Background: an optimization exercise with open tools, aiming at small area and a short achievable clock period. Do not read the settings as production practice.
RTL that was checked went through simulation tests only; none was proved equivalent to the original.
Some runs may be left out. An edit can pass the tests and still lose a function that they never use.
Function not checked in runs 2 to 7: the RTL went through the layout flow alone.
Power figures rest on the tool's default switching activity, not on a simulated workload.

[flow/design.v]
`timescale 1ns / 1ps
module Decoder #(parameter SLAVE_NUM=4)(
	input [$clog2(SLAVE_NUM)-1:0]SEL,
	output reg HSEL_1,
	output reg HSEL_2,
	output reg HSEL_3,
	output reg HSEL_4,
	output [$clog2(SLAVE_NUM)-1:0] Multiplexor_SEL
	);
always@ (*)begin
	if(SEL==0) begin
            HSEL_1=1;
            HSEL_2=0;
            HSEL_3=0;
            HSEL_4=0;
    end
    else if(SEL==1) begin
            HSEL_1=0;
            HSEL_2=1;
            HSEL_3=0;
            HSEL_4=0;
    end
    else if(SEL==2) begin
            HSEL_1=0;
            HSEL_2=0;
            HSEL_3=1;
            HSEL_4=0;
    end
    else if(SEL==3)  begin
            HSEL_1=0;
            HSEL_2=0;
            HSEL_3=0;
            HSEL_4=1;
    end
    else begin
        HSEL_1=0;
        HSEL_2=0;
        HSEL_3=0;
        HSEL_4=0;
    end
end
 assign Multiplexor_SEL=SEL;
endmodule
`timescale 1ns / 1ps
module Multiplexor(
	input [31:0]HRDATA1,
	input [31:0]HRDATA2,
	input [31:0]HRDATA3,
	input [31:0]HRDATA4,
	input HRESP1,
	input HRESP2,
	input HRESP3,
	input HRESP4,
	input HREADYOUT1,
	input HREADYOUT2,
	input HREADYOUT3,
	input HREADYOUT4,
	input [1:0]SEL,
	output reg [31:0]HRDATA,
	output reg HREADYOUT,
	output reg HRESP);
   always@(*)begin
         if (SEL==0)begin
            HRDATA=HRDATA1;
            HREADYOUT=HREADYOUT1;
            HRESP=HRESP1;
         end
         else if(SEL==1)begin
            HRDATA=HRDATA2;
            HREADYOUT=HREADYOUT2;
            HRESP=HRESP2;
         end
         else if(SEL==2)begin
            HRDATA=HRDATA3;
            HREADYOUT=HREADYOUT3;
            HRESP=HRESP3;
        end
        else begin
            HRDATA=HRDATA4;
            HREADYOUT=HREADYOUT4;
            HRESP=HRESP4;
        end
   end
endmodule
`timescale 1ns / 1ps
module master
   (
    input enable,
    input [31:0] addr,
    input [31:0] w_data,
    input [1:0] htrans,
    input [2:0] hsize,
    input hwrite,
    input [1:0] hselx,
    input [2:0]hburst,
    input HCLK,
    input HRESETn,
    input HREADY,
    input HRESP,
    input [31:0] HRDATA,
    output [1:0] HSELx,
    output   HWRITE,
    output reg [31:0] HADDR,
    output reg [31:0] HWDATA,
    output reg [2:0]  HSIZE,
    output reg [2:0]  HBURST,
    output reg [1:0] HTRANS,
    output reg [31:0] data_out
    );
    parameter IDLE=0 , WRITE = 1 , READ = 2  ; 
      parameter SINGLE     = 3'b000;
      parameter INCR       = 3'b001;
      parameter WRAP4      = 3'b010;
      parameter INCR4      = 3'b011;
      parameter WRAP8      = 3'b100;
      parameter INCR8      = 3'b101;
      parameter WRAP16     = 3'b110;
      parameter INCR16     = 3'b111;
    parameter ERROR=1;  
    reg [1:0] current_state , next_state;
    reg [10:0] burst_counter , wrap_counter;
    reg half_of_wrap;
    reg burst_counter_busy_flag,wrap_counter_busy_flag, HREADY_flag;
    reg [31:0] HWDATA_reg_c,HWDATA_reg_d;
    reg [31:0] temp_addr;   
    reg [31:0] data_out_q;
    reg [31:0] wrap , address;
    assign HSELx = hselx;
    assign HWRITE = hwrite;
    always @ (*) begin
        case (hburst) 
            WRAP4: begin
                wrap= ((temp_addr >> 4) <<4);
                address = wrap + 16;
            end
            WRAP8: begin
                wrap= ((temp_addr >> 5) <<5);
                address = wrap + 32;
            end
            WRAP16: begin
                wrap= ((temp_addr >> 6) <<6);
                address = wrap + 64;
            end
            default : begin
                wrap =0;
                address =0;
            end
        endcase
    end
    always @(posedge HCLK or negedge HRESETn ) begin
        if(!HRESETn) begin
            current_state <= IDLE;
        end
        else begin
            current_state <= next_state;
        end
    end
     always @(*) begin
        case(current_state) 
            IDLE: begin
                if(enable) begin
                    if(HRESP == ERROR) begin
                       next_state = IDLE; 
                    end    
                    else if(hwrite) begin
                        next_state = WRITE;
                    end
                    else begin
                        next_state = READ;
                    end
                end
                else begin
                    next_state = IDLE;
                end
            end
            WRITE: begin 
                if(enable) begin
                    if(HREADY) begin
                        if(HRESP == ERROR) begin
                           next_state = IDLE; 
                        end    
                        else if(hwrite) begin
                            next_state = WRITE;
                        end
                        else begin
                            next_state = READ;
                        end
                    end
                    else begin
                        next_state = current_state ;
                    end
                end
                else begin
                    next_state =IDLE ;
                end
            end
            READ: begin
                if(enable) begin
                    if(HREADY) begin
                        if(HRESP == ERROR) begin
                           next_state = IDLE; 
                        end    
                        else if(hwrite) begin
                            next_state = WRITE;
                        end
                        else begin
                            next_state = READ;
                        end
                    end
                    else begin
                        next_state = current_state ;
                    end
                end
                else begin
                    next_state =IDLE ;
                end
            end
            default: begin
                next_state = IDLE;
            end
        endcase
    end
    always @(*) begin
        case(current_state)
            IDLE: begin
                HADDR=0;
                HWDATA=0;
                HSIZE=0;
                HBURST=0;
                HTRANS=0;
                data_out=0;
            end
            WRITE: begin
              if(~HREADY) begin
                HWDATA=HWDATA_reg_c;
              end
              else begin
                HWDATA=HWDATA_reg_d;
              end
                HSIZE=hsize;
                HBURST=hburst;
                HTRANS=htrans;
                data_out=data_out_q;
                case (HBURST)
                    INCR, INCR4, INCR8, INCR16: HADDR=burst_counter;
                    WRAP4, WRAP8, WRAP16 :  HADDR=wrap_counter;
                    SINGLE : HADDR= addr;
                endcase
            end
            READ: begin
               if(~HREADY) begin
                HWDATA=HWDATA_reg_c;
              end
              else begin
                HWDATA=HWDATA_reg_d;
              end
                HSIZE=hsize;
                HBURST=hburst;
                HTRANS=htrans;
                data_out = HRDATA;
                case (HBURST)
                    INCR, INCR4, INCR8, INCR16: HADDR=burst_counter;
                    WRAP4, WRAP8, WRAP16 :  HADDR=wrap_counter ;
                    SINGLE : HADDR= addr;
                endcase
            end
            default: begin
                data_out=0;
                HADDR=0;
                HWDATA=0;
                HSIZE=0;
                HBURST=0;
                HTRANS=0;
            end
        endcase 
    end
     always @(posedge HCLK or negedge HRESETn ) begin
         if(!HRESETn) begin
            burst_counter <=0;
            burst_counter_busy_flag <=0;
            temp_addr <=0;
        end
        else begin
            if(HREADY) begin
                if ( htrans == 2 )  begin
                    burst_counter <= addr;
                    temp_addr <= addr;
                end
                else if (htrans == 3) begin
                    case (hburst) 
                        INCR: begin
                            if(~burst_counter_busy_flag ) begin
                                burst_counter <= burst_counter+4;
                            end
                            else begin
                                burst_counter_busy_flag  <=0;
                            end
                        end
                        INCR4: begin
                            if(~burst_counter_busy_flag ) begin
                                if(burst_counter < temp_addr +12 ) begin
                                    burst_counter <= burst_counter+4;
                                end
                            end    
                            else begin
                                burst_counter_busy_flag  <=0;
                            end
                        end
                        INCR8: begin
                            if(~burst_counter_busy_flag ) begin
                                if(burst_counter < temp_addr +28 ) begin
                                    burst_counter <= burst_counter+4;
                                end
                            end    
                            else begin
                                burst_counter_busy_flag  <=0;
                            end
                        end
                        INCR16: begin
                            if(~burst_counter_busy_flag ) begin
                                if(burst_counter < temp_addr +60 ) begin
                                    burst_counter <= burst_counter+4;
                                end
                            end    
                            else begin
                                burst_counter_busy_flag  <=0;
                            end
                        end
                        default : begin
                            burst_counter <=burst_counter;
                        end
                    endcase
                end
                else if (htrans == 1 ) begin
                    if(burst_counter_busy_flag) begin
                         burst_counter <=burst_counter;
                    end     
                     else begin 
                         burst_counter <=burst_counter +4 ;
                         burst_counter_busy_flag <=1;
                     end    
                end
                else begin
                    burst_counter <=burst_counter;
                end
            end
            else if (htrans == 1 )begin
                if(~burst_counter_busy_flag) begin
                    burst_counter <=burst_counter + 4;
                    burst_counter_busy_flag <=1;
                end
                else begin 
                    burst_counter <=burst_counter  ;                    
                end 
            end
        end
     end
    always @(posedge HCLK or negedge HRESETn ) begin
        if(!HRESETn) begin
            data_out_q <= 0;
        end
        else begin
            data_out_q <= data_out;
        end
    end
    always @(posedge HCLK or negedge HRESETn ) begin
         if(!HRESETn) begin
            HWDATA_reg_c <= 0;
            HWDATA_reg_d <=0;
        end
        else begin
            if(HREADY ) begin
                HWDATA_reg_c <= w_data;
                HWDATA_reg_d <=HWDATA_reg_c;
            end
        end
     end
      always @(posedge HCLK or negedge HRESETn ) begin
         if(!HRESETn) begin
            wrap_counter <= 0;
            wrap_counter_busy_flag <=0;
        end
        else begin
            if(HREADY) begin
                if(htrans == 2) begin
                    wrap_counter <= addr;
                end
                else if (htrans == 3) begin
                    if(~wrap_counter_busy_flag) begin
                        if(wrap_counter >= address - 4) begin
                            wrap_counter <= wrap;
                        end
                        else begin
                            wrap_counter <= wrap_counter+4;
                        end
                    end
                    else begin
                       wrap_counter_busy_flag <=0;                
                    end
                end
                else if (htrans == 1 ) begin
                    if(wrap_counter_busy_flag) begin
                         wrap_counter <=wrap_counter;
                    end     
                    else begin 
                         wrap_counter <=wrap_counter +4 ;
                         wrap_counter_busy_flag <=1;
                    end    
                end
            end
            else begin
                if(~wrap_counter_busy_flag) begin
                    wrap_counter <=wrap_counter + 4;
                    wrap_counter_busy_flag <=1;
                end
                else begin 
                    wrap_counter <=wrap_counter  ;
                end 
            end
         end 
      end
endmodule
`timescale 1ns / 1ps
module slave
#(parameter ADDR_DEPTH = 1024 , hsel = 1 , mem_rst = 0)
    (
    input HCLK,
    input HRESETn,
    input HREADY,
    input HWRITE,
    input HMASTLOCK,
    input [1:0] HTRANS,
    input [2:0] HBURST,
    input [2:0] HSIZE,
    input  HSELx,
    input [3:0] HPROT,
    input [31:0] HWDATA,
    input [31:0] HADDR,
    output reg HREADYout,
    output reg HRESP,
    output reg [31:0] HRDATA
    );
    parameter OKAY =0 , error = 1 ;
    parameter IDLE=0 , WRITE = 1 , READ = 2 , BUSY = 3 ,ERROR = 4; 
    reg [2:0] current_state , next_state;
    reg [32*ADDR_DEPTH-1 : 0] mem;
    reg [31:0]  ADDR_buf;
    reg [31:0] HRDATA_buf1,HRDATA_buf2;
    reg sel_buf1 ;
    reg  Busy_flag;
    reg HREADYout_q, HRESP_q;
    reg [31:0] HRDATA_q;
    wire        mem_we = (current_state == WRITE) && (ADDR_buf < ADDR_DEPTH);
    reg  [31:0] mem_wdata;
    wire [31:0] rd_index = HADDR >> 2;
    reg  [31:0] mem_rdata;
    integer i;
    always @(*) begin
        case(HSIZE)
        0: begin mem_wdata = {{24{1'b0}},HWDATA[7:0]};      end
        1: begin mem_wdata = {{16{1'b0}},HWDATA[15:0]};     end
        2: begin mem_wdata = HWDATA;                        end
        default: begin mem_wdata = HWDATA;                  end
        endcase
    end
    always @(*) begin
        mem_rdata = 0;
        for(i = 0 ; i < ADDR_DEPTH ; i=i+1) begin
            if(rd_index == i) begin
                if(mem_we && ADDR_buf == i)
                    mem_rdata = mem_wdata;
                else
                    mem_rdata = mem[32*i +: 32];
            end
        end
    end
    genvar g;
    generate
        for(g = 0 ; g < ADDR_DEPTH ; g=g+1) begin : word
            always @(posedge HCLK or negedge HRESETn ) begin
                if(!HRESETn) begin
                    mem[32*g +: 32] <= g + mem_rst;
                end
                else if(mem_we && ADDR_buf == g) begin
                    mem[32*g +: 32] <= mem_wdata;
                end
            end
        end
    endgenerate
    always @(posedge HCLK or negedge HRESETn ) begin
        if(!HRESETn) begin
            current_state <= IDLE;
        end
        else begin
            current_state <= next_state;
        end
    end
    always @(posedge HCLK or negedge HRESETn ) begin
        if(!HRESETn) begin
            HREADYout_q <= 0;
            HRESP_q <= OKAY;
            HRDATA_q <= 0;
        end
        else begin
            HREADYout_q <= HREADYout;
            HRESP_q <= HRESP;
            HRDATA_q <= HRDATA;
        end
    end
    always @(posedge HCLK or negedge HRESETn ) begin
        if(!HRESETn) begin
            HRDATA_buf1 <=0;
            HRDATA_buf2 <=0;
            ADDR_buf <=0;
            sel_buf1 <=0;
        end
        else begin
            if(HREADY) begin
                HRDATA_buf1 <= mem_rdata;
                HRDATA_buf2 <= HRDATA_buf1 ;
                ADDR_buf <= HADDR >>2;
                sel_buf1 <= HSELx;
            end
        end
    end
    always @(posedge HCLK or negedge HRESETn ) begin
        if(!HRESETn) begin
            Busy_flag <=0;
        end
        else begin
            if(current_state == BUSY) begin
                Busy_flag <=1;
            end
            else begin
                Busy_flag <=0;
            end
        end
    end
    always @(*) begin
        case(current_state)
            IDLE: begin
                if(HWRITE && HREADY  ) begin
                    next_state = WRITE;
                end
                else if (~HWRITE && HREADY  ) begin
                    next_state = READ;
                end
                else begin
                    next_state = IDLE;
                end
            end
            WRITE: begin
                if(HREADY) begin
                    if(ADDR_buf > ADDR_DEPTH) begin
                        next_state = ERROR;
                    end
                    else if(HTRANS == 1 ) begin
                        next_state = BUSY;
                    end
                    else if ( HTRANS == 2 || HTRANS == 3) begin
                         if(HWRITE && HREADY && HSELx == hsel) begin
                             next_state = WRITE;
                         end
                         else if (~HWRITE && HREADY && HSELx == hsel) begin
                              next_state = READ;
                          end
                          else begin
                             next_state =IDLE;
                         end 
                    end
                    else begin
                        next_state = IDLE;
                    end
                end
                else begin
                    if(HTRANS == 0) begin 
                        next_state = IDLE;
                    end
                    else begin
                        next_state = current_state;
                    end
                end
            end
            READ: begin
                 if(HREADY) begin
                    if(ADDR_buf > ADDR_DEPTH) begin
                        next_state = ERROR;
                    end
                    else if(HTRANS == 1 ) begin
                        next_state = BUSY;
                    end
                    else if ( HTRANS == 2 || HTRANS == 3) begin
                         if(HWRITE && HREADY && HSELx == hsel) begin
                             next_state = WRITE;
                         end
                         else if (~HWRITE && HREADY && HSELx == hsel) begin
                              next_state = READ;
                         end 
                         else begin
                             next_state =IDLE;
                         end
                    end
                    else begin
                        next_state = IDLE;
                    end
                end
                else begin
                    if(HTRANS == 0) begin 
                        next_state = IDLE;
                    end
                    else begin
                        next_state = current_state;
                    end
                end
            end
            BUSY: begin
                if(HTRANS == 1 ) begin
                        next_state = BUSY;
                end
                else if ( HTRANS == 2 || HTRANS == 3) begin
                         if(HWRITE && HREADY && HSELx == hsel) begin
                             next_state = WRITE;
                         end
                         else if (~HWRITE && HREADY && HSELx == hsel) begin
                              next_state = READ;
                         end 
                         else begin
                              next_state = BUSY;
                         end
                end
                else begin
                        next_state = IDLE;
                end
            end
            ERROR: begin
                    next_state = IDLE;
            end
            default : begin
                    next_state = IDLE;
            end
        endcase
    end
    always @(*) begin
        case(current_state)
            IDLE: begin
                HREADYout =0;
                HRESP = OKAY;
                HRDATA =0;
            end
            WRITE: begin
                HRDATA =HRDATA_q;
               if(ADDR_buf > ADDR_DEPTH) begin
                    HRESP = error;
                    HREADYout =0;
               end
               else begin
                    HRESP = OKAY;
                    HREADYout =1;
               end
            end
            READ: begin
               if(ADDR_buf > ADDR_DEPTH) begin
                    HRESP = error;
                    HREADYout =0;
                    HRDATA =HRDATA_q;
               end
               else begin
                    if(Busy_flag ) begin
                        HRDATA =HRDATA_q ;
                        HRESP = HRESP_q;
                        HREADYout = HREADYout_q;
                    end
                    else begin
                        if(HREADY) begin
                            HRDATA = HRDATA_buf1;
                            HREADYout =1;
                            HRESP = OKAY;
                        end
                        else begin
                            HRDATA =HRDATA_buf2 ;
                            HRESP = HRESP_q;
                            HREADYout = HREADYout_q;
                        end
                    end
               end
            end
            BUSY: begin
                if(Busy_flag == 0) begin
                    HRDATA =HRDATA_buf2 ;
                end
                else begin
                    HRDATA = HRDATA_q ;
                end
                HRESP = HRESP_q;
                HREADYout = HREADYout_q;
            end
            ERROR: begin
                HRDATA = HRDATA_q;
                HRESP = error;
                HREADYout =1;
            end
            default : begin
                HREADYout =0;
                HRESP = OKAY;
                HRDATA =0;
            end
        endcase
    end
endmodule
`timescale 1ns / 1ps
module Top
    #(parameter DATA_WIDTH = 32, parameter ADDR_DEPTH = 16)
    (
    input enable,
    input [31:0] addr,
    input [31:0] w_data,
    input [1:0] htrans,
    input [2:0] hsize,
    input hwrite,
    input [2:0]hburst,
    input Master_ready , Slave_ready,  
    input HCLK,
    input HRESETn,
    input [1:0] hselx,  
    output  [31:0] data_out
    );
    wire HREADY;
    wire HRESP;
    wire HRESP1;
    wire HRESP2;
    wire HRESP3;
    wire HRESP4;
    wire HREADYOUT1;
    wire HREADYOUT2;
    wire HREADYOUT3;
    wire HREADYOUT4;
    wire [DATA_WIDTH-1:0]HRDATA1;
    wire [DATA_WIDTH-1:0]HRDATA2;
    wire [DATA_WIDTH-1:0]HRDATA3;
    wire [DATA_WIDTH-1:0]HRDATA4;
    wire HSEL_1;
    wire HSEL_2;
    wire HSEL_3;
    wire HSEL_4;
    wire [1:0]HSEL , Multiplexor_SEL;
        wire [31:0] HWDATA;
        wire [31:0] HRDATA;
        wire [31:0] HADDR;
        wire [2:0]  HBURST;
        wire [2:0]  HSIZE;
        wire [1:0] HTRANS;
        wire HWRITE;
        wire HREADYout;
    master Master
   (
     .enable(enable),
     .addr(addr),
     .w_data(w_data),
     .htrans(htrans),
     .hsize(hsize),
     .hwrite(hwrite),
     .hselx(hselx),
     .hburst(hburst),
     .HCLK(HCLK),
     .HRESETn(HRESETn),
     .HREADY(Master_ready),
     .HRESP(HRESP),
     .HRDATA(HRDATA),
     .HSELx(HSEL),
     .HWRITE(HWRITE),
    . HADDR(HADDR),
     .HWDATA(HWDATA),
     .HSIZE(HSIZE),
    . HBURST(HBURST),
    . HTRANS(HTRANS),
    . data_out(data_out)
    );
    slave #(ADDR_DEPTH , 1 ,  0) Slave1
    (
    .HCLK(HCLK),
    .HRESETn(HRESETn),
    .HREADY(Slave_ready),
    .HWRITE(HWRITE),
    .HTRANS(HTRANS),
    .HBURST(HBURST),
    .HSIZE(HSIZE),
    .HSELx(HSEL_1),
    .HWDATA(HWDATA),
    .HADDR(HADDR),
    .HREADYout(HREADYOUT1),
    .HRESP(HRESP1),
    .HRDATA(HRDATA1)
    );
    slave
     #(ADDR_DEPTH , 1 ,  1024) 
     Slave2
    (
    .HCLK(HCLK),
    .HRESETn(HRESETn),
    .HREADY(Slave_ready),
    .HWRITE(HWRITE),
    .HTRANS(HTRANS),
    .HBURST(HBURST),
    .HSIZE(HSIZE),
    .HSELx(HSEL_2),
    .HWDATA(HWDATA),
    .HADDR(HADDR),
    .HREADYout(HREADYOUT2),
    .HRESP(HRESP2),
    .HRDATA(HRDATA2)
    );
    slave 
    #(ADDR_DEPTH , 1 ,  2048) 
    Slave3
    (
    .HCLK(HCLK),
    .HRESETn(HRESETn),
    .HREADY(Slave_ready),
    .HWRITE(HWRITE),
    .HTRANS(HTRANS),
    .HBURST(HBURST),
    .HSIZE(HSIZE),
    .HSELx(HSEL_3),
    .HWDATA(HWDATA),
    .HADDR(HADDR),
    .HREADYout(HREADYOUT3),
    .HRESP(HRESP3),
    .HRDATA(HRDATA3)
    );
    slave 
    #(ADDR_DEPTH , 1 ,  3072) 
    Slave4
    (
    .HCLK(HCLK),
    .HRESETn(HRESETn),
    .HREADY(Slave_ready),
    .HWRITE(HWRITE),
    .HTRANS(HTRANS),
    .HBURST(HBURST),
    .HSIZE(HSIZE),
    .HSELx(HSEL_4),
    .HWDATA(HWDATA),
    .HADDR(HADDR),
    .HREADYout(HREADYOUT4),
    .HRESP(HRESP4),
    .HRDATA(HRDATA4)
    );
    Decoder Decode
    (.SEL(HSEL),
	.HSEL_1(HSEL_1),
	.HSEL_2(HSEL_2),
	.HSEL_3(HSEL_3),
	.HSEL_4(HSEL_4),
    .Multiplexor_SEL(Multiplexor_SEL)
    );
    Multiplexor Mux(
    .HRDATA1(HRDATA1),
	.HRDATA2(HRDATA2),
	.HRDATA3(HRDATA3),
	.HRDATA4(HRDATA4),
    .HRESP1(HRESP1),
	.HRESP2(HRESP2),
	.HRESP3(HRESP3),
	.HRESP4(HRESP4),
	.HREADYOUT1(HREADYOUT1),
	.HREADYOUT2(HREADYOUT2),
	.HREADYOUT3(HREADYOUT3),
	.HREADYOUT4(HREADYOUT4),
	.SEL(Multiplexor_SEL),
	.HRDATA(HRDATA),
	.HREADYOUT(HREADYout),
	.HRESP(HRESP)
 	);
endmodule
[flow/run.sh]
#!/bin/bash
# synth_recipe.tcl (not shown) runs the flow's synth.tcl, then flattens the netlist and writes it again
# the make line also repeats each setting of config.mk as NAME=value (left out here)
make -C /OpenROAD-flow-scripts/flow DESIGN_CONFIG=/design/flow/config.mk WORK_HOME=/design/flow/orfs CLKGATE_MAP_FILE= SYNTH_SCRIPT=/design/flow/synth_recipe.tcl finish
[flow/config.mk]
export PLATFORM = sky130hd
export DESIGN_NAME = Top
export DESIGN_NICKNAME = Top
export VERILOG_FILES = /design/flow/design.v
export SDC_FILE = /design/flow/constraint.sdc
export NUM_CORES = 4
export LEC_CHECK = 0
export CAP_MARGIN = 20
export CORE_MARGIN = 2
export CORE_UTILIZATION = 45
export PLACE_DENSITY = 0.6
export SLEW_MARGIN = 20
[flow/constraint.sdc]
create_clock -name core_clock -period 8.0 [get_ports {HCLK}]
set_input_delay 1.6000 -clock core_clock [delete_from_list [all_inputs] [get_ports {HCLK}]]
set_output_delay 1.6000 -clock core_clock [all_outputs]
set_load 0.01 [all_outputs]
==> impl_metrics.toml, run 1 <==
[job]
max_cap_violations = 0

[placed_design]
routabilityCongestion = 0.9700
dp_hpwl_um = 325900
dp.cells = 14980

[timing]
slew_headroom_pct = 13.99
fmax_ghz = 0.1304
worst_slew_pin_slew_ps = 1290
tns_ps = 0
finalSetupViolations = 0

[synthesis]
ys_async_sr_fraction_pct = 100.0
synth_edf_count = 0
synth_area_per_cell_um2 = 9.599
synth_top_area_cell = "dfrtp_1"
yosys.cell_types.count = 112
netlist_area_mm2 = 0.1167
seq_area_frac_synth_pct = 56.69
yosysTopAreaCellShare_pct = 52.37
synthCells = 12160

[worst_setup_path]
cp.required_ps = 6400
worstPathCellList = "nor4_1, and4_1, buf_4, and3_1, nor2_1, o21ai_0, a21o_1, nand2_1, buf_4, a222oi_1, a21oi_1, a21oi_1, o21ai_0, clkdlybuf4s50_1"
cp_slowest_cell = "a222oi_1"
cp.arrival_ps = 6070
max_stage_delay_ps = 1090

[global_route]
grt_overflow = 0
grt_pass1_wl_um = 704100
antenna_found_initial = 40

[cts]
cts_hold_buf = 0
cts_resized = 0
htreeDepth = 5
cts.path.max_buffers = 4
cts_sinks = 2634
root_buffer = "clkbuf_16"
cts-buffers-inserted = 304

[floorplan]
core-area_mm2 = 0.2574
taps = 3384
initial_utilization_pct = 45.34
fp.dieH_um = 513.2
die_area_mm2 = 0.2634

[cells_and_area]
layout-drive-gt1-share_pct = 12.14
seq_area_share_pct = 50.15
buffer_area_share_pct = 3.792
area_growth_pct = 13.06
nMultiInputCombCells = 8205

[pwr]
p_total_mw = 49.05
p_per_area_mw_per_mm2 = 371.8
pwr-share-seq_pct = 38.8
p_leak_nw = 61.54
p_switching_mw = 19.20

[run_status]
outcome = "finished clean"

[detailed_routing]
ant_nets = 0
drtIter0Drc = 13420
run 1: metrics by stage:
step / instance area (um^2) / setup WS [ps]
after detailed placement: 122000 / 698.0
after floorplan: 116700 / 2751
final: 131900 / 328.8
after global routing: 131900 / 141.5
after global placement: 122000 / 726.2
after CTS: 131800 / 302.7
run 1: registers in the layout, summed over array words and instances (netlist names), 32 cells and up:
name / cells
Slave4.HRDATA_buf1: 32
Slave3.HRDATA_buf1: 32
Slave2.mem: 512
Slave2.HRDATA_q: 32
Master.temp_addr: 32
Master.HWDATA_reg_d: 32
Master.HWDATA_reg_c: 32
Slave1.HRDATA_q: 32
Slave3.HRDATA_buf2: 32
Slave1.mem: 512
Slave4.HRDATA_q: 32
Slave3.HRDATA_q: 32
Slave3.mem: 512
Slave4.mem: 512
Master.data_out_q: 32
Slave1.HRDATA_buf2: 32
Slave4.HRDATA_buf2: 32
Slave2.HRDATA_buf1: 32
Slave1.HRDATA_buf1: 32
Slave2.HRDATA_buf2: 32
run 1: final timing paths:
| check | from | end | slack [ps] | cells after the start |
|---|---|---|---|---|
| max | Slave4.ADDR_buf[16] | data_out[24] | 330 | 14 |
| min in group asynchronous | HRESETn | Master.HWDATA_reg_c[2] | 640 | 1 |
| max reg2reg | Master.current_state[0] | Slave2.HRDATA_buf1[16] | 2150 | 14 |
| max in group asynchronous | HRESETn | Slave4.HRDATA_buf1[8] | 5270 | 3 |
| min | Master.burst_counter[0] | Master.burst_counter[0] | 470 | 2 |
| min reg2reg | Master.burst_counter[0] | Master.burst_counter[0] | 470 | 2 |
run 1: cells in the final DEF, fill, tap and decap left out, types with 55 or more instances in the layout:
cell and n:
dfrtp_1 2442, o221ai_1 58, inv_1 207, a22o_1 96, a21oi_1 396, nand3_1 139
buf_4 395, nor3_1 116, a221o_1 122, a22oi_1 202, clkbuf_16 314, clkdlybuf4s50_1 106
a222oi_1 137, nor2_1 349, a31oi_1 65, and3_1 82, nor2b_1 55, mux2_2 179
dfstp_2 192, clkbuf_8 76, mux2i_1 113, a221oi_1 160, o22ai_1 115, o21ai_0 2296
clkbuf_1 95, a211oi_1 85, nand2b_1 57, nand2_1 2534, nand4_1 78
run 1: cell families (layout without fill, tap and decap cells):
kind of cell,count (synthesis),count (layout),share of synthesized area [%]
AO/OA/AOI/OAI,4109,4109,21.63
AND/OR/NAND/NOR,3693,3693,13.51
flip-flops,2634,2634,56.69
buffers and inverters,1318,1291,4.455
multiplexers,297,297,2.774
XOR/XNOR,63,63,0.4729
adder cells (fa/ha/maj),43,43,0.4611
other,0,21,0
run 1: synth_stat cells (21+ instances only):
library cell,count
mux2i_1,113
a221o_1,122
o211ai_1,39
a21o_1,51
o22ai_1,118
a31oi_1,65
and2_1,26
nand2_1,2579
nor2_1,363
o21a_1,25
a211oi_1,86
nand3_1,141
a221oi_1,160
dfrtp_1,2442
nand2b_1,57
a2111oi_0,31
nand4_1,78
xor2_1,22
buf_1,35
a222oi_1,137
ha_1,43
o221ai_1,58
dfstp_2,192
and3_1,82
o2bb2ai_1,26
a22oi_1,202
buf_2,156
nor2b_1,57
a22o_1,96
a21oi_1,399
or3_1,21
xnor2_1,41
inv_1,209
o21ai_0,2302
clkbuf_1,905
nor3_1,125
nor4_1,37
mux2_2,179
run 1: critical path, delay by kind of cell (launching register included):
family	cells	cell delay [ps]
AO/OA/AOI/OAI	6	2030
buffers and inverters	3	1270
flip-flops	1	370
AND/OR/NAND/NOR	5	1410
run 1: power groups by stage:
| stage | combinational [mW] | clock [mW] | sequential [mW] |
|---|---|---|---|
| 2_1_floorplan | 8.44 | 0 | 18.3 |
| 3_3_place_gp | 15.3 | 0 | 19.1 |
| 3_5_place_dp | 15.6 | 0 | 19.2 |
| 4_1_cts | 15.6 | 14.0 | 19.0 |
| 5_1_grt | 16.9 | 14.5 | 19.3 |
| 6_report | 16.1 | 13.9 | 19.0 |
run 1: per-layer routing:
metal	vias to the layer above	global-route usage [%]	routed length (um)	part of all wire, %
met5	-	0	83	0.017
met4	12	24.92	39840	8.1
met3	1376	8.717	52310	11
met2	5908	53.75	210200	43
met1	49780	48.70	189000	38
li1	42630	-	-	-
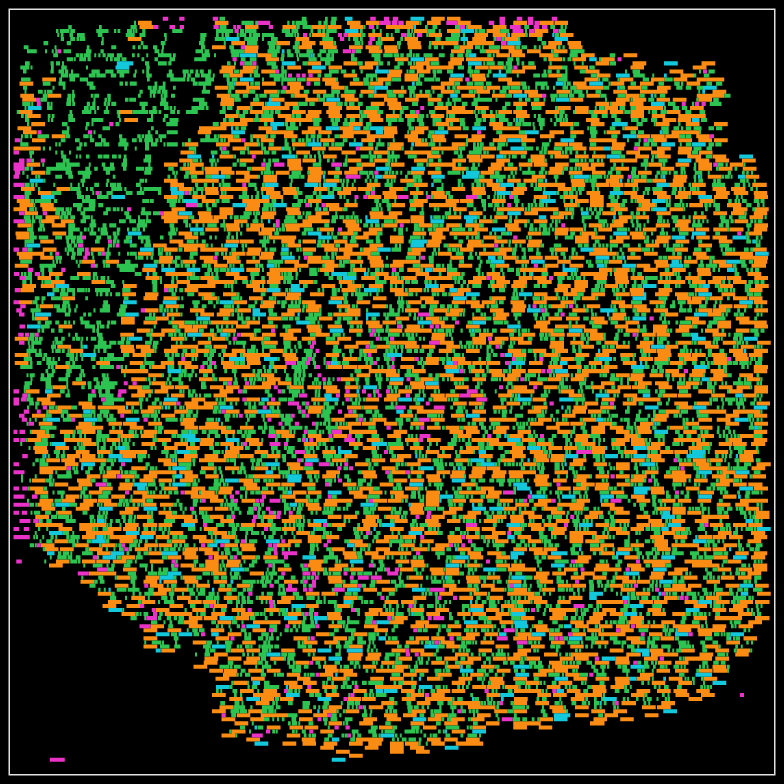
run_1/class_map.png
Key: remaining logic cells = green [cells 8415, share of their area 37%]; remaining buffers and delay cells = magenta [cells 550, share of their area 3.9%]; clock drivers and dummy loads = cyan [cells 531, share of their area 7.7%]; registers = orange [cells 2634, share of their area 52%]
Core Rows: 186
Layout Utilization: 51.25%

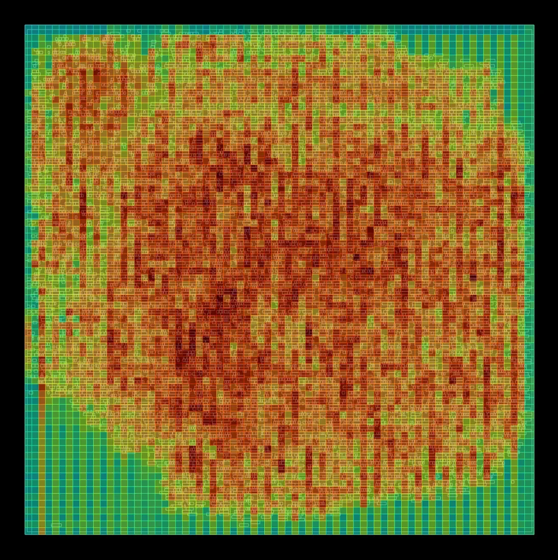
run_1/congestion_map.png
GRT Total Usage: 36.82%
GRT busiest layer: met2
met3 Use GR: 8.717%
met1 usage: 48.70%

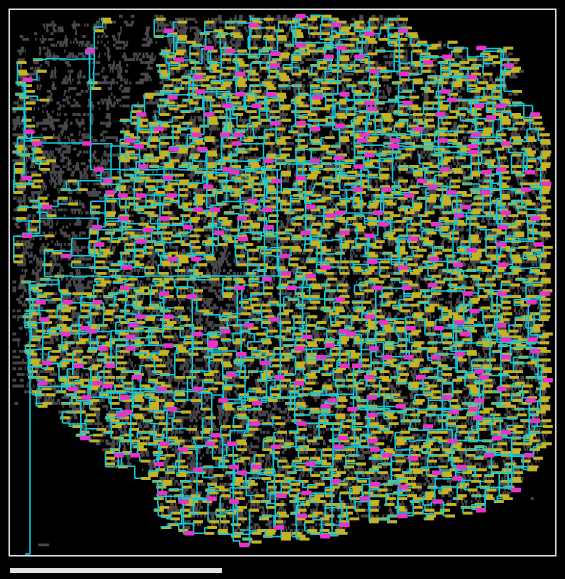
run_1/clock_wires.png
Scale bar: 200 um.
Key: clock wires = cyan [length 33.6 mm]; flip-flops = yellow [count 2634]; clock-net drivers = magenta [count 304]
There are 305 routed clock nets.
clock share of power: 28.3%
Clk Latency, worst-skew pair: 980 ps
Fin Clk Skew: 83.04 ps

run_1/m1.png
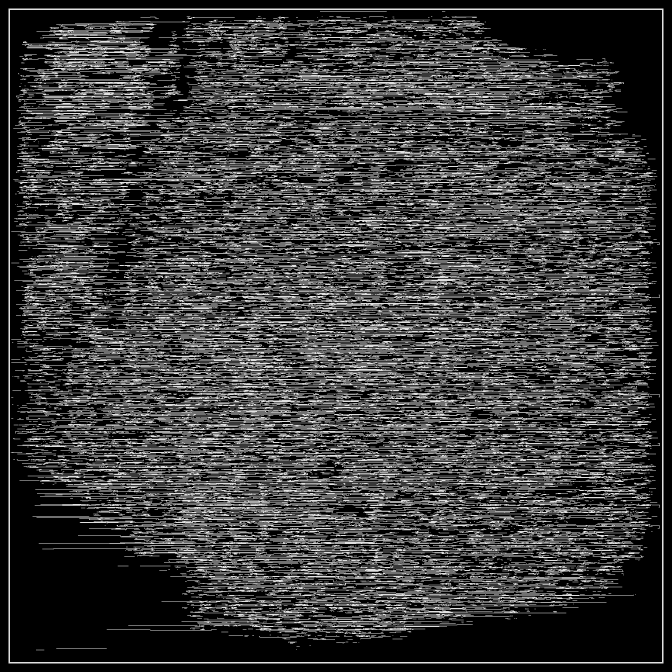

--- run 2 (changed files replaced; the others as in run 1) ---
==> flow/design.v <==
module Decoder (
    input  [1:0] SEL,
    output [3:0] HSEL
    );
    assign HSEL = 4'b0001 << SEL;
endmodule
module Multiplexor (
    input      [1:0]   SEL,
    input      [127:0] HRDATA_ALL,
    input      [3:0]   HRESP_ALL,
    output     [31:0]  HRDATA,
    output             HRESP
    );
    assign HRDATA = HRDATA_ALL[32*SEL +: 32];
    assign HRESP  = HRESP_ALL[SEL];
endmodule
module master (
    input             HCLK,
    input             HRESETn,
    input             enable,
    input      [31:0] addr,
    input      [31:0] w_data,
    input      [1:0]  htrans,
    input      [2:0]  hsize,
    input             hwrite,
    input      [2:0]  hburst,
    input             HREADY,
    input             HRESP,
    output            m_idle,
    output            m_write,
    output            m_read,
    output     [31:0] HADDR,
    output     [1:0]  HTRANS,
    output     [31:0] WDATA,      
    input      [31:0] data_out,
    output reg [31:0] data_out_q
    );
    localparam IDLE = 2'd0, WRITE = 2'd1, READ = 2'd2;
    reg [1:0]  state;
    reg [10:0] bc, wc;
    reg        bflag, wflag;
    reg [10:0] temp_lo;
    reg        t_hz, t_ho;
    reg [31:0] wd_c, wd_d;
    assign m_idle  = (state == IDLE) || (state == 2'd3);
    assign m_write = (state == WRITE);
    assign m_read  = (state == READ);
    wire [31:0] cnt_addr = {21'b0, hburst[0] ? bc : wc};
    assign HADDR  = m_idle ? 32'd0 : (hburst == 3'd0) ? addr : cnt_addr;
    assign HTRANS = m_idle ? 2'd0 : htrans;
    wire [2:0]  HSIZE  = m_idle ? 3'd0 : hsize;
    wire [31:0] HWDATA = m_idle ? 32'd0 : (HREADY ? wd_d : wd_c);
    assign WDATA = (HSIZE == 3'd0) ? {24'b0, HWDATA[7:0]} :
                   (HSIZE == 3'd1) ? {16'b0, HWDATA[15:0]} : HWDATA;
    reg [1:0] next_state;
    always @(*) begin
        case (state)
            IDLE:
                next_state = !enable ? IDLE : HRESP ? IDLE : hwrite ? WRITE : READ;
            WRITE, READ:
                next_state = !enable ? IDLE : !HREADY ? state :
                             HRESP ? IDLE : hwrite ? WRITE : READ;
            default:
                next_state = IDLE;
        endcase
    end
    always @(posedge HCLK or negedge HRESETn) begin
        if (!HRESETn) state <= IDLE;
        else          state <= next_state;
    end
    always @(posedge HCLK or negedge HRESETn) begin
        if (!HRESETn) data_out_q <= 32'd0;
        else          data_out_q <= data_out;
    end
    always @(posedge HCLK or negedge HRESETn) begin
        if (!HRESETn) begin
            wd_c <= 32'd0;
            wd_d <= 32'd0;
        end else if (HREADY) begin
            wd_c <= w_data;
            wd_d <= wd_c;
        end
    end
    reg [5:0] lim_k;
    always @(*) begin
        case (hburst)
            3'd3:    lim_k = 6'd12;
            3'd5:    lim_k = 6'd28;
            default: lim_k = 6'd60;
        endcase
    end
    wire [11:0] lim_sum = {1'b0, temp_lo} + {6'b0, lim_k};
    wire        lim_hz  = (t_hz & ~lim_sum[11]) | (t_ho & lim_sum[11]);
    wire        bc_lt   = ~lim_hz | (bc < lim_sum[10:0]);
    wire [10:0] bc_inc = bc + 11'd4;
    always @(posedge HCLK or negedge HRESETn) begin
        if (!HRESETn) begin
            bc      <= 11'd0;
            bflag   <= 1'b0;
            temp_lo <= 11'd0;
            t_hz    <= 1'b1;
            t_ho    <= 1'b0;
        end else if (HREADY) begin
            if (htrans == 2'd2) begin
                bc      <= addr[10:0];
                temp_lo <= addr[10:0];
                t_hz    <= (addr[31:11] == 21'd0);
                t_ho    <= (&addr[31:11]);
            end else if (htrans == 2'd3) begin
                if (hburst[0]) begin
                    if (bflag)
                        bflag <= 1'b0;
                    else if (hburst == 3'd1 || bc_lt)
                        bc <= bc_inc;
                end
            end else if (htrans == 2'd1) begin
                if (!bflag) begin
                    bc    <= bc_inc;
                    bflag <= 1'b1;
                end
            end
        end else if (htrans == 2'd1) begin
            if (!bflag) begin
                bc    <= bc_inc;
                bflag <= 1'b1;
            end
        end
    end
    reg [10:0] wmask;
    reg        wvalid;
    always @(*) begin
        case (hburst)
            3'd2:    begin wmask = 11'h7F0; wvalid = 1'b1; end
            3'd4:    begin wmask = 11'h7E0; wvalid = 1'b1; end
            3'd6:    begin wmask = 11'h7C0; wvalid = 1'b1; end
            default: begin wmask = 11'h000; wvalid = 1'b0; end
        endcase
    end
    wire [10:0] wrapv  = temp_lo & wmask;
    wire [10:0] wlimit = wrapv + (~wmask - 11'd3);
    wire        wcond  = wvalid & t_hz & (wc >= wlimit);
    wire [10:0] wc_inc = wc + 11'd4;
    always @(posedge HCLK or negedge HRESETn) begin
        if (!HRESETn) begin
            wc    <= 11'd0;
            wflag <= 1'b0;
        end else if (HREADY) begin
            if (htrans == 2'd2) begin
                wc <= addr[10:0];
            end else if (htrans == 2'd3) begin
                if (wflag)
                    wflag <= 1'b0;
                else
                    wc <= wcond ? wrapv : wc_inc;
            end else if (htrans == 2'd1) begin
                if (!wflag) begin
                    wc    <= wc_inc;
                    wflag <= 1'b1;
                end
            end
        end else if (!wflag) begin
            wc    <= wc_inc;
            wflag <= 1'b1;
        end
    end
endmodule
module slave #(parameter [1:0] SLAVE = 2'd0) (
    input             HCLK,
    input             HRESETn,
    input             HREADY,
    input             HWRITE,
    input      [1:0]  HTRANS,
    input             HSELx,
    input      [31:0] WDATA,
    input      [3:0]  idx,         
    input             lt16,        
    input             gt16,        
    input      [15:0] wsel,        
    input      [15:0] sel_next,    
    input      [3:0]  idx_next,    
    output reg        HRESP,
    output reg [31:0] HRDATA
    );
    localparam IDLE = 3'd0, WRITE = 3'd1, READ = 3'd2, BUSY = 3'd3, ERROR = 3'd4;
    reg [2:0]  state, next_state;
    reg        busy_flag;
    reg        resp_q;
    reg [31:0] rdata_q;
    reg [31:0] buf2;
    reg [15:0] written;
    reg [511:0] mem;
    wire we = (state == WRITE) & lt16;
    genvar g;
    generate
        for (g = 0; g < 16; g = g + 1) begin : word
            always @(posedge HCLK) begin
                if (we & wsel[g])
                    mem[32*g +: 32] <= WDATA;
            end
        end
    endgenerate
    wire [15:0] written_next = written | ({16{we}} & wsel);
    always @(posedge HCLK or negedge HRESETn) begin
        if (!HRESETn) written <= 16'd0;
        else          written <= written_next;
    end
    wire [15:0] rsel   = sel_next & written;
    wire        rconst = |(sel_next & ~written);
    wire        bypass = we & |(sel_next & wsel);
    reg  [31:0] mem_rd;
    integer i;
    always @(*) begin
        mem_rd = rconst ? {20'b0, SLAVE, 6'b0, idx_next} : 32'd0;
        for (i = 0; i < 16; i = i + 1)
            mem_rd = mem_rd | ({32{rsel[i]}} & mem[32*i +: 32]);
        if (bypass)
            mem_rd = WDATA;
    end
    reg [31:0] buf1;
    always @(posedge HCLK or negedge HRESETn) begin
        if (!HRESETn) begin
            buf1 <= 32'd0;
            buf2 <= 32'd0;
        end else if (HREADY) begin
            buf1 <= mem_rd;
            buf2 <= buf1;
        end
    end
    always @(*) begin
        case (state)
            IDLE:
                next_state = !HREADY ? IDLE : HWRITE ? WRITE : READ;
            WRITE, READ:
                if (HREADY) begin
                    if (gt16)
                        next_state = ERROR;
                    else if (HTRANS == 2'd1)
                        next_state = BUSY;
                    else if (HTRANS[1])
                        next_state = !HSELx ? IDLE : HWRITE ? WRITE : READ;
                    else
                        next_state = IDLE;
                end else begin
                    next_state = (HTRANS == 2'd0) ? IDLE : state;
                end
            BUSY:
                if (HTRANS == 2'd1)
                    next_state = BUSY;
                else if (HTRANS[1])
                    next_state = !(HREADY & HSELx) ? BUSY : HWRITE ? WRITE : READ;
                else
                    next_state = IDLE;
            default:
                next_state = IDLE;
        endcase
    end
    always @(posedge HCLK or negedge HRESETn) begin
        if (!HRESETn) begin
            state     <= IDLE;
            busy_flag <= 1'b0;
            resp_q    <= 1'b0;
            rdata_q   <= 32'd0;
        end else begin
            state     <= next_state;
            busy_flag <= (state == BUSY);
            resp_q    <= HRESP;
            rdata_q   <= HRDATA;
        end
    end
    always @(*) begin
        case (state)
            IDLE: begin
                HRESP  = 1'b0;
                HRDATA = 32'd0;
            end
            WRITE: begin
                HRESP  = gt16;
                HRDATA = rdata_q;
            end
            READ: begin
                if (gt16) begin
                    HRESP  = 1'b1;
                    HRDATA = rdata_q;
                end else if (busy_flag) begin
                    HRESP  = resp_q;
                    HRDATA = rdata_q;
                end else if (HREADY) begin
                    HRESP  = 1'b0;
                    HRDATA = buf1;
                end else begin
                    HRESP  = resp_q;
                    HRDATA = buf2;
                end
            end
            BUSY: begin
                HRESP  = resp_q;
                HRDATA = busy_flag ? rdata_q : buf2;
            end
            ERROR: begin
                HRESP  = 1'b1;
                HRDATA = rdata_q;
            end
            default: begin
                HRESP  = 1'b0;
                HRDATA = 32'd0;
            end
        endcase
    end
endmodule
module Top (
    input         enable,
    input  [31:0] addr,
    input  [31:0] w_data,
    input  [1:0]  htrans,
    input  [2:0]  hsize,
    input         hwrite,
    input  [2:0]  hburst,
    input         Master_ready,
    input         Slave_ready,
    input         HCLK,
    input         HRESETn,
    input  [1:0]  hselx,
    output [31:0] data_out
    );
    wire        m_idle, m_write, m_read;
    wire [31:0] HADDR;
    wire [1:0]  HTRANS;
    wire [31:0] WDATA;
    wire [31:0] data_out_q;
    wire [31:0] HRDATA;
    wire        HRESP;
    wire [3:0]  HSEL;
    wire [127:0] hrdata_all;
    wire [3:0]  hresp_all;
    master Master (
        .HCLK(HCLK), .HRESETn(HRESETn),
        .enable(enable), .addr(addr), .w_data(w_data), .htrans(htrans),
        .hsize(hsize), .hwrite(hwrite), .hburst(hburst),
        .HREADY(Master_ready), .HRESP(HRESP),
        .m_idle(m_idle), .m_write(m_write), .m_read(m_read),
        .HADDR(HADDR), .HTRANS(HTRANS), .WDATA(WDATA),
        .data_out(data_out), .data_out_q(data_out_q)
    );
    reg  [3:0] idx;
    reg        lt16, gt16;
    wire       lt16_n = (HADDR[31:6] == 26'd0);
    wire       eq16_n = (HADDR[31:2] == 30'd16);
    wire [15:0] sel_next = lt16_n ? (16'd1 << HADDR[5:2]) : 16'd0;
    wire [15:0] wsel     = lt16   ? (16'd1 << idx) : 16'd0;
    always @(posedge HCLK or negedge HRESETn) begin
        if (!HRESETn) begin
            idx  <= 4'd0;
            lt16 <= 1'b1;
            gt16 <= 1'b0;
        end else begin
            if (Slave_ready) begin
                idx  <= HADDR[5:2];
                lt16 <= lt16_n;
                gt16 <= ~lt16_n & ~eq16_n;
            end
        end
    end
    Decoder Decode (.SEL(hselx), .HSEL(HSEL));
    genvar s;
    generate
        for (s = 0; s < 4; s = s + 1) begin : sl
            slave #(.SLAVE(s)) Slave (
                .HCLK(HCLK), .HRESETn(HRESETn),
                .HREADY(Slave_ready), .HWRITE(hwrite), .HTRANS(HTRANS),
                .HSELx(HSEL[s]), .WDATA(WDATA),
                .idx(idx), .lt16(lt16), .gt16(gt16), .wsel(wsel),
                .sel_next(sel_next), .idx_next(HADDR[5:2]),
                .HRESP(hresp_all[s]), .HRDATA(hrdata_all[32*s +: 32])
            );
        end
    endgenerate
    Multiplexor Mux (
        .SEL(hselx), .HRDATA_ALL(hrdata_all), .HRESP_ALL(hresp_all),
        .HRDATA(HRDATA), .HRESP(HRESP)
    );
    assign data_out = m_read ? HRDATA : m_write ? data_out_q : 32'd0;
endmodule
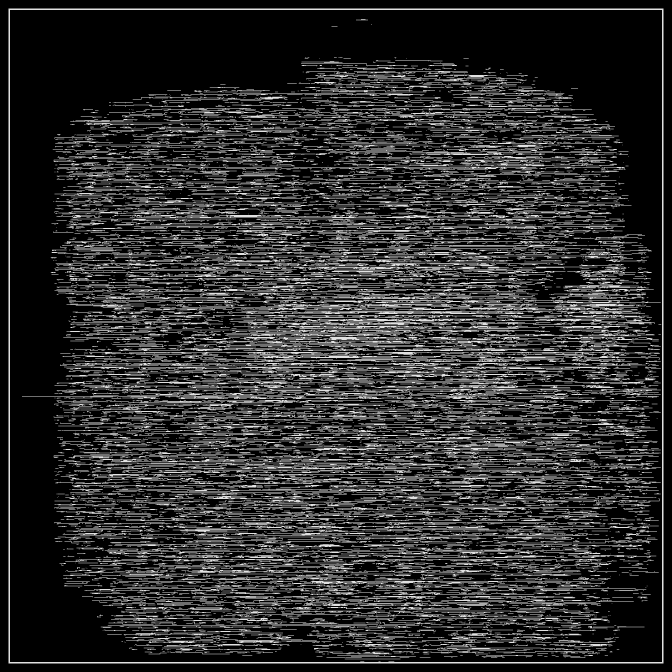
run_2/m1.png
The layer carries 131 mm of wire. The longest straight run is 132 um.
met1 usage: 39.62%
wirelength, routed: 331600 um
vias: 64280

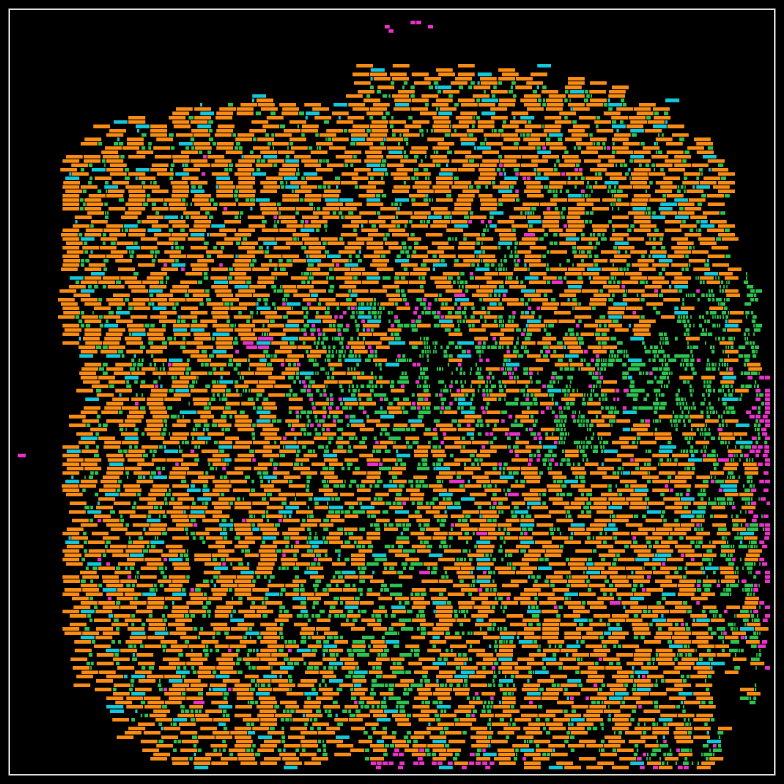
run_2/class_map.png
Key: clock drivers and dummy loads = cyan [cells 494, share of their area 7.9%]; remaining logic cells = green [cells 3267, share of their area 21%]; registers = orange [cells 2657, share of their area 68%]; remaining buffers and delay cells = magenta [cells 373, share of their area 2.9%]

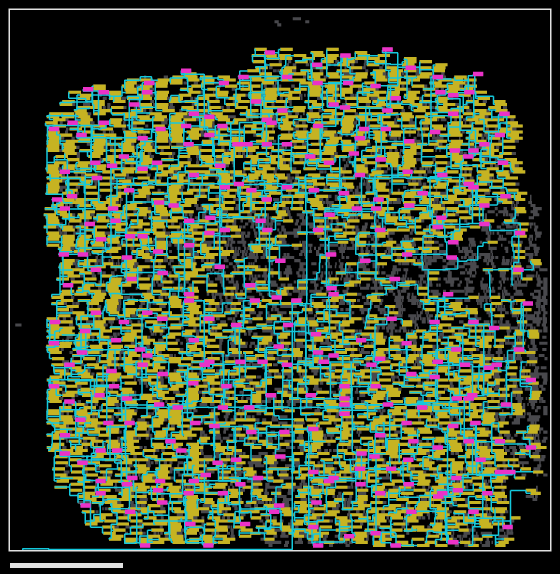
run_2/clock_wires.png
Scale bar: 100 um.
Key: clock-net drivers = magenta [count 292]; flip-flops = yellow [count 2657]; clock wires = cyan [length 30.9 mm]
Position of the flops: spread over the die. There are 293 routed clock nets.
Fin Clk Skew: 58.58 ps
Clk Latency, worst-skew pair: 940 ps
Clock group: 12.9 mW
clock share of power: 35.4%

==> impl_metrics.toml, run 2 <==
[run_status]
outcome = "finished clean"

[timing]
slew_headroom_pct = 23.00
finalHoldViolations = 0
fin_crit_sh_pct = 82.13
worst_slew_pin_slew_ps = 1155
tns_ps = 0
finalSetupViolations = 0
report.final.slew_viol_count = 0
fmax_ghz = 0.1522
setup_ws_ps = 1430

[worst_setup_path]
cp.required_ps = 6400
startpoint_type = "input pin"
reg2reg_from = "Master.state[0]"
cp.arrival_ps = 4970
criticalPathCategory = "in2out"
critPathLaunch = "Slave_ready"

[synthesis]
synth_edf_count = 2048
synthTopCellsByArea = "edfxtp_1 (60%), dfrtp_1 (15%), a22oi_1 (4.0%), mux2_2 (2.0%), a222oi_1 (1.5%)"
yosys.cell_types.count = 98
synth-main-ff-cell = "edfxtp_1"
synthesis.nets = 6473
yosys-top-cells-count = "edfxtp_1 (2048), dfrtp_1 (607), a22oi_1 (541), nand2_1 (404), clkbuf_1 (281)"
seq_area_frac_synth_pct = 75.36
synth_top_area_cell = "edfxtp_1"
synthCells = 6367
yosysMostFrequentCell = "edfxtp_1"
ys_ff_latch = 2657
ys_async_sr_fraction_pct = 22.92
synth_area_per_cell_um2 = 15.99
netlist_area_mm2 = 0.1018
yosysWarnings = 6
yosysTopAreaCellShare_pct = 60.39

[cts]
cts_sinks = 2657
cts.path.max_buffers = 4
htreeDepth = 5
cts_tree = "built"
post_cts_buffers = 0
cts.clk_slew.worst_paths_ps = 60
cts_hold_buf = 0
cts-buffers-inserted = 292
cts_resized = 0
root_buffer = "clkbuf_16"

[global_route]
grt_pass1_vias = 61490
track_usage_pct = 28.30
grt_overflow = 0
grt_pass1_wl_um = 467500
antenna_found_initial = 31

[cells_and_area]
final_common_cell = "edfxtp_1"
largest_reg_flops = 2048
fin_area_mm2 = 0.1170
finalNonFillerCells = 9798
fin_nets = 6697
multiInputGateArea_mm2 = 0.02398
ff_latch_area_mm2 = 0.07674
fillers = 18020
layout-drive-gt1-share_pct = 16.21
largest-register = "sl.Slave.mem"
mostFrequentLayoutCells = "edfxtp_1 (2048), dfrtp_1 (607), a22oi_1 (541)"
area_growth_pct = 14.89

[placed_design]
dp_hpwl_um = 189300
routabilityCongestion = 0.9572
io_buffers = 111
dp.cells = 9285
dpl-instance-area_mm2 = 0.1079
place_ws_ps = 1079

[floorplan]
initial_utilization_pct = 45.28
core-area_mm2 = 0.2249
rows = 174
num_io_pins = 112
fp.dieH_um = 479.7
die_area_mm2 = 0.2301

[detailed_routing]
ant_nets = 0
drtIter0Drc = 9716
dr.pass1.iters = 7
drc = 0
vias_per_cell = 6.561

[pwr]
p_total_mw = 36.33
p_per_area_mw_per_mm2 = 310.6
peakVddDrop_mv = 0.2259
p_leak_nw = 42.13

[worst_hold_path]
hp-start = "Master.bc[0]"
min_path_type = "reg2reg"

[job]
max_cap_violations = 0
==> run 2: cell types whose count changed after synthesis, sizes merged, moves of 100 or more <==
cell    change
and3      +113
nor2      -189
inv       -156
dfstp     -190
edfxtp   +2048
a21oi     -322
clkbuf    -624
nand2    -2176
mux2i     -100
o22ai     -102
a22oi     +339
dfrtp    -1835
o21ai    -2182
==> run 2: report_power, final <==
part / internal [mW] / switching [mW]
Clock: 7.57 / 5.30
Combinational: 1.73 / 4.20
Sequential: 16.5 / 1.05
==> run 2: cell type report <==
class,count,area share (%)
Sequential cell,2657,65.59
Antenna cell,15,0.03208
Clock buffer,391,6.949
Tap cell,2992,3.200
Multi-Input combinational cell,3211,20.49
Inverter,56,0.1818
Clock inverter,103,0.7379
Timing Repair Buffer,373,2.813
==> run 2: path summary, 6_finish.rpt <==
kind / end / slack [ps] / cells after the start
max in group asynchronous: sl[2].Slave.buf1[3] / 5590 / 2
setup / recovery: data_out[29] / 1430 / 7
hold / removal: Master.bc[0] / 470 / 2
min in group asynchronous: Master.wd_c[19] / 750 / 1
hold reg to reg: Master.bc[0] / 470 / 2
setup reg to reg: sl[1].Slave.buf1[12] / 2860 / 12
==> run 2: metal layers <==
metal | global-route usage [%] | part of all wire [%] | vias up | routed length, um
met4 | 11.23 | 4.3 | 14 | 14310
met2 | 43.78 | 46 | 4014 | 152300
met1 | 39.62 | 40 | 33390 | 131200
met5 | 0 | 0.032 | - | 105
met3 | 5.416 | 10 | 691 | 33680
li1 | - | - | 26170 | -
==> run 2: cells by family (layout without fill, tap and decap cells) <==
group                    count (synthesis)  after routing  share of synthesized area (%)
AO/OA/AOI/OAI                         1612           1612                          12.60
XOR/XNOR                                21             21                         0.1806
adder cells (fa/ha/maj)                 27             27                         0.3293
buffers and inverters                  499            923                          2.065
flip-flops                            2657           2657                          75.36
multiplexers                           223            223                          2.804
other                                    1             16                       0.003683
AND/OR/NAND/NOR                       1327           1327                          6.655
==> run 2: worst max-delay path: stages <==
cell	delay [ps]
buf_8	370
buf_4	580
mux2_2	420
a221o_1	480
mux4_2	500
a22o_1	380
clkdlybuf4s50_1	530
==> run 2: stage by stage <==
stage | hold slack [ps] | util [%]
4_1_cts | 469.6 | 51.97
3_5_place_dp | 455.0 | 47.97
5_1_grt | 493.4 | 52.01
3_3_place_gp | 452.1 | 47.95
2_1_floorplan | 437.4 | -
6_report | 468.9 | 52.02
run_2/blocks.png
Other sequential cells in the stronger grey, the rest of the logic in the fainter grey.
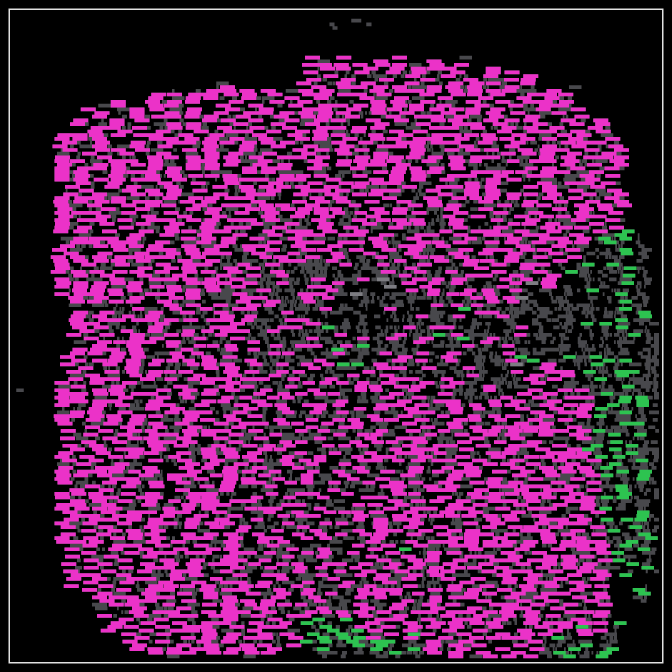

==> run 3, diff against run 2 <==
--- a/flow/design.v
+++ b/flow/design.v
@@ -7,11 +7,15 @@
 module Multiplexor (
     input      [1:0]   SEL,
-    input      [127:0] HRDATA_ALL,
+    input              READY,
     input      [3:0]   HRESP_ALL,
-    output     [31:0]  HRDATA,
-    output             HRESP
+    input      [127:0] G1_ALL,
+    input      [127:0] G0_ALL,
+    output             HRESP,
+    output     [31:0]  data_out
     );
-    assign HRDATA = HRDATA_ALL[32*SEL +: 32];
-    assign HRESP  = HRESP_ALL[SEL];
+    assign HRESP = HRESP_ALL[SEL];
+    wire [31:0] d1 = G1_ALL[32*SEL +: 32];
+    wire [31:0] d0 = G0_ALL[32*SEL +: 32];
+    assign data_out = READY ? d1 : d0;
 endmodule
 module master (
@@ -30,4 +34,5 @@
     output            m_write,
     output            m_read,
+    output            mr_next,
     output     [31:0] HADDR,
     output     [1:0]  HTRANS,
@@ -54,4 +59,5 @@
                    (HSIZE == 3'd1) ? {16'b0, HWDATA[15:0]} : HWDATA;
     reg [1:0] next_state;
+    assign mr_next = (next_state == READ);
     always @(*) begin
         case (state)
@@ -179,6 +185,12 @@
     input      [15:0] sel_next,    
     input      [3:0]  idx_next,    
+    input             gt16_next,   
+    input             mr_next,     
+    input             mw,          
+    input      [31:0] doq,         
     output reg        HRESP,
-    output reg [31:0] HRDATA
+    output reg [31:0] HRDATA,
+    output     [31:0] G1,
+    output     [31:0] G0
     );
     localparam IDLE = 3'd0, WRITE = 3'd1, READ = 3'd2, BUSY = 3'd3, ERROR = 3'd4;
@@ -268,4 +280,23 @@
         end
     end
+    wire n_idle = (next_state == IDLE) || (next_state > ERROR);
+    wire n_b1   = (next_state == READ) & ~gt16_next & (state != BUSY);
+    wire n_b2   = (next_state == BUSY) & (state != BUSY);
+    reg  e_b1, e_b2, e_q;
+    always @(posedge HCLK or negedge HRESETn) begin
+        if (!HRESETn) begin
+            e_b1 <= 1'b0;
+            e_b2 <= 1'b0;
+            e_q  <= 1'b0;
+        end else begin
+            e_b1 <= mr_next & n_b1;
+            e_b2 <= mr_next & n_b2;
+            e_q  <= mr_next & ~n_idle & ~n_b1 & ~n_b2;
+        end
+    end
+    assign G1 = ({32{e_b1}} & buf1) | ({32{e_b2}} & buf2) |
+                ({32{e_q}} & rdata_q) | ({32{mw}} & doq);
+    assign G0 = ({32{e_b1 | e_b2}} & buf2) |
+                ({32{e_q}} & rdata_q) | ({32{mw}} & doq);
     always @(*) begin
         case (state)
@@ -323,13 +354,12 @@
     output [31:0] data_out
     );
-    wire        m_idle, m_write, m_read;
+    wire        m_idle, m_write, m_read, mr_next;
     wire [31:0] HADDR;
     wire [1:0]  HTRANS;
     wire [31:0] WDATA;
     wire [31:0] data_out_q;
-    wire [31:0] HRDATA;
     wire        HRESP;
     wire [3:0]  HSEL;
-    wire [127:0] hrdata_all;
+    wire [127:0] hrdata_all, g1_all, g0_all;
     wire [3:0]  hresp_all;
     master Master (
@@ -338,5 +368,5 @@
         .hsize(hsize), .hwrite(hwrite), .hburst(hburst),
         .HREADY(Master_ready), .HRESP(HRESP),
-        .m_idle(m_idle), .m_write(m_write), .m_read(m_read),
+        .m_idle(m_idle), .m_write(m_write), .m_read(m_read), .mr_next(mr_next),
         .HADDR(HADDR), .HTRANS(HTRANS), .WDATA(WDATA),
         .data_out(data_out), .data_out_q(data_out_q)
@@ -371,4 +401,7 @@
                 .idx(idx), .lt16(lt16), .gt16(gt16), .wsel(wsel),
                 .sel_next(sel_next), .idx_next(HADDR[5:2]),
+                .gt16_next(Slave_ready ? (~lt16_n & ~eq16_n) : gt16),
+                .mr_next(mr_next), .mw(m_write), .doq(data_out_q),
+                .G1(g1_all[32*s +: 32]), .G0(g0_all[32*s +: 32]),
                 .HRESP(hresp_all[s]), .HRDATA(hrdata_all[32*s +: 32])
             );
@@ -376,7 +409,7 @@
     endgenerate
     Multiplexor Mux (
-        .SEL(hselx), .HRDATA_ALL(hrdata_all), .HRESP_ALL(hresp_all),
-        .HRDATA(HRDATA), .HRESP(HRESP)
+        .SEL(hselx), .READY(Slave_ready), .HRESP_ALL(hresp_all),
+        .G1_ALL(g1_all), .G0_ALL(g0_all),
+        .HRESP(HRESP), .data_out(data_out)
     );
-    assign data_out = m_read ? HRDATA : m_write ? data_out_q : 32'd0;
 endmodule
--- a/flow/config.mk
+++ b/flow/config.mk
@@ -9,4 +9,7 @@
 export CORE_MARGIN = 2
 export CORE_UTILIZATION = 45
+export CTS_CLUSTER_DIAMETER = 60
+export CTS_CLUSTER_SIZE = 24
 export PLACE_DENSITY = 0.6
+export SETUP_SLACK_MARGIN = 3.5
 export SLEW_MARGIN = 20
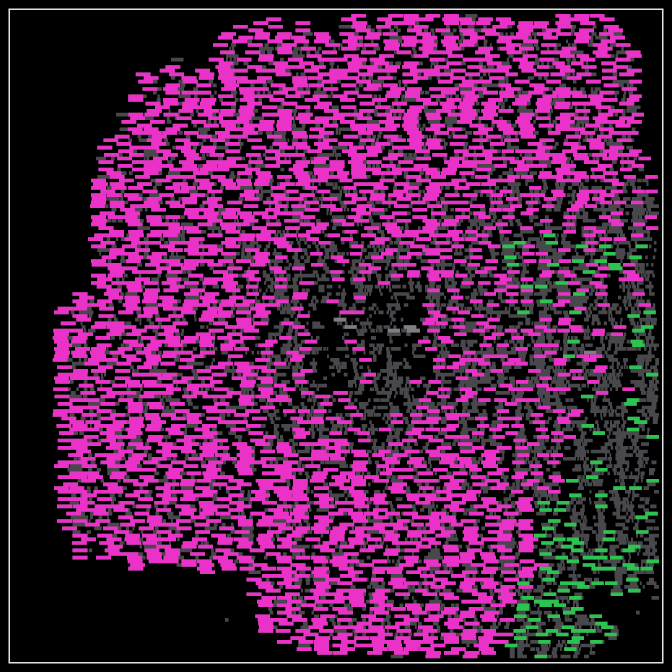
run_3/blocks.png
Other sequential cells in the stronger grey, the rest of the logic in the fainter grey.
Key: sl = magenta [sequential cells 2528, where spread over the die]; Master = green [sequential cells 135]
Another 6 sequential cells are not coloured.
Layout Utilization: 51.91%
full die area: 0.2346 mm^2
final cell count without fillers: 10260

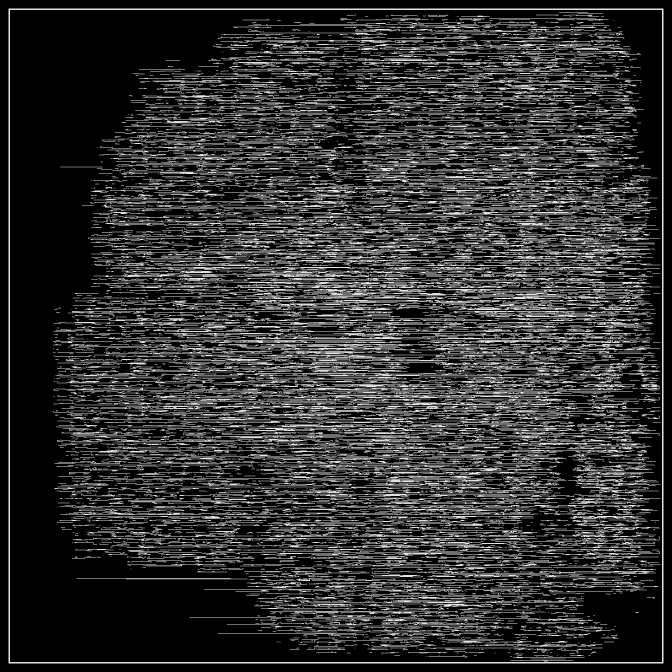
run_3/m1.png
The longest straight run is 162 um. 6873 nets have wire on it. The layer holds 39% of the routed length.
met1 usage: 42.87%
vias: 68610
wirelength, routed: 361100 um

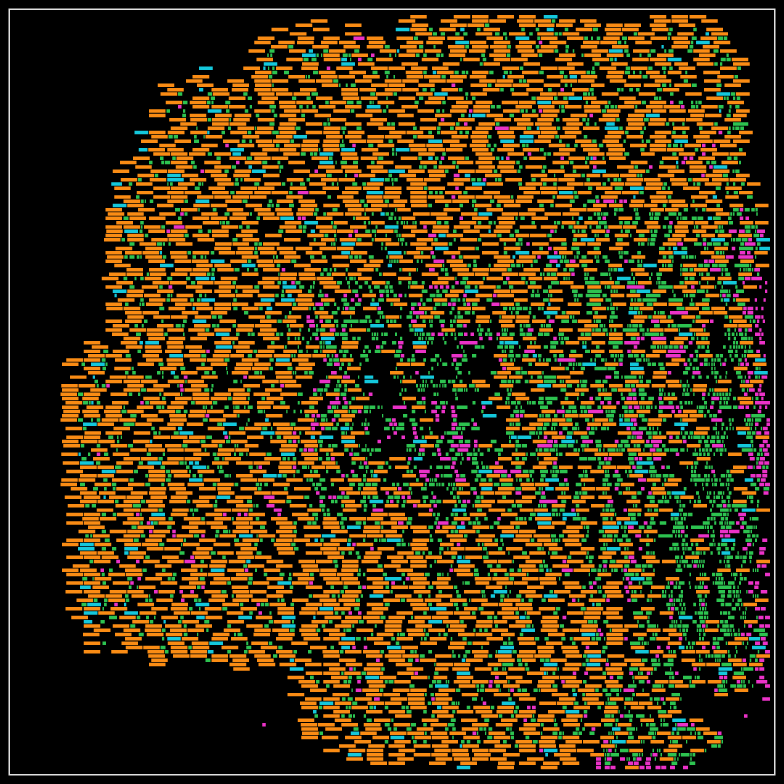
run_3/class_map.png
Key: remaining logic cells = green [cells 3617, share of their area 23%]; clock drivers and dummy loads = cyan [cells 308, share of their area 5.1%]; remaining buffers and delay cells = magenta [cells 624, share of their area 5.2%]; registers = orange [cells 2669, share of their area 67%]
Core Rows: 176
Final Instance Area: 0.1192 mm^2
core area: 0.2297 mm^2
fraction of area in registers: 64.62%

==> impl_metrics.toml, run 3 <==
[pwr]
p_per_area_mw_per_mm2 = 300.7

[timing]
worst_slew_pin_slew_ps = 1237
slew_headroom_pct = 17.30
finalHoldViolations = 0
finalSetupViolations = 0
fin_skew_ps = 67.12
report.final.slew_viol_count = 0
fin_crit_sh_pct = 67.48
tns_ps = 0

[global_route]
met2_usage_pct = 43.72
use_met3_pct = 6.842
antenna_found_initial = 37
grt.busiest_layer = "met2"
grt_pass1_wl_um = 500600

[synthesis]
synth_area_per_cell_um2 = 15.28
netlist_area_mm2 = 0.1038
yosys-top-cells-count = "edfxtp_1 (2048), dfrtp_1 (619), a22oi_1 (598), nand2_1 (434), nor2_1 (347)"
synth_top_area_cell = "edfxtp_1"
yosysMostFrequentCell = "edfxtp_1"
seq_area_frac_synth_pct = 74.20
synth_edf_count = 2048
synthCells = 6797
ys_ff_latch = 2669
synth-main-ff-cell = "edfxtp_1"
yosys.cell_types.count = 91

[cts]
root_buffer = "clkbuf_16"
cts.clk_slew.worst_paths_ps = 80
cts_hold_buf = 0
htreeDepth = 4
cts_tree = "built"
cts_sinks = 2669
cts-buffers-inserted = 167

[worst_hold_path]
holdPathStages = 2
hold_end = "Master.bc[0]"
hp-start = "Master.bc[0]"

[worst_setup_path]
regToRegSetupSlack_ps = 3680
criticalPathCategory = "in2out"
startpoint_type = "input pin"
cp.required_ps = 6400
r2r_cells = 15

[cells_and_area]
largest_reg_flops = 2048
largest-register = "sl.Slave.mem"
fin_nets = 7185
mostFrequentLayoutCells = "edfxtp_1 (2048), dfrtp_1 (618), a22oi_1 (596)"

[placed_design]
dpl-instance-area_mm2 = 0.1100
dp_hpwl_um = 216500
io_buffers = 111

[job]
max_cap_violations = 0

[detailed_routing]
drc = 0
drtIter0Drc = 12600
vias_per_cell = 6.687
ant_nets = 0

[floorplan]
num_io_pins = 112
initial_utilization_pct = 45.20

[run_status]
outcome = "finished clean"
run 3: cell types whose count changed after synthesis, moves of 47 or more:
cell and change:
nor3_1 -49, and3_1 -108, nand3_1 +65, a22o_1 -55, a222oi_1 +161, a221o_1 -102
o221ai_1 +47, a21oi_1 +226, a22oi_1 +57, nor2_1 +168, a211oi_1 +58
run 3: kinds of logic (layout without fill, tap and decap cells):
family          after synthesis  in the layout  synth area share, %
compound gates             1900           1901                13.99
xor+xnor                     21             21               0.1772
fa+ha+maj                    26             26               0.3133
buf+inv                     549            963                2.458
flops                      2669           2669                74.20
mux                         206            206                2.284
other cells                   1             17             0.003612
simple gates               1425           1431                6.575
run 3: worst max-delay path by stage:
| stage | endpoint | slack, ps | cells past startpoint |
|---|---|---|---|
| after detailed placement | sl[2].Slave.buf1[29] | 940 | 11 |
| after global routing | data_out[25] | 2670 | 10 |
| after CTS | data_out[12] | 2600 | 7 |
| after floorplan | Master.bc[10] | 3270 | 19 |
| after global placement | sl[2].Slave.buf1[29] | 1020 | 11 |
| final | data_out[21] | 2600 | 10 |
run 3: worst max-delay path, stage by stage:
cell and delay [ps]:
buf_16 140, inv_16 50, buf_12 120, buf_8 120, a21o_4 230, buf_6 120
buf_6 110, a222oi_1 850, o221ai_2 230, buf_2 210
run 3: power by group:
group | leakage (nW) | internal [mW] | switching [mW] | total [mW]
Combinational | 11.9 | 2.56 | 5.73 | 8.29
Clock | 2.82 | 4.54 | 5.12 | 9.66
Sequential | 27.0 | 16.7 | 1.15 | 17.9
Total | 41.8 | 23.8 | 12.0 | 35.9
run 3: layer usage:
metal	vias to the layer above	routed length [um]	part of all wire (%)
li1	27970	-	-
met1	35420	142500	39
met2	4575	159000	44
met3	621	43130	12
met4	24	16340	4.5
met5	-	172	0.048
run 3: final cells by class:
cell class / count / area (um^2)
inverters: 29 / 125.1
fillers: 18650 / 110500
repair buffers: 624 / 5992
flip-flops and latches: 2669 / 77040
repair inverters: 2 / 17.52
diodes: 16 / 40.04
clock inverters: 113 / 1381
clock buffers: 195 / 4463
well taps: 3026 / 3786
multi-input cells: 3586 / 26380
run 3: metrics by stage:
stage          utilization, %  worst slack (ps)  hold WS (ps)
2_1_floorplan               -              3266         437.3
3_3_place_gp            47.88              1019         452.3
3_5_place_dp            47.89             939.9         461.2
4_1_cts                 51.40              2598         481.7
5_1_grt                 51.89              2666         508.9
6_report                51.91              2602         481.9
run 3: what timing repair did:
| action | in CTS | in global routing |
|---|---|---|
| setup buffers | 110 | 68 |
| endpoints found under the setup margin | 178 | 95 |
| gates resized for setup | 427 | 136 |
| gates cloned | 12 | 7 |
| pin swaps | 77 | 75 |
==> run 4, diff against run 3 <==
--- a/flow/config.mk
+++ b/flow/config.mk
@@ -9,6 +9,4 @@
 export CORE_MARGIN = 2
 export CORE_UTILIZATION = 45
-export CTS_CLUSTER_DIAMETER = 60
-export CTS_CLUSTER_SIZE = 24
 export PLACE_DENSITY = 0.6
 export SETUP_SLACK_MARGIN = 3.5
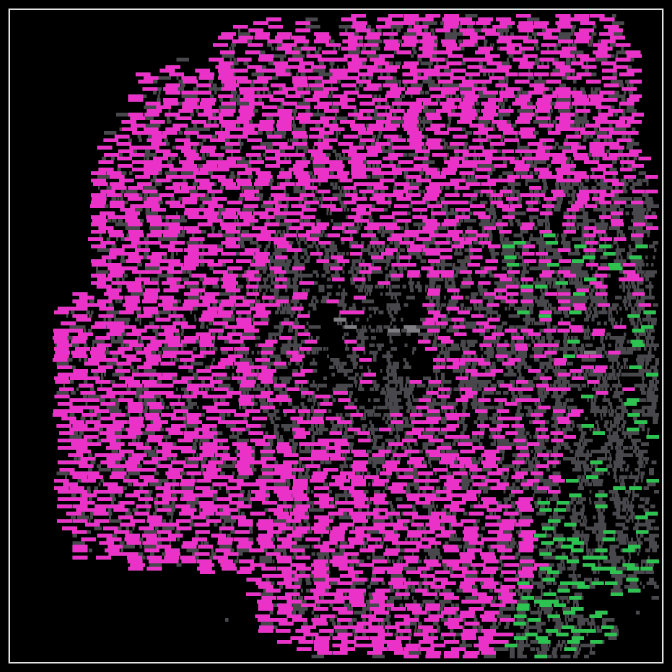
run_4/blocks.png
Other sequential cells in the stronger grey, the rest of the logic in the fainter grey.
Key: sl = magenta [sequential cells 2528, where spread over the die]; Master = green [sequential cells 135]
Another 6 sequential cells are not coloured.
final cell count without fillers: 10440
Layout Utilization: 53.20%

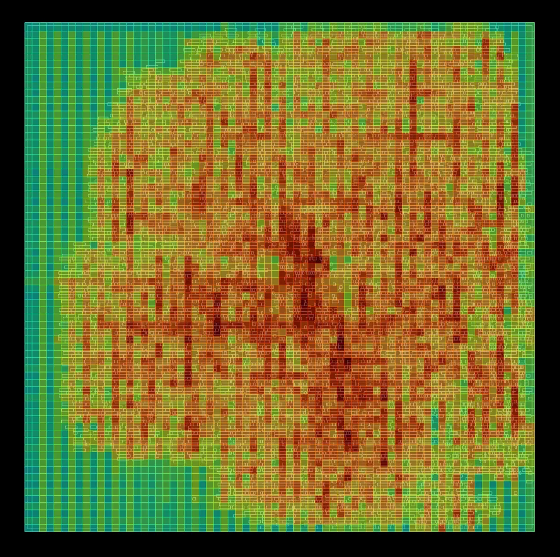
run_4/congestion_map.png
M2 GR Usage: 43.79%
GRT Total Usage: 30.15%

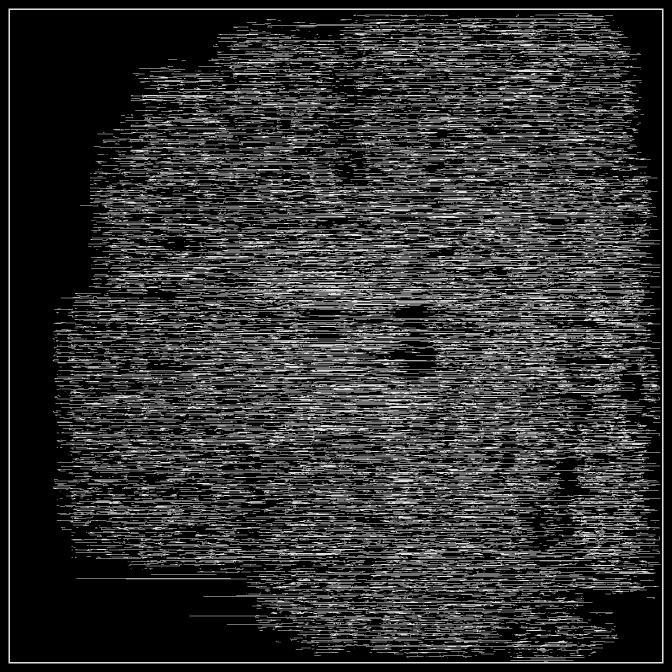
run_4/m1.png
The layer holds 40% of the routed length. The wires run mostly horizontal. 6947 nets have wire on it.

==> impl_metrics.toml, run 4 <==
[cts]
htreeDepth = 5
cts_tree = "built"
cts_hold_buf = 0
clk_latency_ps = 970
cts-buffers-inserted = 292
cts_sinks = 2669
cts.clk_slew.worst_paths_ps = 60
root_buffer = "clkbuf_16"

[floorplan]
rows = 176
initial_utilization_pct = 45.20
die_x_um = 484.3
die_area_mm2 = 0.2346
core-area_mm2 = 0.2297
num_io_pins = 112

[worst_setup_path]
regToRegSetupSlack_ps = 3620
worstPathCellList = "buf_16, inv_16, a21o_4, a222oi_1, mux4_2, nand2_2, buf_6"
startpoint_type = "input pin"
max_stage_delay_ps = 1010
cp.arrival_ps = 3810
r2r_cells = 15
r2r_end = "sl[1].Slave.buf1[2]"
cp_slowest_cell = "a222oi_1"
cp.required_ps = 6400
criticalPathCategory = "in2out"
path_max_fanout = 6

[timing]
fin_skew_ps = 66.94
finalSetupViolations = 0
finalHoldViolations = 0
worst_slew_pin_slew_ps = 1201
setup_ws_ps = 2595
tns_ps = 0
report.final.slew_viol_count = 0
fin_crit_sh_pct = 67.56
slew_headroom_pct = 19.77

[worst_hold_path]
hp-start = "Master.bc[0]"
min_path_type = "reg2reg"
holdPathStages = 2
hold_end = "Master.bc[0]"

[placed_design]
place_ws_ps = 939.9
io_buffers = 111
routabilityCongestion = 0.9625
dp_hpwl_um = 216500

[synthesis]
yosys-top-cells-count = "edfxtp_1 (2048), dfrtp_1 (619), a22oi_1 (598), nand2_1 (434), nor2_1 (347)"
synth_edf_count = 2048
netlist_area_mm2 = 0.1038
ys_async_sr_fraction_pct = 23.27
yosysMostFrequentCell = "edfxtp_1"
synth_area_per_cell_um2 = 15.28
yosys.cell_types.count = 91
synthCells = 6797
yosysWarnings = 6
synth_top_area_cell = "edfxtp_1"
seq_area_frac_synth_pct = 74.20
ys_ff_latch = 2669
synth-main-ff-cell = "edfxtp_1"
yosysTopAreaCellShare_pct = 59.23

[global_route]
grt_pass1_wl_um = 506200
grt_pass1_vias = 65460
antenna_found_initial = 37

[run_status]
outcome = "finished clean"

[detailed_routing]
ant_nets = 0
drtIter0Drc = 12210
drc = 0
dr.pass1.iters = 11
wl_um = 361700
vias_per_cell = 6.606
vias = 68930

[cells_and_area]
mostFrequentLayoutCells = "edfxtp_1 (2048), dfrtp_1 (617), a22oi_1 (595)"
area_growth_pct = 17.69
layout-drive-gt1-share_pct = 20.50
fin_nets = 7281
largest-register = "sl.Slave.mem"
largest_reg_flops = 2048

[pwr]
p_leak_nw = 43.24
p_per_area_mw_per_mm2 = 320.9
peakVddDrop_mv = 0.2950

[job]
max_cap_violations = 0
## run 4: how the worst max path moves through the flow
stage                      from                    to  slack [ps]
floorplan             hburst[0]         Master.bc[10]        3270
finish              Slave_ready          data_out[12]        2590
CTS                 Slave_ready          data_out[12]        2610
detailed placement    hburst[1]  sl[2].Slave.buf1[29]         940
global route        Slave_ready          data_out[31]        2660
global placement      hburst[1]  sl[2].Slave.buf1[29]        1020
## run 4: stage by stage
stage / std cells / area [um^2] / hold slack, ps / total power, mW
6_report: 10440 / 122200 / 477.2 / 39.21
5_1_grt: 10420 / 122100 / 509.4 / 40.32
4_1_cts: 10350 / 121200 / 476.0 / 38.87
3_5_place_dp: 9738 / 110000 / 461.2 / 25.47
3_3_place_gp: 9737 / 110000 / 452.3 / 25.25
2_1_floorplan: 6797 / 104300 / 437.3 / 21.68
## run 4: power by group
group	internal [mW]	total [mW]	switching, mW
Combinational	2.58	8.28	5.70
Clock	7.61	13.0	5.42
Sequential	16.8	17.9	1.14
## run 4: cell families (layout without fill, tap and decap cells)
family          after synthesis  count (layout)  share of synthesized area, %
compound gates             1900            1901                         13.99
xor+xnor                     21              21                        0.1772
fa+ha+maj                    26              26                        0.3133
buf+inv                     549            1138                         2.458
flops                      2669            2669                         74.20
mux                         206             206                         2.284
other cells                   1              20                      0.003612
simple gates               1425            1428                         6.575
## run 4: final cells by class
type                       count  area [um^2]
fill                       18400       107500
timing repair inverter         2        17.52
timing repair buffer         598         5752
inverter                      29        125.1
tap                         3026         3786
antenna                       19        47.55
clock buffer                 381         7951
clock inverter               128         1141
multi-input combinational   3583        26330
sequential                  2669        77040
## run 4: timing repair
| action | CTS | global route |
|---|---|---|
| hold endpoints to repair | 0 | 0 |
| pin swaps | 73 | 68 |
| setup buffers | 92 | 61 |
| setup endpoints to repair | 178 | 139 |
| resized for setup | 407 | 127 |
| gates cloned | 15 | 1 |
## run 4: worst max-delay path: cells and delay by family
family,cells,cell delay [ps]
AOI/OAI and AO/OA,2,1220
and+or+nand+nor,1,90
muxes,1,550
buffers and inverters,3,320
## run 4: metal layers
layer / up-vias / share of wire [%] / GRT usage [%] / wire (um)
met5: - / 0.12 / 0 / 448
met4: 38 / 4.9 / 13.41 / 17780
met3: 697 / 12 / 8.026 / 42920
met2: 4363 / 43 / 43.79 / 157200
met1: 35600 / 40 / 42.62 / 143300
li1: 28230 / - / - / -
==> run 5, diff against run 4 <==
--- a/flow/config.mk
+++ b/flow/config.mk
@@ -9,5 +9,8 @@
 export CORE_MARGIN = 2
 export CORE_UTILIZATION = 45
+export CTS_CLUSTER_DIAMETER = 60
+export CTS_CLUSTER_SIZE = 24
 export PLACE_DENSITY = 0.6
 export SETUP_SLACK_MARGIN = 3.5
 export SLEW_MARGIN = 20
+export SYNTH_HIERARCHICAL = 1
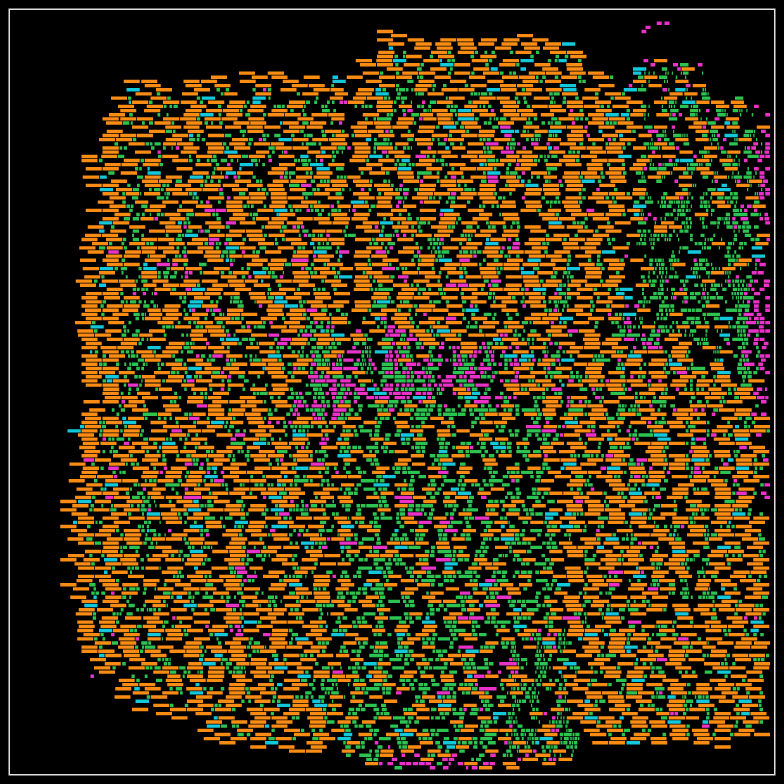
run_5/class_map.png
Key: remaining buffers and delay cells = magenta [cells 698, share of their area 6.2%]; clock drivers and dummy loads = cyan [cells 335, share of their area 5.0%]; remaining logic cells = green [cells 4231, share of their area 27%]; registers = orange [cells 2669, share of their area 62%]
fraction of area in registers: 59.60%
Layout Utilization: 53.06%
core area: 0.2437 mm^2
Final Instance Area: 0.1293 mm^2
Core Rows: 181

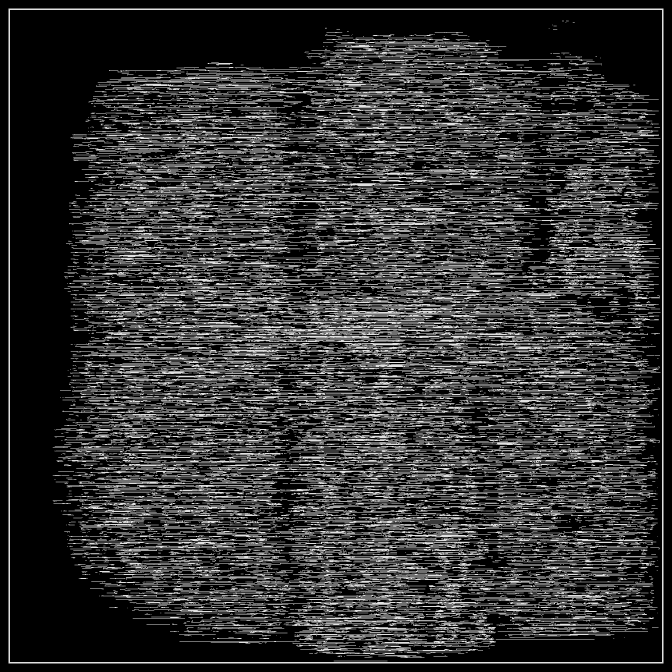
run_5/m1.png
The wires run mostly horizontal. The layer holds 36% of the routed length. The layer carries 158 mm of wire.
met1 usage: 44.40%
vias: 77950
wirelength, routed: 432400 um

==> impl_metrics.toml, run 5 <==
[detailed_routing]
drtIter0Drc = 12660
vias_per_cell = 6.986
ant_nets = 0
dr.pass1.iters = 8
wl_per_cell_um = 38.75
drc = 0

[worst_hold_path]
min_path_type = "reg2reg"

[pwr]
p_total_mw = 37.79
peakVddDrop_mv = 0.2182
p_int_mw = 24.23
swShare_pct = 35.87
pwr-share-comb_pct = 24.9
p_switching_mw = 13.56
p_per_area_mw_per_mm2 = 292.3
pwr-share-seq_pct = 48.3
p_leak_nw = 49.23

[synthesis]
synthesis.nets = 7555
synthCells = 7449
yosysWarnings = 12
synth_area_per_cell_um2 = 14.84
netlist_area_mm2 = 0.1105

[timing]
tns_ps = 0
slew_headroom_pct = 7.163
fmax_ghz = 0.1961
finalHoldViolations = 0
setup_ws_ps = 2900
rsz0062_at_grt = "true"
finalCriticalPeriod_ps = 5100
worst_slew_pin_slew_ps = 1387
fin_crit_sh_pct = 63.75
report.final.slew_viol_count = 0
finalSetupViolations = 0

[worst_setup_path]
worstPathCellList = "ha_4, buf_12, buf_12, buf_16, a22o_1, a221o_1, mux4_2, mux2_4, buf_6"
cp_top_family = "multiplexers"
end_kind = "primary output"
cp.required_ps = 6400
max_stage_delay_ps = 550
startpoint_type = "register"
cp_common_cell = "buf_12"
path_buf_inv = 4
path_max_fanout = 6
cp.arrival_ps = 3500
criticalPathCategory = "reg2out"
cp_slowest_cell = "mux4_2"

[placed_design]
routabilityCongestion = 0.9103
dp.cells = 10550
io_buffers = 111
place_ws_ps = 765.2
dp_hpwl_um = 241500

[global_route]
grt_pass1_wl_um = 588500
grt_overflow = 0
grt_pass1_vias = 73040
grt_max_degree = 166
track_usage_pct = 33.36
antenna_found_initial = 33

[cells_and_area]
finalNonFillerCells = 11160
area_growth_pct = 16.98
final_common_cell = "edfxtp_1"
layout-drive-gt1-share_pct = 23.41
fillers = 19580
largest_reg_flops = 2048
ff_latch_area_mm2 = 0.07706
multiInputGateArea_mm2 = 0.03361
fin_nets = 7884
largest-register = "sl.Slave.mem"
mostFrequentLayoutCells = "edfxtp_1 (2048), and3_1 (646), a22oi_1 (630)"

[floorplan]
fp.dieH_um = 499.6
die_x_um = 499.6
initial_utilization_pct = 45.36
die_area_mm2 = 0.2496
num_io_pins = 112

[cts]
cts.clk_slew.worst_paths_ps = 80
cts.path.max_buffers = 3
cts-buffers-inserted = 178
htreeDepth = 4
cts_tree = "built"
cts_sinks = 2669
root_buffer = "clkbuf_16"

[job]
max_cap_violations = 0

[run_status]
outcome = "finished clean"
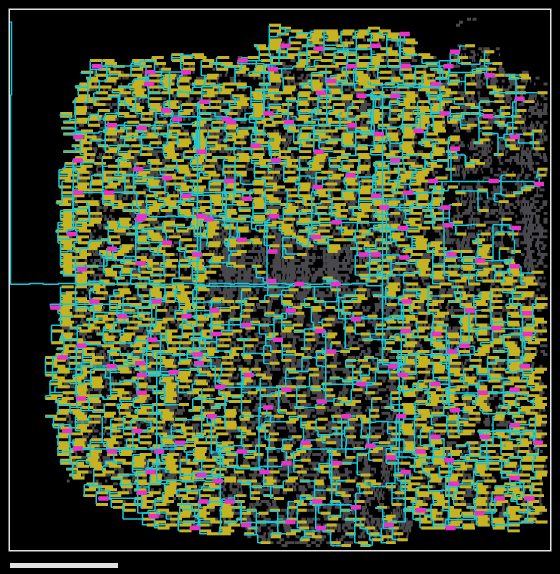
run_5/clock_wires.png
Scale bar: 100 um.
Key: flip-flops = yellow [count 2669]; clock wires = cyan [length 29.1 mm]; clock-net drivers = magenta [count 178]
There are 179 routed clock nets. Position of the flops: spread over the die.
Clock group: 10.1 mW
clock share of power: 26.8%
Clk Latency, worst-skew pair: 910 ps
Fin Clk Skew: 45.64 ps

==> run 5: area by class of cell <==
cell class / instances / share of cell area (%)
Sequential cell: 2669 / 59.60
Tap cell: 3202 / 3.099
Inverter: 161 / 0.4732
Clock buffer: 202 / 3.636
Clock inverter: 133 / 1.181
Multi-Input combinational cell: 4070 / 26.00
Timing Repair Buffer: 698 / 5.970
Antenna cell: 23 / 0.04452
==> run 5: per-layer routing <==
layer / routed length, um / vias to the layer above / global-route usage, %
met4: 30030 / 16 / 19.77
met1: 157500 / 40180 / 44.40
li1: - / 30740 / -
met3: 52370 / 1109 / 7.386
met5: 100 / - / 0
met2: 192400 / 5900 / 50.33
==> run 5: repair_timing <==
action / 4_1_cts / 5_1_grt
pin swaps: 37 / 72
setup buffers: 88 / 121
gates cloned: 25 / 18
resized for setup: 531 / 418
setup endpoints to repair: 177 / 168
hold buffers: 0 / 0
==> run 5: final timing paths <==
check	from	slack, ps	end	cells past startpoint
setup / recovery	Master.state[0]	2900	data_out[29]	9
hold / removal	Master.temp_lo[0]	490	Master.temp_lo[0]	2
max in group asynchronous	HRESETn	5820	idx[1]	2
min in group asynchronous	HRESETn	670	sl[3].Slave.buf1[10]	1
hold reg to reg	Master.temp_lo[0]	490	Master.temp_lo[0]	2
setup reg to reg	Master.state[0]	3430	sl[0].Slave.buf1[13]	24
==> run 5: power groups by stage <==
stage	clock [mW]	sequential, mW	combinational (mW)
6_report	10.1	18.3	9.41
5_1_grt	10.6	18.3	9.62
4_1_cts	10.2	18.1	8.26
3_5_place_dp	0	18.4	7.38
3_3_place_gp	0	18.4	7.26
2_1_floorplan	0	17.4	4.17
==> run 5: metrics by stage <==
step           hold slack (ps)  area, um^2  utilization [%]
2_1_floorplan            438.1      112100                -
3_5_place_dp             460.8      117500            48.23
3_3_place_gp             454.8      117500            48.20
6_report                 490.6      129300            53.06
4_1_cts                  483.2      126100            51.76
5_1_grt                  523.2      129200            53.04
==> run 5: worst register-to-register path: cells and delay by family, from the launching register on <==
kind / cells / cell delay (ps)
and+or+nand+nor: 7 / 1290
adders and majority gates: 1 / 320
AOI/OAI and AO/OA: 3 / 520
buffers and inverters: 13 / 1920
DFF: 1 / 400
run_5/blocks.png
Other sequential cells in the stronger grey, the rest of the logic in the fainter grey.
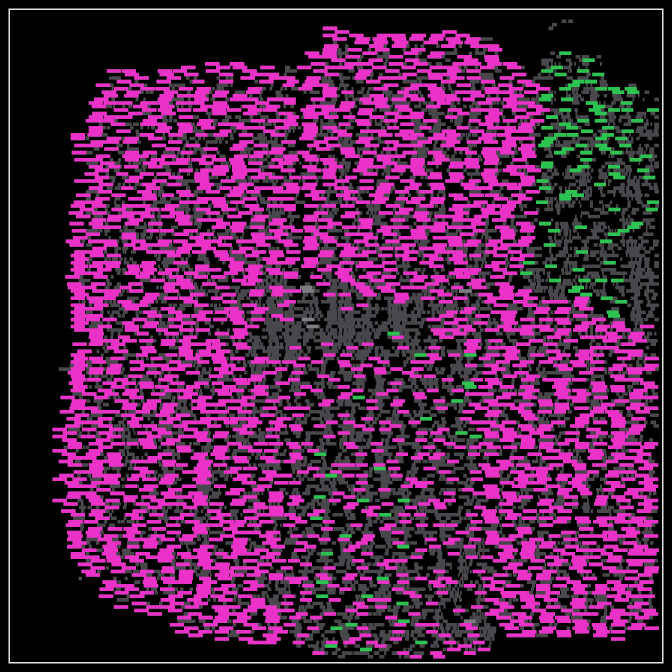

==> run 6, diff against run 5 <==
--- a/flow/design.v
+++ b/flow/design.v
@@ -35,4 +35,5 @@
     output            m_read,
     output            mr_next,
+    output            mw_next,
     output     [31:0] HADDR,
     output     [1:0]  HTRANS,
@@ -41,6 +42,5 @@
     output reg [31:0] data_out_q
     );
-    localparam IDLE = 2'd0, WRITE = 2'd1, READ = 2'd2;
-    reg [1:0]  state;
+    reg        st_w, st_r;    
     reg [10:0] bc, wc;
     reg        bflag, wflag;
@@ -48,7 +48,7 @@
     reg        t_hz, t_ho;
     reg [31:0] wd_c, wd_d;
-    assign m_idle  = (state == IDLE) || (state == 2'd3);
-    assign m_write = (state == WRITE);
-    assign m_read  = (state == READ);
+    assign m_idle  = ~st_w & ~st_r;
+    assign m_write = st_w;
+    assign m_read  = st_r;
     wire [31:0] cnt_addr = {21'b0, hburst[0] ? bc : wc};
     assign HADDR  = m_idle ? 32'd0 : (hburst == 3'd0) ? addr : cnt_addr;
@@ -58,20 +58,17 @@
     assign WDATA = (HSIZE == 3'd0) ? {24'b0, HWDATA[7:0]} :
                    (HSIZE == 3'd1) ? {16'b0, HWDATA[15:0]} : HWDATA;
-    reg [1:0] next_state;
-    assign mr_next = (next_state == READ);
-    always @(*) begin
-        case (state)
-            IDLE:
-                next_state = !enable ? IDLE : HRESP ? IDLE : hwrite ? WRITE : READ;
-            WRITE, READ:
-                next_state = !enable ? IDLE : !HREADY ? state :
-                             HRESP ? IDLE : hwrite ? WRITE : READ;
-            default:
-                next_state = IDLE;
-        endcase
-    end
+    wire hold_st = ~m_idle & ~HREADY;
+    wire nw = enable & (hold_st ? st_w : (~HRESP & hwrite));
+    wire nr = enable & (hold_st ? st_r : (~HRESP & ~hwrite));
+    assign mr_next = nr;
+    assign mw_next = nw;
     always @(posedge HCLK or negedge HRESETn) begin
-        if (!HRESETn) state <= IDLE;
-        else          state <= next_state;
+        if (!HRESETn) begin
+            st_w <= 1'b0;
+            st_r <= 1'b0;
+        end else begin
+            st_w <= nw;
+            st_r <= nr;
+        end
     end
     always @(posedge HCLK or negedge HRESETn) begin
@@ -187,5 +184,5 @@
     input             gt16_next,   
     input             mr_next,     
-    input             mw,          
+    input             mw_next,     
     input      [31:0] doq,         
     output reg        HRESP,
@@ -283,5 +280,5 @@
     wire n_b1   = (next_state == READ) & ~gt16_next & (state != BUSY);
     wire n_b2   = (next_state == BUSY) & (state != BUSY);
-    reg  e_b1, e_b2, e_q;
+    reg  e_b1, e_b2, e_q, e_w;
     always @(posedge HCLK or negedge HRESETn) begin
         if (!HRESETn) begin
@@ -289,5 +286,7 @@
             e_b2 <= 1'b0;
             e_q  <= 1'b0;
+            e_w  <= 1'b0;
         end else begin
+            e_w  <= mw_next;
             e_b1 <= mr_next & n_b1;
             e_b2 <= mr_next & n_b2;
@@ -296,7 +295,7 @@
     end
     assign G1 = ({32{e_b1}} & buf1) | ({32{e_b2}} & buf2) |
-                ({32{e_q}} & rdata_q) | ({32{mw}} & doq);
+                ({32{e_q}} & rdata_q) | ({32{e_w}} & doq);
     assign G0 = ({32{e_b1 | e_b2}} & buf2) |
-                ({32{e_q}} & rdata_q) | ({32{mw}} & doq);
+                ({32{e_q}} & rdata_q) | ({32{e_w}} & doq);
     always @(*) begin
         case (state)
@@ -354,5 +353,5 @@
     output [31:0] data_out
     );
-    wire        m_idle, m_write, m_read, mr_next;
+    wire        m_idle, m_write, m_read, mr_next, mw_next;
     wire [31:0] HADDR;
     wire [1:0]  HTRANS;
@@ -368,5 +367,5 @@
         .hsize(hsize), .hwrite(hwrite), .hburst(hburst),
         .HREADY(Master_ready), .HRESP(HRESP),
-        .m_idle(m_idle), .m_write(m_write), .m_read(m_read), .mr_next(mr_next),
+        .m_idle(m_idle), .m_write(m_write), .m_read(m_read), .mr_next(mr_next), .mw_next(mw_next),
         .HADDR(HADDR), .HTRANS(HTRANS), .WDATA(WDATA),
         .data_out(data_out), .data_out_q(data_out_q)
@@ -402,5 +401,5 @@
                 .sel_next(sel_next), .idx_next(HADDR[5:2]),
                 .gt16_next(Slave_ready ? (~lt16_n & ~eq16_n) : gt16),
-                .mr_next(mr_next), .mw(m_write), .doq(data_out_q),
+                .mr_next(mr_next), .mw_next(mw_next), .doq(data_out_q),
                 .G1(g1_all[32*s +: 32]), .G0(g0_all[32*s +: 32]),
                 .HRESP(hresp_all[s]), .HRDATA(hrdata_all[32*s +: 32])
==> flow/flow/run.sh (new file) <==
#!/bin/bash
set -euo pipefail
export SYNTH_KEEP_MODULES="Multiplexor"
export BUFFER_PORTS_ARGS="-buffer_cell sky130_fd_sc_hd__buf_4"
bash standard.sh > standard.log 2>&1
==> flow/standard.sh (new file) <==
#!/bin/bash
# synth_recipe.tcl (not shown) runs the flow's synth.tcl, then flattens the netlist and writes it again
# the make line also repeats each setting of config.mk as NAME=value (left out here)
make -C /OpenROAD-flow-scripts/flow DESIGN_CONFIG=/design/flow/config.mk WORK_HOME=/design/flow/orfs CLKGATE_MAP_FILE= SYNTH_SCRIPT=/design/flow/synth_recipe.tcl "${@:-finish}"
--- a/flow/config.mk
+++ b/flow/config.mk
@@ -14,3 +14,2 @@
 export SETUP_SLACK_MARGIN = 3.5
 export SLEW_MARGIN = 20
-export SYNTH_HIERARCHICAL = 1
removed: flow/run.sh
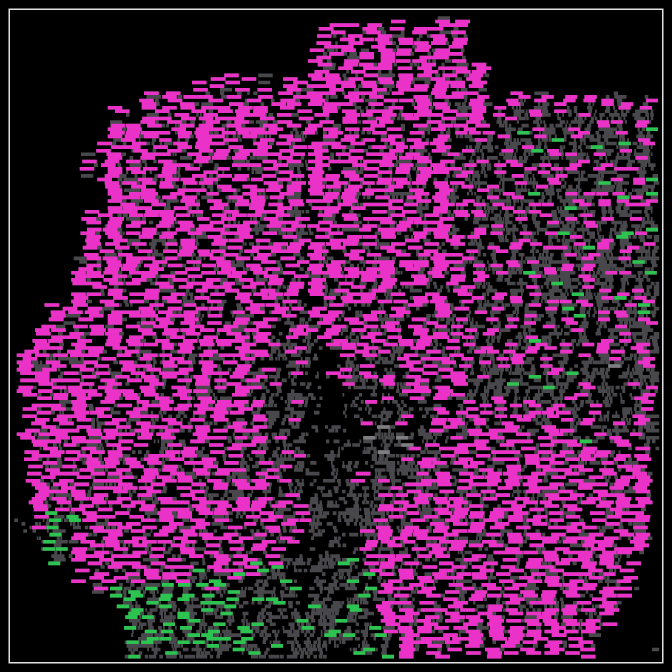
run_6/blocks.png
Other sequential cells in the stronger grey, the rest of the logic in the fainter grey.
Key: Master = green [sequential cells 134, where spread over the die]; sl = magenta [sequential cells 2529, where spread over the die]
Another 6 sequential cells are not coloured.
final cell count without fillers: 11010
full die area: 0.2443 mm^2
Layout Utilization: 51.64%

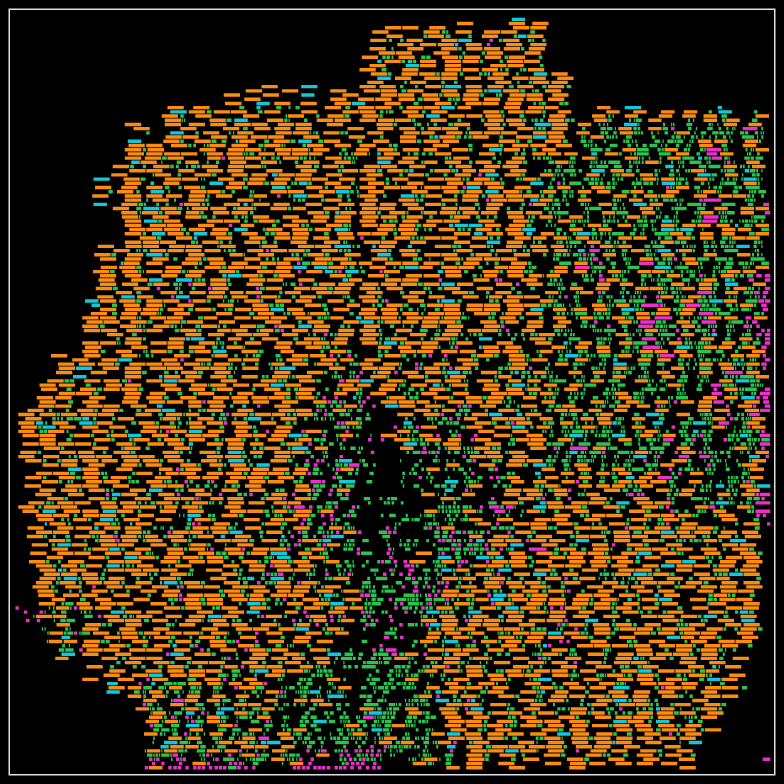
run_6/class_map.png
Key: registers = orange [cells 2669, share of their area 65%]; remaining logic cells = green [cells 4288, share of their area 26%]; remaining buffers and delay cells = magenta [cells 530, share of their area 4.2%]; clock drivers and dummy loads = cyan [cells 330, share of their area 5.4%]
Final Instance Area: 0.1232 mm^2
core area: 0.2385 mm^2
Core Rows: 179
fraction of area in registers: 62.56%

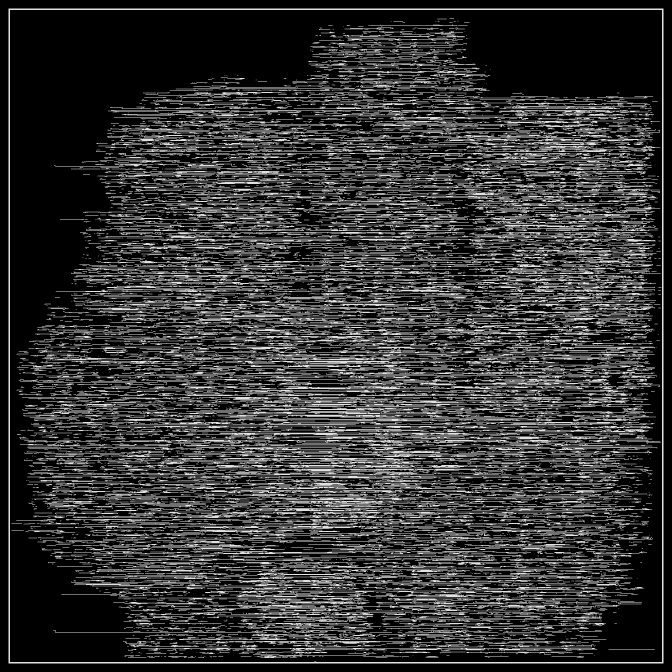
run_6/m1.png
The wires run mostly horizontal. 7472 nets have wire on it. The longest straight run is 180 um. The layer holds 37% of the routed length. The layer carries 156 mm of wire.
vias: 75900
wirelength, routed: 418400 um
met1 usage: 45.83%

==> impl_metrics.toml, run 6 <==
[pwr]
peakVddDrop_mv = 0.2424
p_leak_nw = 44.28
p_total_mw = 36.07
p_per_area_mw_per_mm2 = 292.8

[cells_and_area]
fin_nets = 7768
area_growth_pct = 13.87
mostFrequentLayoutCells = "edfxtp_1 (2048), a22oi_1 (650), dfrtp_1 (606)"
largest-register = "sl.Slave.mem"
final_common_cell = "edfxtp_1"
layout-drive-gt1-share_pct = 19.21
largest_reg_flops = 2048
fillers = 19770

[synthesis]
yosysWarnings = 6
yosys.cell_types.count = 97
synth_edf_count = 2048
synthCells = 7480
yosysTopAreaCellShare_pct = 56.85
netlist_area_mm2 = 0.1082
synth_area_per_cell_um2 = 14.46
synth_top_area_cell = "edfxtp_1"
ys_ff_latch = 2669
synth-main-ff-cell = "edfxtp_1"
synthesis.nets = 7583
synthTopCellsByArea = "edfxtp_1 (57%), dfrtp_1 (14%), a22oi_1 (4.6%), mux2_2 (2.2%), nand2_1 (2.2%)"
yosysMostFrequentCell = "edfxtp_1"

[cts]
cts_tree = "built"
root_buffer = "clkbuf_16"
cts.clk_slew.worst_paths_ps = 80
htreeDepth = 4
cts-buffers-inserted = 176
cts_sinks = 2669
cts.path.max_buffers = 3
clk_latency_ps = 900

[timing]
finalHoldViolations = 0
finalCriticalPeriod_ps = 4674
setup_ws_ps = 3326
tns_ps = 0
report.final.slew_viol_count = 0
finalSetupViolations = 0
fmax_ghz = 0.2140
slew_headroom_pct = 17.05
fin_crit_sh_pct = 58.42
worst_slew_pin_slew_ps = 1244
fin_skew_ps = 63.02
rsz0062_at_grt = "true"

[global_route]
grt_max_degree = 167
grt_pass1_vias = 71190
grt_pass1_wl_um = 574600
track_usage_pct = 33.64
grt_overflow = 0
antenna_found_initial = 46

[detailed_routing]
ant_nets = 0
drc = 0
dr.pass1.iters = 10
wl_per_cell_um = 38.01
drtIter0Drc = 13760
vias_per_cell = 6.896

[worst_setup_path]
path_max_fanout = 36
cp.arrival_ps = 3070
cp.required_ps = 6400
worstPathCellList = "buf_6, nand2_2, nand3_1, mux4_2, mux2_4, buf_6"
cp_slowest_cell = "mux4_2"
cp_common_cell = "buf_6"
max_stage_delay_ps = 570
end_kind = "primary output"
path_buf_inv = 2
cp_top_family = "multiplexers"
criticalPathCategory = "reg2out"
startpoint_type = "register"

[floorplan]
fp.dieH_um = 494.3
num_io_pins = 112
initial_utilization_pct = 45.35
die_x_um = 494.3

[placed_design]
place_ws_ps = 1545
routabilityCongestion = 0.9874
dp_hpwl_um = 247400
io_buffers = 111

[job]
max_cap_violations = 0

[run_status]
outcome = "finished clean"

[worst_hold_path]
min_path_type = "reg2reg"
## run 6: power by group
group / switching (mW) / internal (mW)
Combinational: 5.29 / 2.22
Clock: 5.43 / 4.87
Sequential: 1.73 / 16.5
## run 6: kinds of logic after synthesis
kind of cell,count (synthesis),share of synthesized area [%]
flops,2669,71.22
other cells,1,0.003467
compound gates,1753,12.48
buf+inv,607,2.335
xor+xnor,24,0.1943
simple gates,2119,9.682
mux,284,3.822
fa+ha+maj,23,0.2660
## run 6: area by class of cell
cell class / instances / area (um^2) / share of cell area, %
diodes: 23 / 57.56 / 0.04672
clock buffers: 197 / 4597 / 3.732
clock inverters: 133 / 1853 / 1.504
inverters: 70 / 265.3 / 0.2153
multi-input cells: 4218 / 30400 / 24.68
flip-flops and latches: 2669 / 77070 / 62.56
well taps: 3167 / 3963 / 3.217
repair buffers: 530 / 4980 / 4.043
## run 6: path summary, 6_finish.rpt
kind | from | endpoint | slack, ps | depth (start not counted)
hold / removal | Master.temp_lo[0] | Master.temp_lo[0] | 490 | 2
setup reg to reg | sl[3].Slave.e_w | sl[3].Slave.buf1[2] | 3430 | 14
min in group asynchronous | HRESETn | sl[0].Slave.buf1[23] | 670 | 1
setup / recovery | sl[3].Slave.e_w | data_out[27] | 3330 | 6
max in group asynchronous | HRESETn | Master.wd_d[17] | 5780 | 2
hold reg to reg | Master.temp_lo[0] | Master.temp_lo[0] | 490 | 2
## run 6: metrics by stage
stage                     hold slack (ps)  cell area (um^2)  std cells
after global routing                509.1            123100      10990
after floorplan                     437.3            108300       7480
after CTS                           488.1            122800      10970
after global placement              451.3            114400      10530
final                               489.8            123200      11010
after detailed placement            468.4            114500      10540
## run 6: metal layers
layer / up-vias / track usage (%) / routed length [um]
met4: 34 / 15.65 / 22500
met5: - / 0 / 241
met2: 5561 / 49.39 / 182400
met1: 39120 / 45.83 / 156400
li1: 30200 / - / -
met3: 981 / 10.32 / 56960
## run 6: per-module statistics from Yosys, one instance, submodules excluded
module / flip-flops and latches / copies in the design
Multiplexor: 0 / 1
Top: 2669 / 1
## run 6: tightest hold or removal path, cell delays in order, from the launching register on
cell	delay, ps
dfrtp_1	350
nand2_1	50
nand2_1	60
## run 6: timing repair
| item | 4_1_cts | 5_1_grt |
|---|---|---|
| resized for setup | 262 | 68 |
| pin swaps | 60 | 22 |
| hold buffers | 0 | 0 |
| cloned | 33 | 0 |
| setup buffers | 69 | 12 |
| endpoints found under the setup margin | 164 | 151 |
==> run 7, diff against run 6 <==
==> flow/run.sh (new file) <==
#!/bin/bash
# synth_recipe.tcl (not shown) runs the flow's synth.tcl, then flattens the netlist and writes it again
# the make line also repeats each setting of config.mk as NAME=value (left out here)
make -C /OpenROAD-flow-scripts/flow DESIGN_CONFIG=/design/flow/config.mk WORK_HOME=/design/flow/orfs CLKGATE_MAP_FILE= SYNTH_SCRIPT=/design/flow/synth_recipe.tcl finish
removed: flow/flow/run.sh
removed: flow/standard.sh
==> impl_metrics.toml, run 7 <==
[run_status]
outcome = "finished clean"

[cells_and_area]
fillers = 18980
mostFrequentLayoutCells = "edfxtp_1 (2048), dfrtp_1 (617), a22oi_1 (551)"
largest-register = "sl.Slave.mem"
layout-drive-gt1-share_pct = 19.99
area_growth_pct = 15.38
largest_reg_flops = 2048
fin_nets = 7433
fin_area_mm2 = 0.1213
final_common_cell = "edfxtp_1"

[worst_hold_path]
holdPathStages = 2
hp-start = "Master.temp_lo[0]"
min_path_type = "reg2reg"

[placed_design]
dp.cells = 10010
routabilityCongestion = 0.9786
io_buffers = 111
dpl-instance-area_mm2 = 0.1118
dp_hpwl_um = 228700

[timing]
finalSetupViolations = 0
finalCriticalPeriod_ps = 5452
rsz0062_at_grt = "true"
finalHoldViolations = 0
fmax_ghz = 0.1834
tns_ps = 0
slew_headroom_pct = 14.21
fin_crit_sh_pct = 68.15
fin_skew_ps = 59.31
worst_slew_pin_slew_ps = 1287
report.final.slew_viol_count = 0

[synthesis]
synth_edf_count = 2048
netlist_area_mm2 = 0.1051
synth_top_area_cell = "edfxtp_1"
synthTopCellsByArea = "edfxtp_1 (59%), dfrtp_1 (15%), a22oi_1 (4.0%), a222oi_1 (2.7%), mux2_2 (2.1%)"
synthesis.nets = 7135
yosysMostFrequentCell = "edfxtp_1"
yosysWarnings = 6
yosysTopAreaCellShare_pct = 58.50
synthCells = 7032
ys_ff_latch = 2669
synth_area_per_cell_um2 = 14.95
synth-main-ff-cell = "edfxtp_1"
yosys.cell_types.count = 98

[detailed_routing]
vias = 71640
wl_um = 377700
vias_per_cell = 6.802
drc = 0
drtIter0Drc = 13550
ant_nets = 0
dr.pass1.iters = 10

[floorplan]
initial_utilization_pct = 45.21
fp.dieH_um = 487.3
rows = 177
core-area_mm2 = 0.2325
die_x_um = 487.3
num_io_pins = 112

[worst_setup_path]
criticalPathCategory = "in2out"
reg2reg_from = "sl[3].Slave.e_w"
path_max_fanout = 6
end_kind = "primary output"
cp.arrival_ps = 3850
regToRegSetupSlack_ps = 3540
cp.required_ps = 6400
critPathLaunch = "Slave_ready"
startpoint_type = "input pin"
r2r_cells = 14

[global_route]
antenna_found_initial = 42
grt_pass1_wl_um = 523300
track_usage_pct = 31.06
grt_overflow = 0
grt_pass1_vias = 66900
grt_max_degree = 142

[cts]
cts.clk_slew.worst_paths_ps = 90
root_buffer = "clkbuf_16"
cts_hold_buf = 0
htreeDepth = 4
cts_tree = "built"
cts_sinks = 2669
cts.path.max_buffers = 3
cts-buffers-inserted = 166
clk_latency_ps = 920

[pwr]
p_leak_nw = 42.68
peakVddDrop_mv = 0.2606
p_per_area_mw_per_mm2 = 271.3

[job]
max_cap_violations = 0
==> run 7: cell count changes in the layout (fill, tap and decap cells not counted), sizes merged, moves of 50 or more <==
cell	previous run	this run
o2bb2ai	2	95
nor2	300	362
mux4	65	1
nand2	640	430
a222oi	226	281
clkdlybuf4s50	0	65
a22oi	664	555
a221oi	57	107
nand3	462	224
a21oi	212	266
==> run 7: final cells by class <==
cell class | instances | area [um^2] | share of cell area, %
antenna | 13 | 32.53 | 0.02682
clock buffer | 200 | 4449 | 3.668
timing repair buffer | 631 | 5848 | 4.822
multi-input combinational | 3810 | 28450 | 23.46
inverter | 50 | 209.0 | 0.1723
sequential | 2669 | 77040 | 63.52
tap | 3043 | 3807 | 3.139
clock inverter | 113 | 1431 | 1.180
timing repair inverter | 2 | 17.52 | 0.01444
==> run 7: logic make-up after synthesis <==
kind of cell               after synthesis  share of synthesized area, %
buffers and inverters                  559                         2.275
muxes                                  214                         2.286
AOI/OAI and AO/OA                     1888                         13.83
xor gates and xnor gates                17                        0.1416
and+or+nand+nor                       1661                         7.904
adders and majority gates               23                        0.2738
other                                    1                      0.003567
DFF                                   2669                         73.29
==> run 7: worst paths after layout <==
path | end
min in group asynchronous | sl[2].Slave.buf2[24]
min reg2reg | Master.temp_lo[0]
max | data_out[10]
max reg2reg | sl[2].Slave.buf1[24]
min | Master.temp_lo[0]
max in group asynchronous | sl[2].Slave.written[8]
==> run 7: through the flow <==
stage	util [%]	total power, mW	hold WS (ps)	setup slack (ps)
2_1_floorplan	-	20.08	437.1	3501
3_3_place_gp	48.02	22.64	453.3	1107
3_5_place_dp	48.07	22.82	465.9	1194
4_1_cts	51.63	32.56	487.3	2690
5_1_grt	52.15	33.77	513.0	2632
6_report	52.16	32.91	483.6	2548
==> run 7: critical path, cell delays in order <==
cell	delay (ps)
buf_16	150
inv_16	50
buf_4	130
buf_6	110
a21o_4	220
a222oi_1	930
mux2_4	300
o221ai_2	130
buf_2	210
==> run 7: what timing repair did <==
item,4_1_cts,5_1_grt
hold endpoints to repair,0,0
endpoints found under the setup margin,177,165
cloned,18,5
resized for setup,419,155
pin swaps,110,86
setup buffers,107,61
==> run 7: metal layers <==
| layer | part of all wire [%] | global-route usage [%] | wire length (um) |
|---|---|---|---|
| met4 | 5.1 | 13.53 | 19140 |
| met5 | 0.034 | 0 | 130 |
| met3 | 13 | 7.830 | 48970 |
| met2 | 44 | 45.46 | 164800 |
| met1 | 38 | 43.96 | 144700 |
==> run 7: power breakdown <==
part           internal, mW  total, mW  switching, mW
Clock                  4.49       9.69           5.20
Sequential             16.3       17.6           1.34
Combinational          1.83       5.59           3.76
Total                  22.6       32.9           10.3
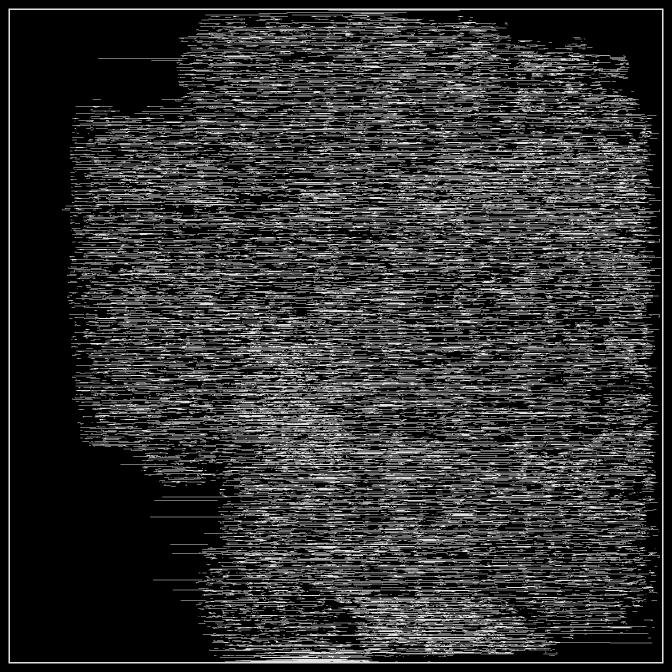
run_7/m1.png
7103 nets have wire on it. The longest straight run is 140 um. The layer carries 145 mm of wire. The layer holds 38% of the routed length.

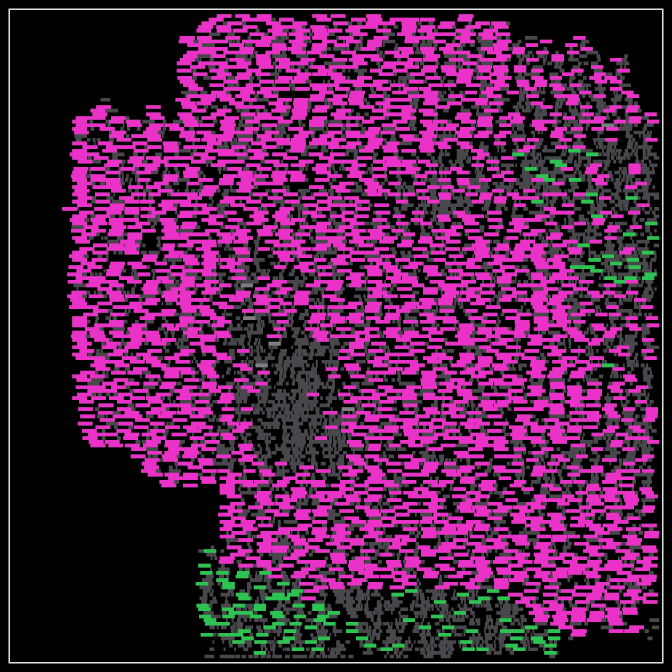
run_7/blocks.png
Other sequential cells in the stronger grey, the rest of the logic in the fainter grey.
Key: Master = green [sequential cells 134]; sl = magenta [sequential cells 2529, where spread over the die]
final cell count without fillers: 10530
Layout Utilization: 52.16%
full die area: 0.2375 mm^2

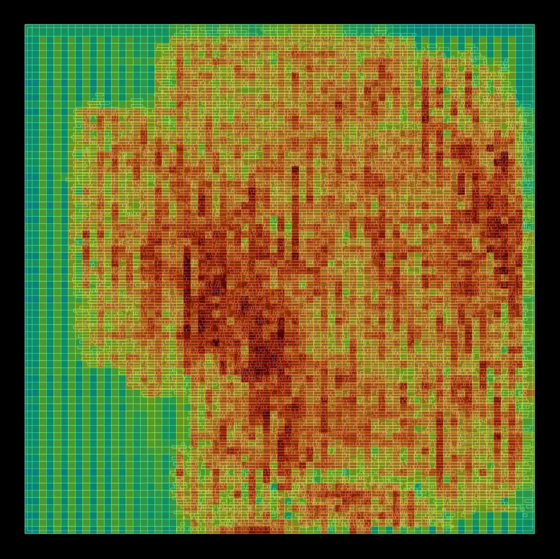
run_7/congestion_map.png
M2 GR Usage: 45.46%
met3 Use GR: 7.830%
post-DR wirelength/cell: 35.86 um
met1 usage: 43.96%


## Gallery

Routed clock nets over the placement.
Scale bar: 100 um.
panel A
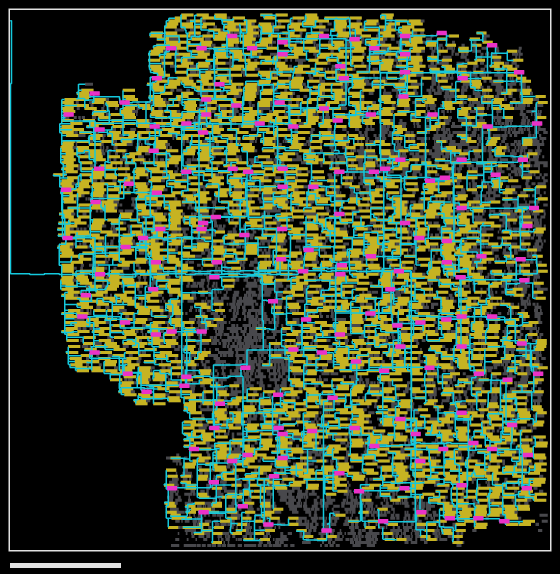
panel B
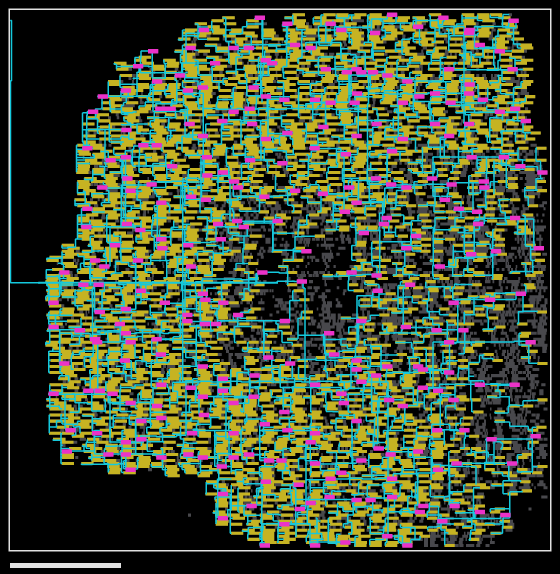
panel C
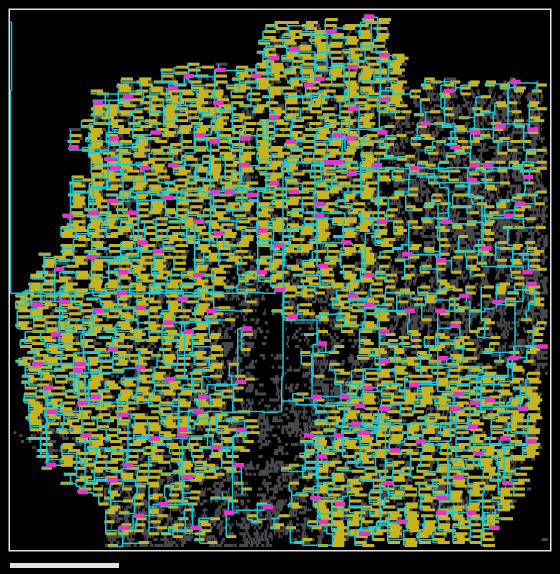
| from | picture |
|---|---|
| run 4 | panel B |
| run 7 | panel A |
| run 6 | panel C |

Key to panel C:
Key: flip-flops = yellow [count 2669]; clock-net drivers = magenta [count 176]; clock wires = cyan [length 28.6 mm]
There are 177 routed clock nets. Position of the flops: spread over the die.

==> static timing again, ports no longer ideal <==
Ports are ideal in the flow. The routed layouts listed here were re-timed in OpenROAD. Step 1 assumes that a clkbuf_16 drives the clock port and a buf_2 every other input. Step 2 times the ports against the registers' clock, not the clock port: input delays grow and output delays shrink by t, the midpoint of the rising clock arrivals with the driver on. Three values: ideal ports, drivers, drivers and shift; two values: the first two.
run	t, ns	slack for setup (ns)	hold WS [ns]	worst setup path at the end	worst slew at a driven data input, ns
run 1	1.046	0.329 / 0.217 / 0.425	0.465 / 0.465 / 0.465	input to register	0.08
run 2	1.000	1.430 / 1.381 / 0.842	0.469 / 0.469 / 0.469	input to register	0.11
run 3	0.956	2.602 / 2.310 / 2.310	0.482 / 0.482 / 0.482	input to output	0.32
run 4	1.025	2.595 / 2.315 / 2.315	0.477 / 0.477 / 0.477	input to output	0.30
run 5	0.980	2.900 / 2.810 / 2.485	0.491 / 0.491 / 0.491	input to register	0.10
run 6	0.960	3.326 / 3.019 / 2.537	0.490 / 0.490 / 0.490	input to register	0.35
run 7	0.980	2.548 / 2.029 / 2.029	0.484 / 0.484 / 0.484	input to output	0.61
After both steps setup and hold are still met in every run listed. For run 6, which loses most, drivers alone change the setup slack by -0.307 ns; drivers and shift together by -0.789 ns.
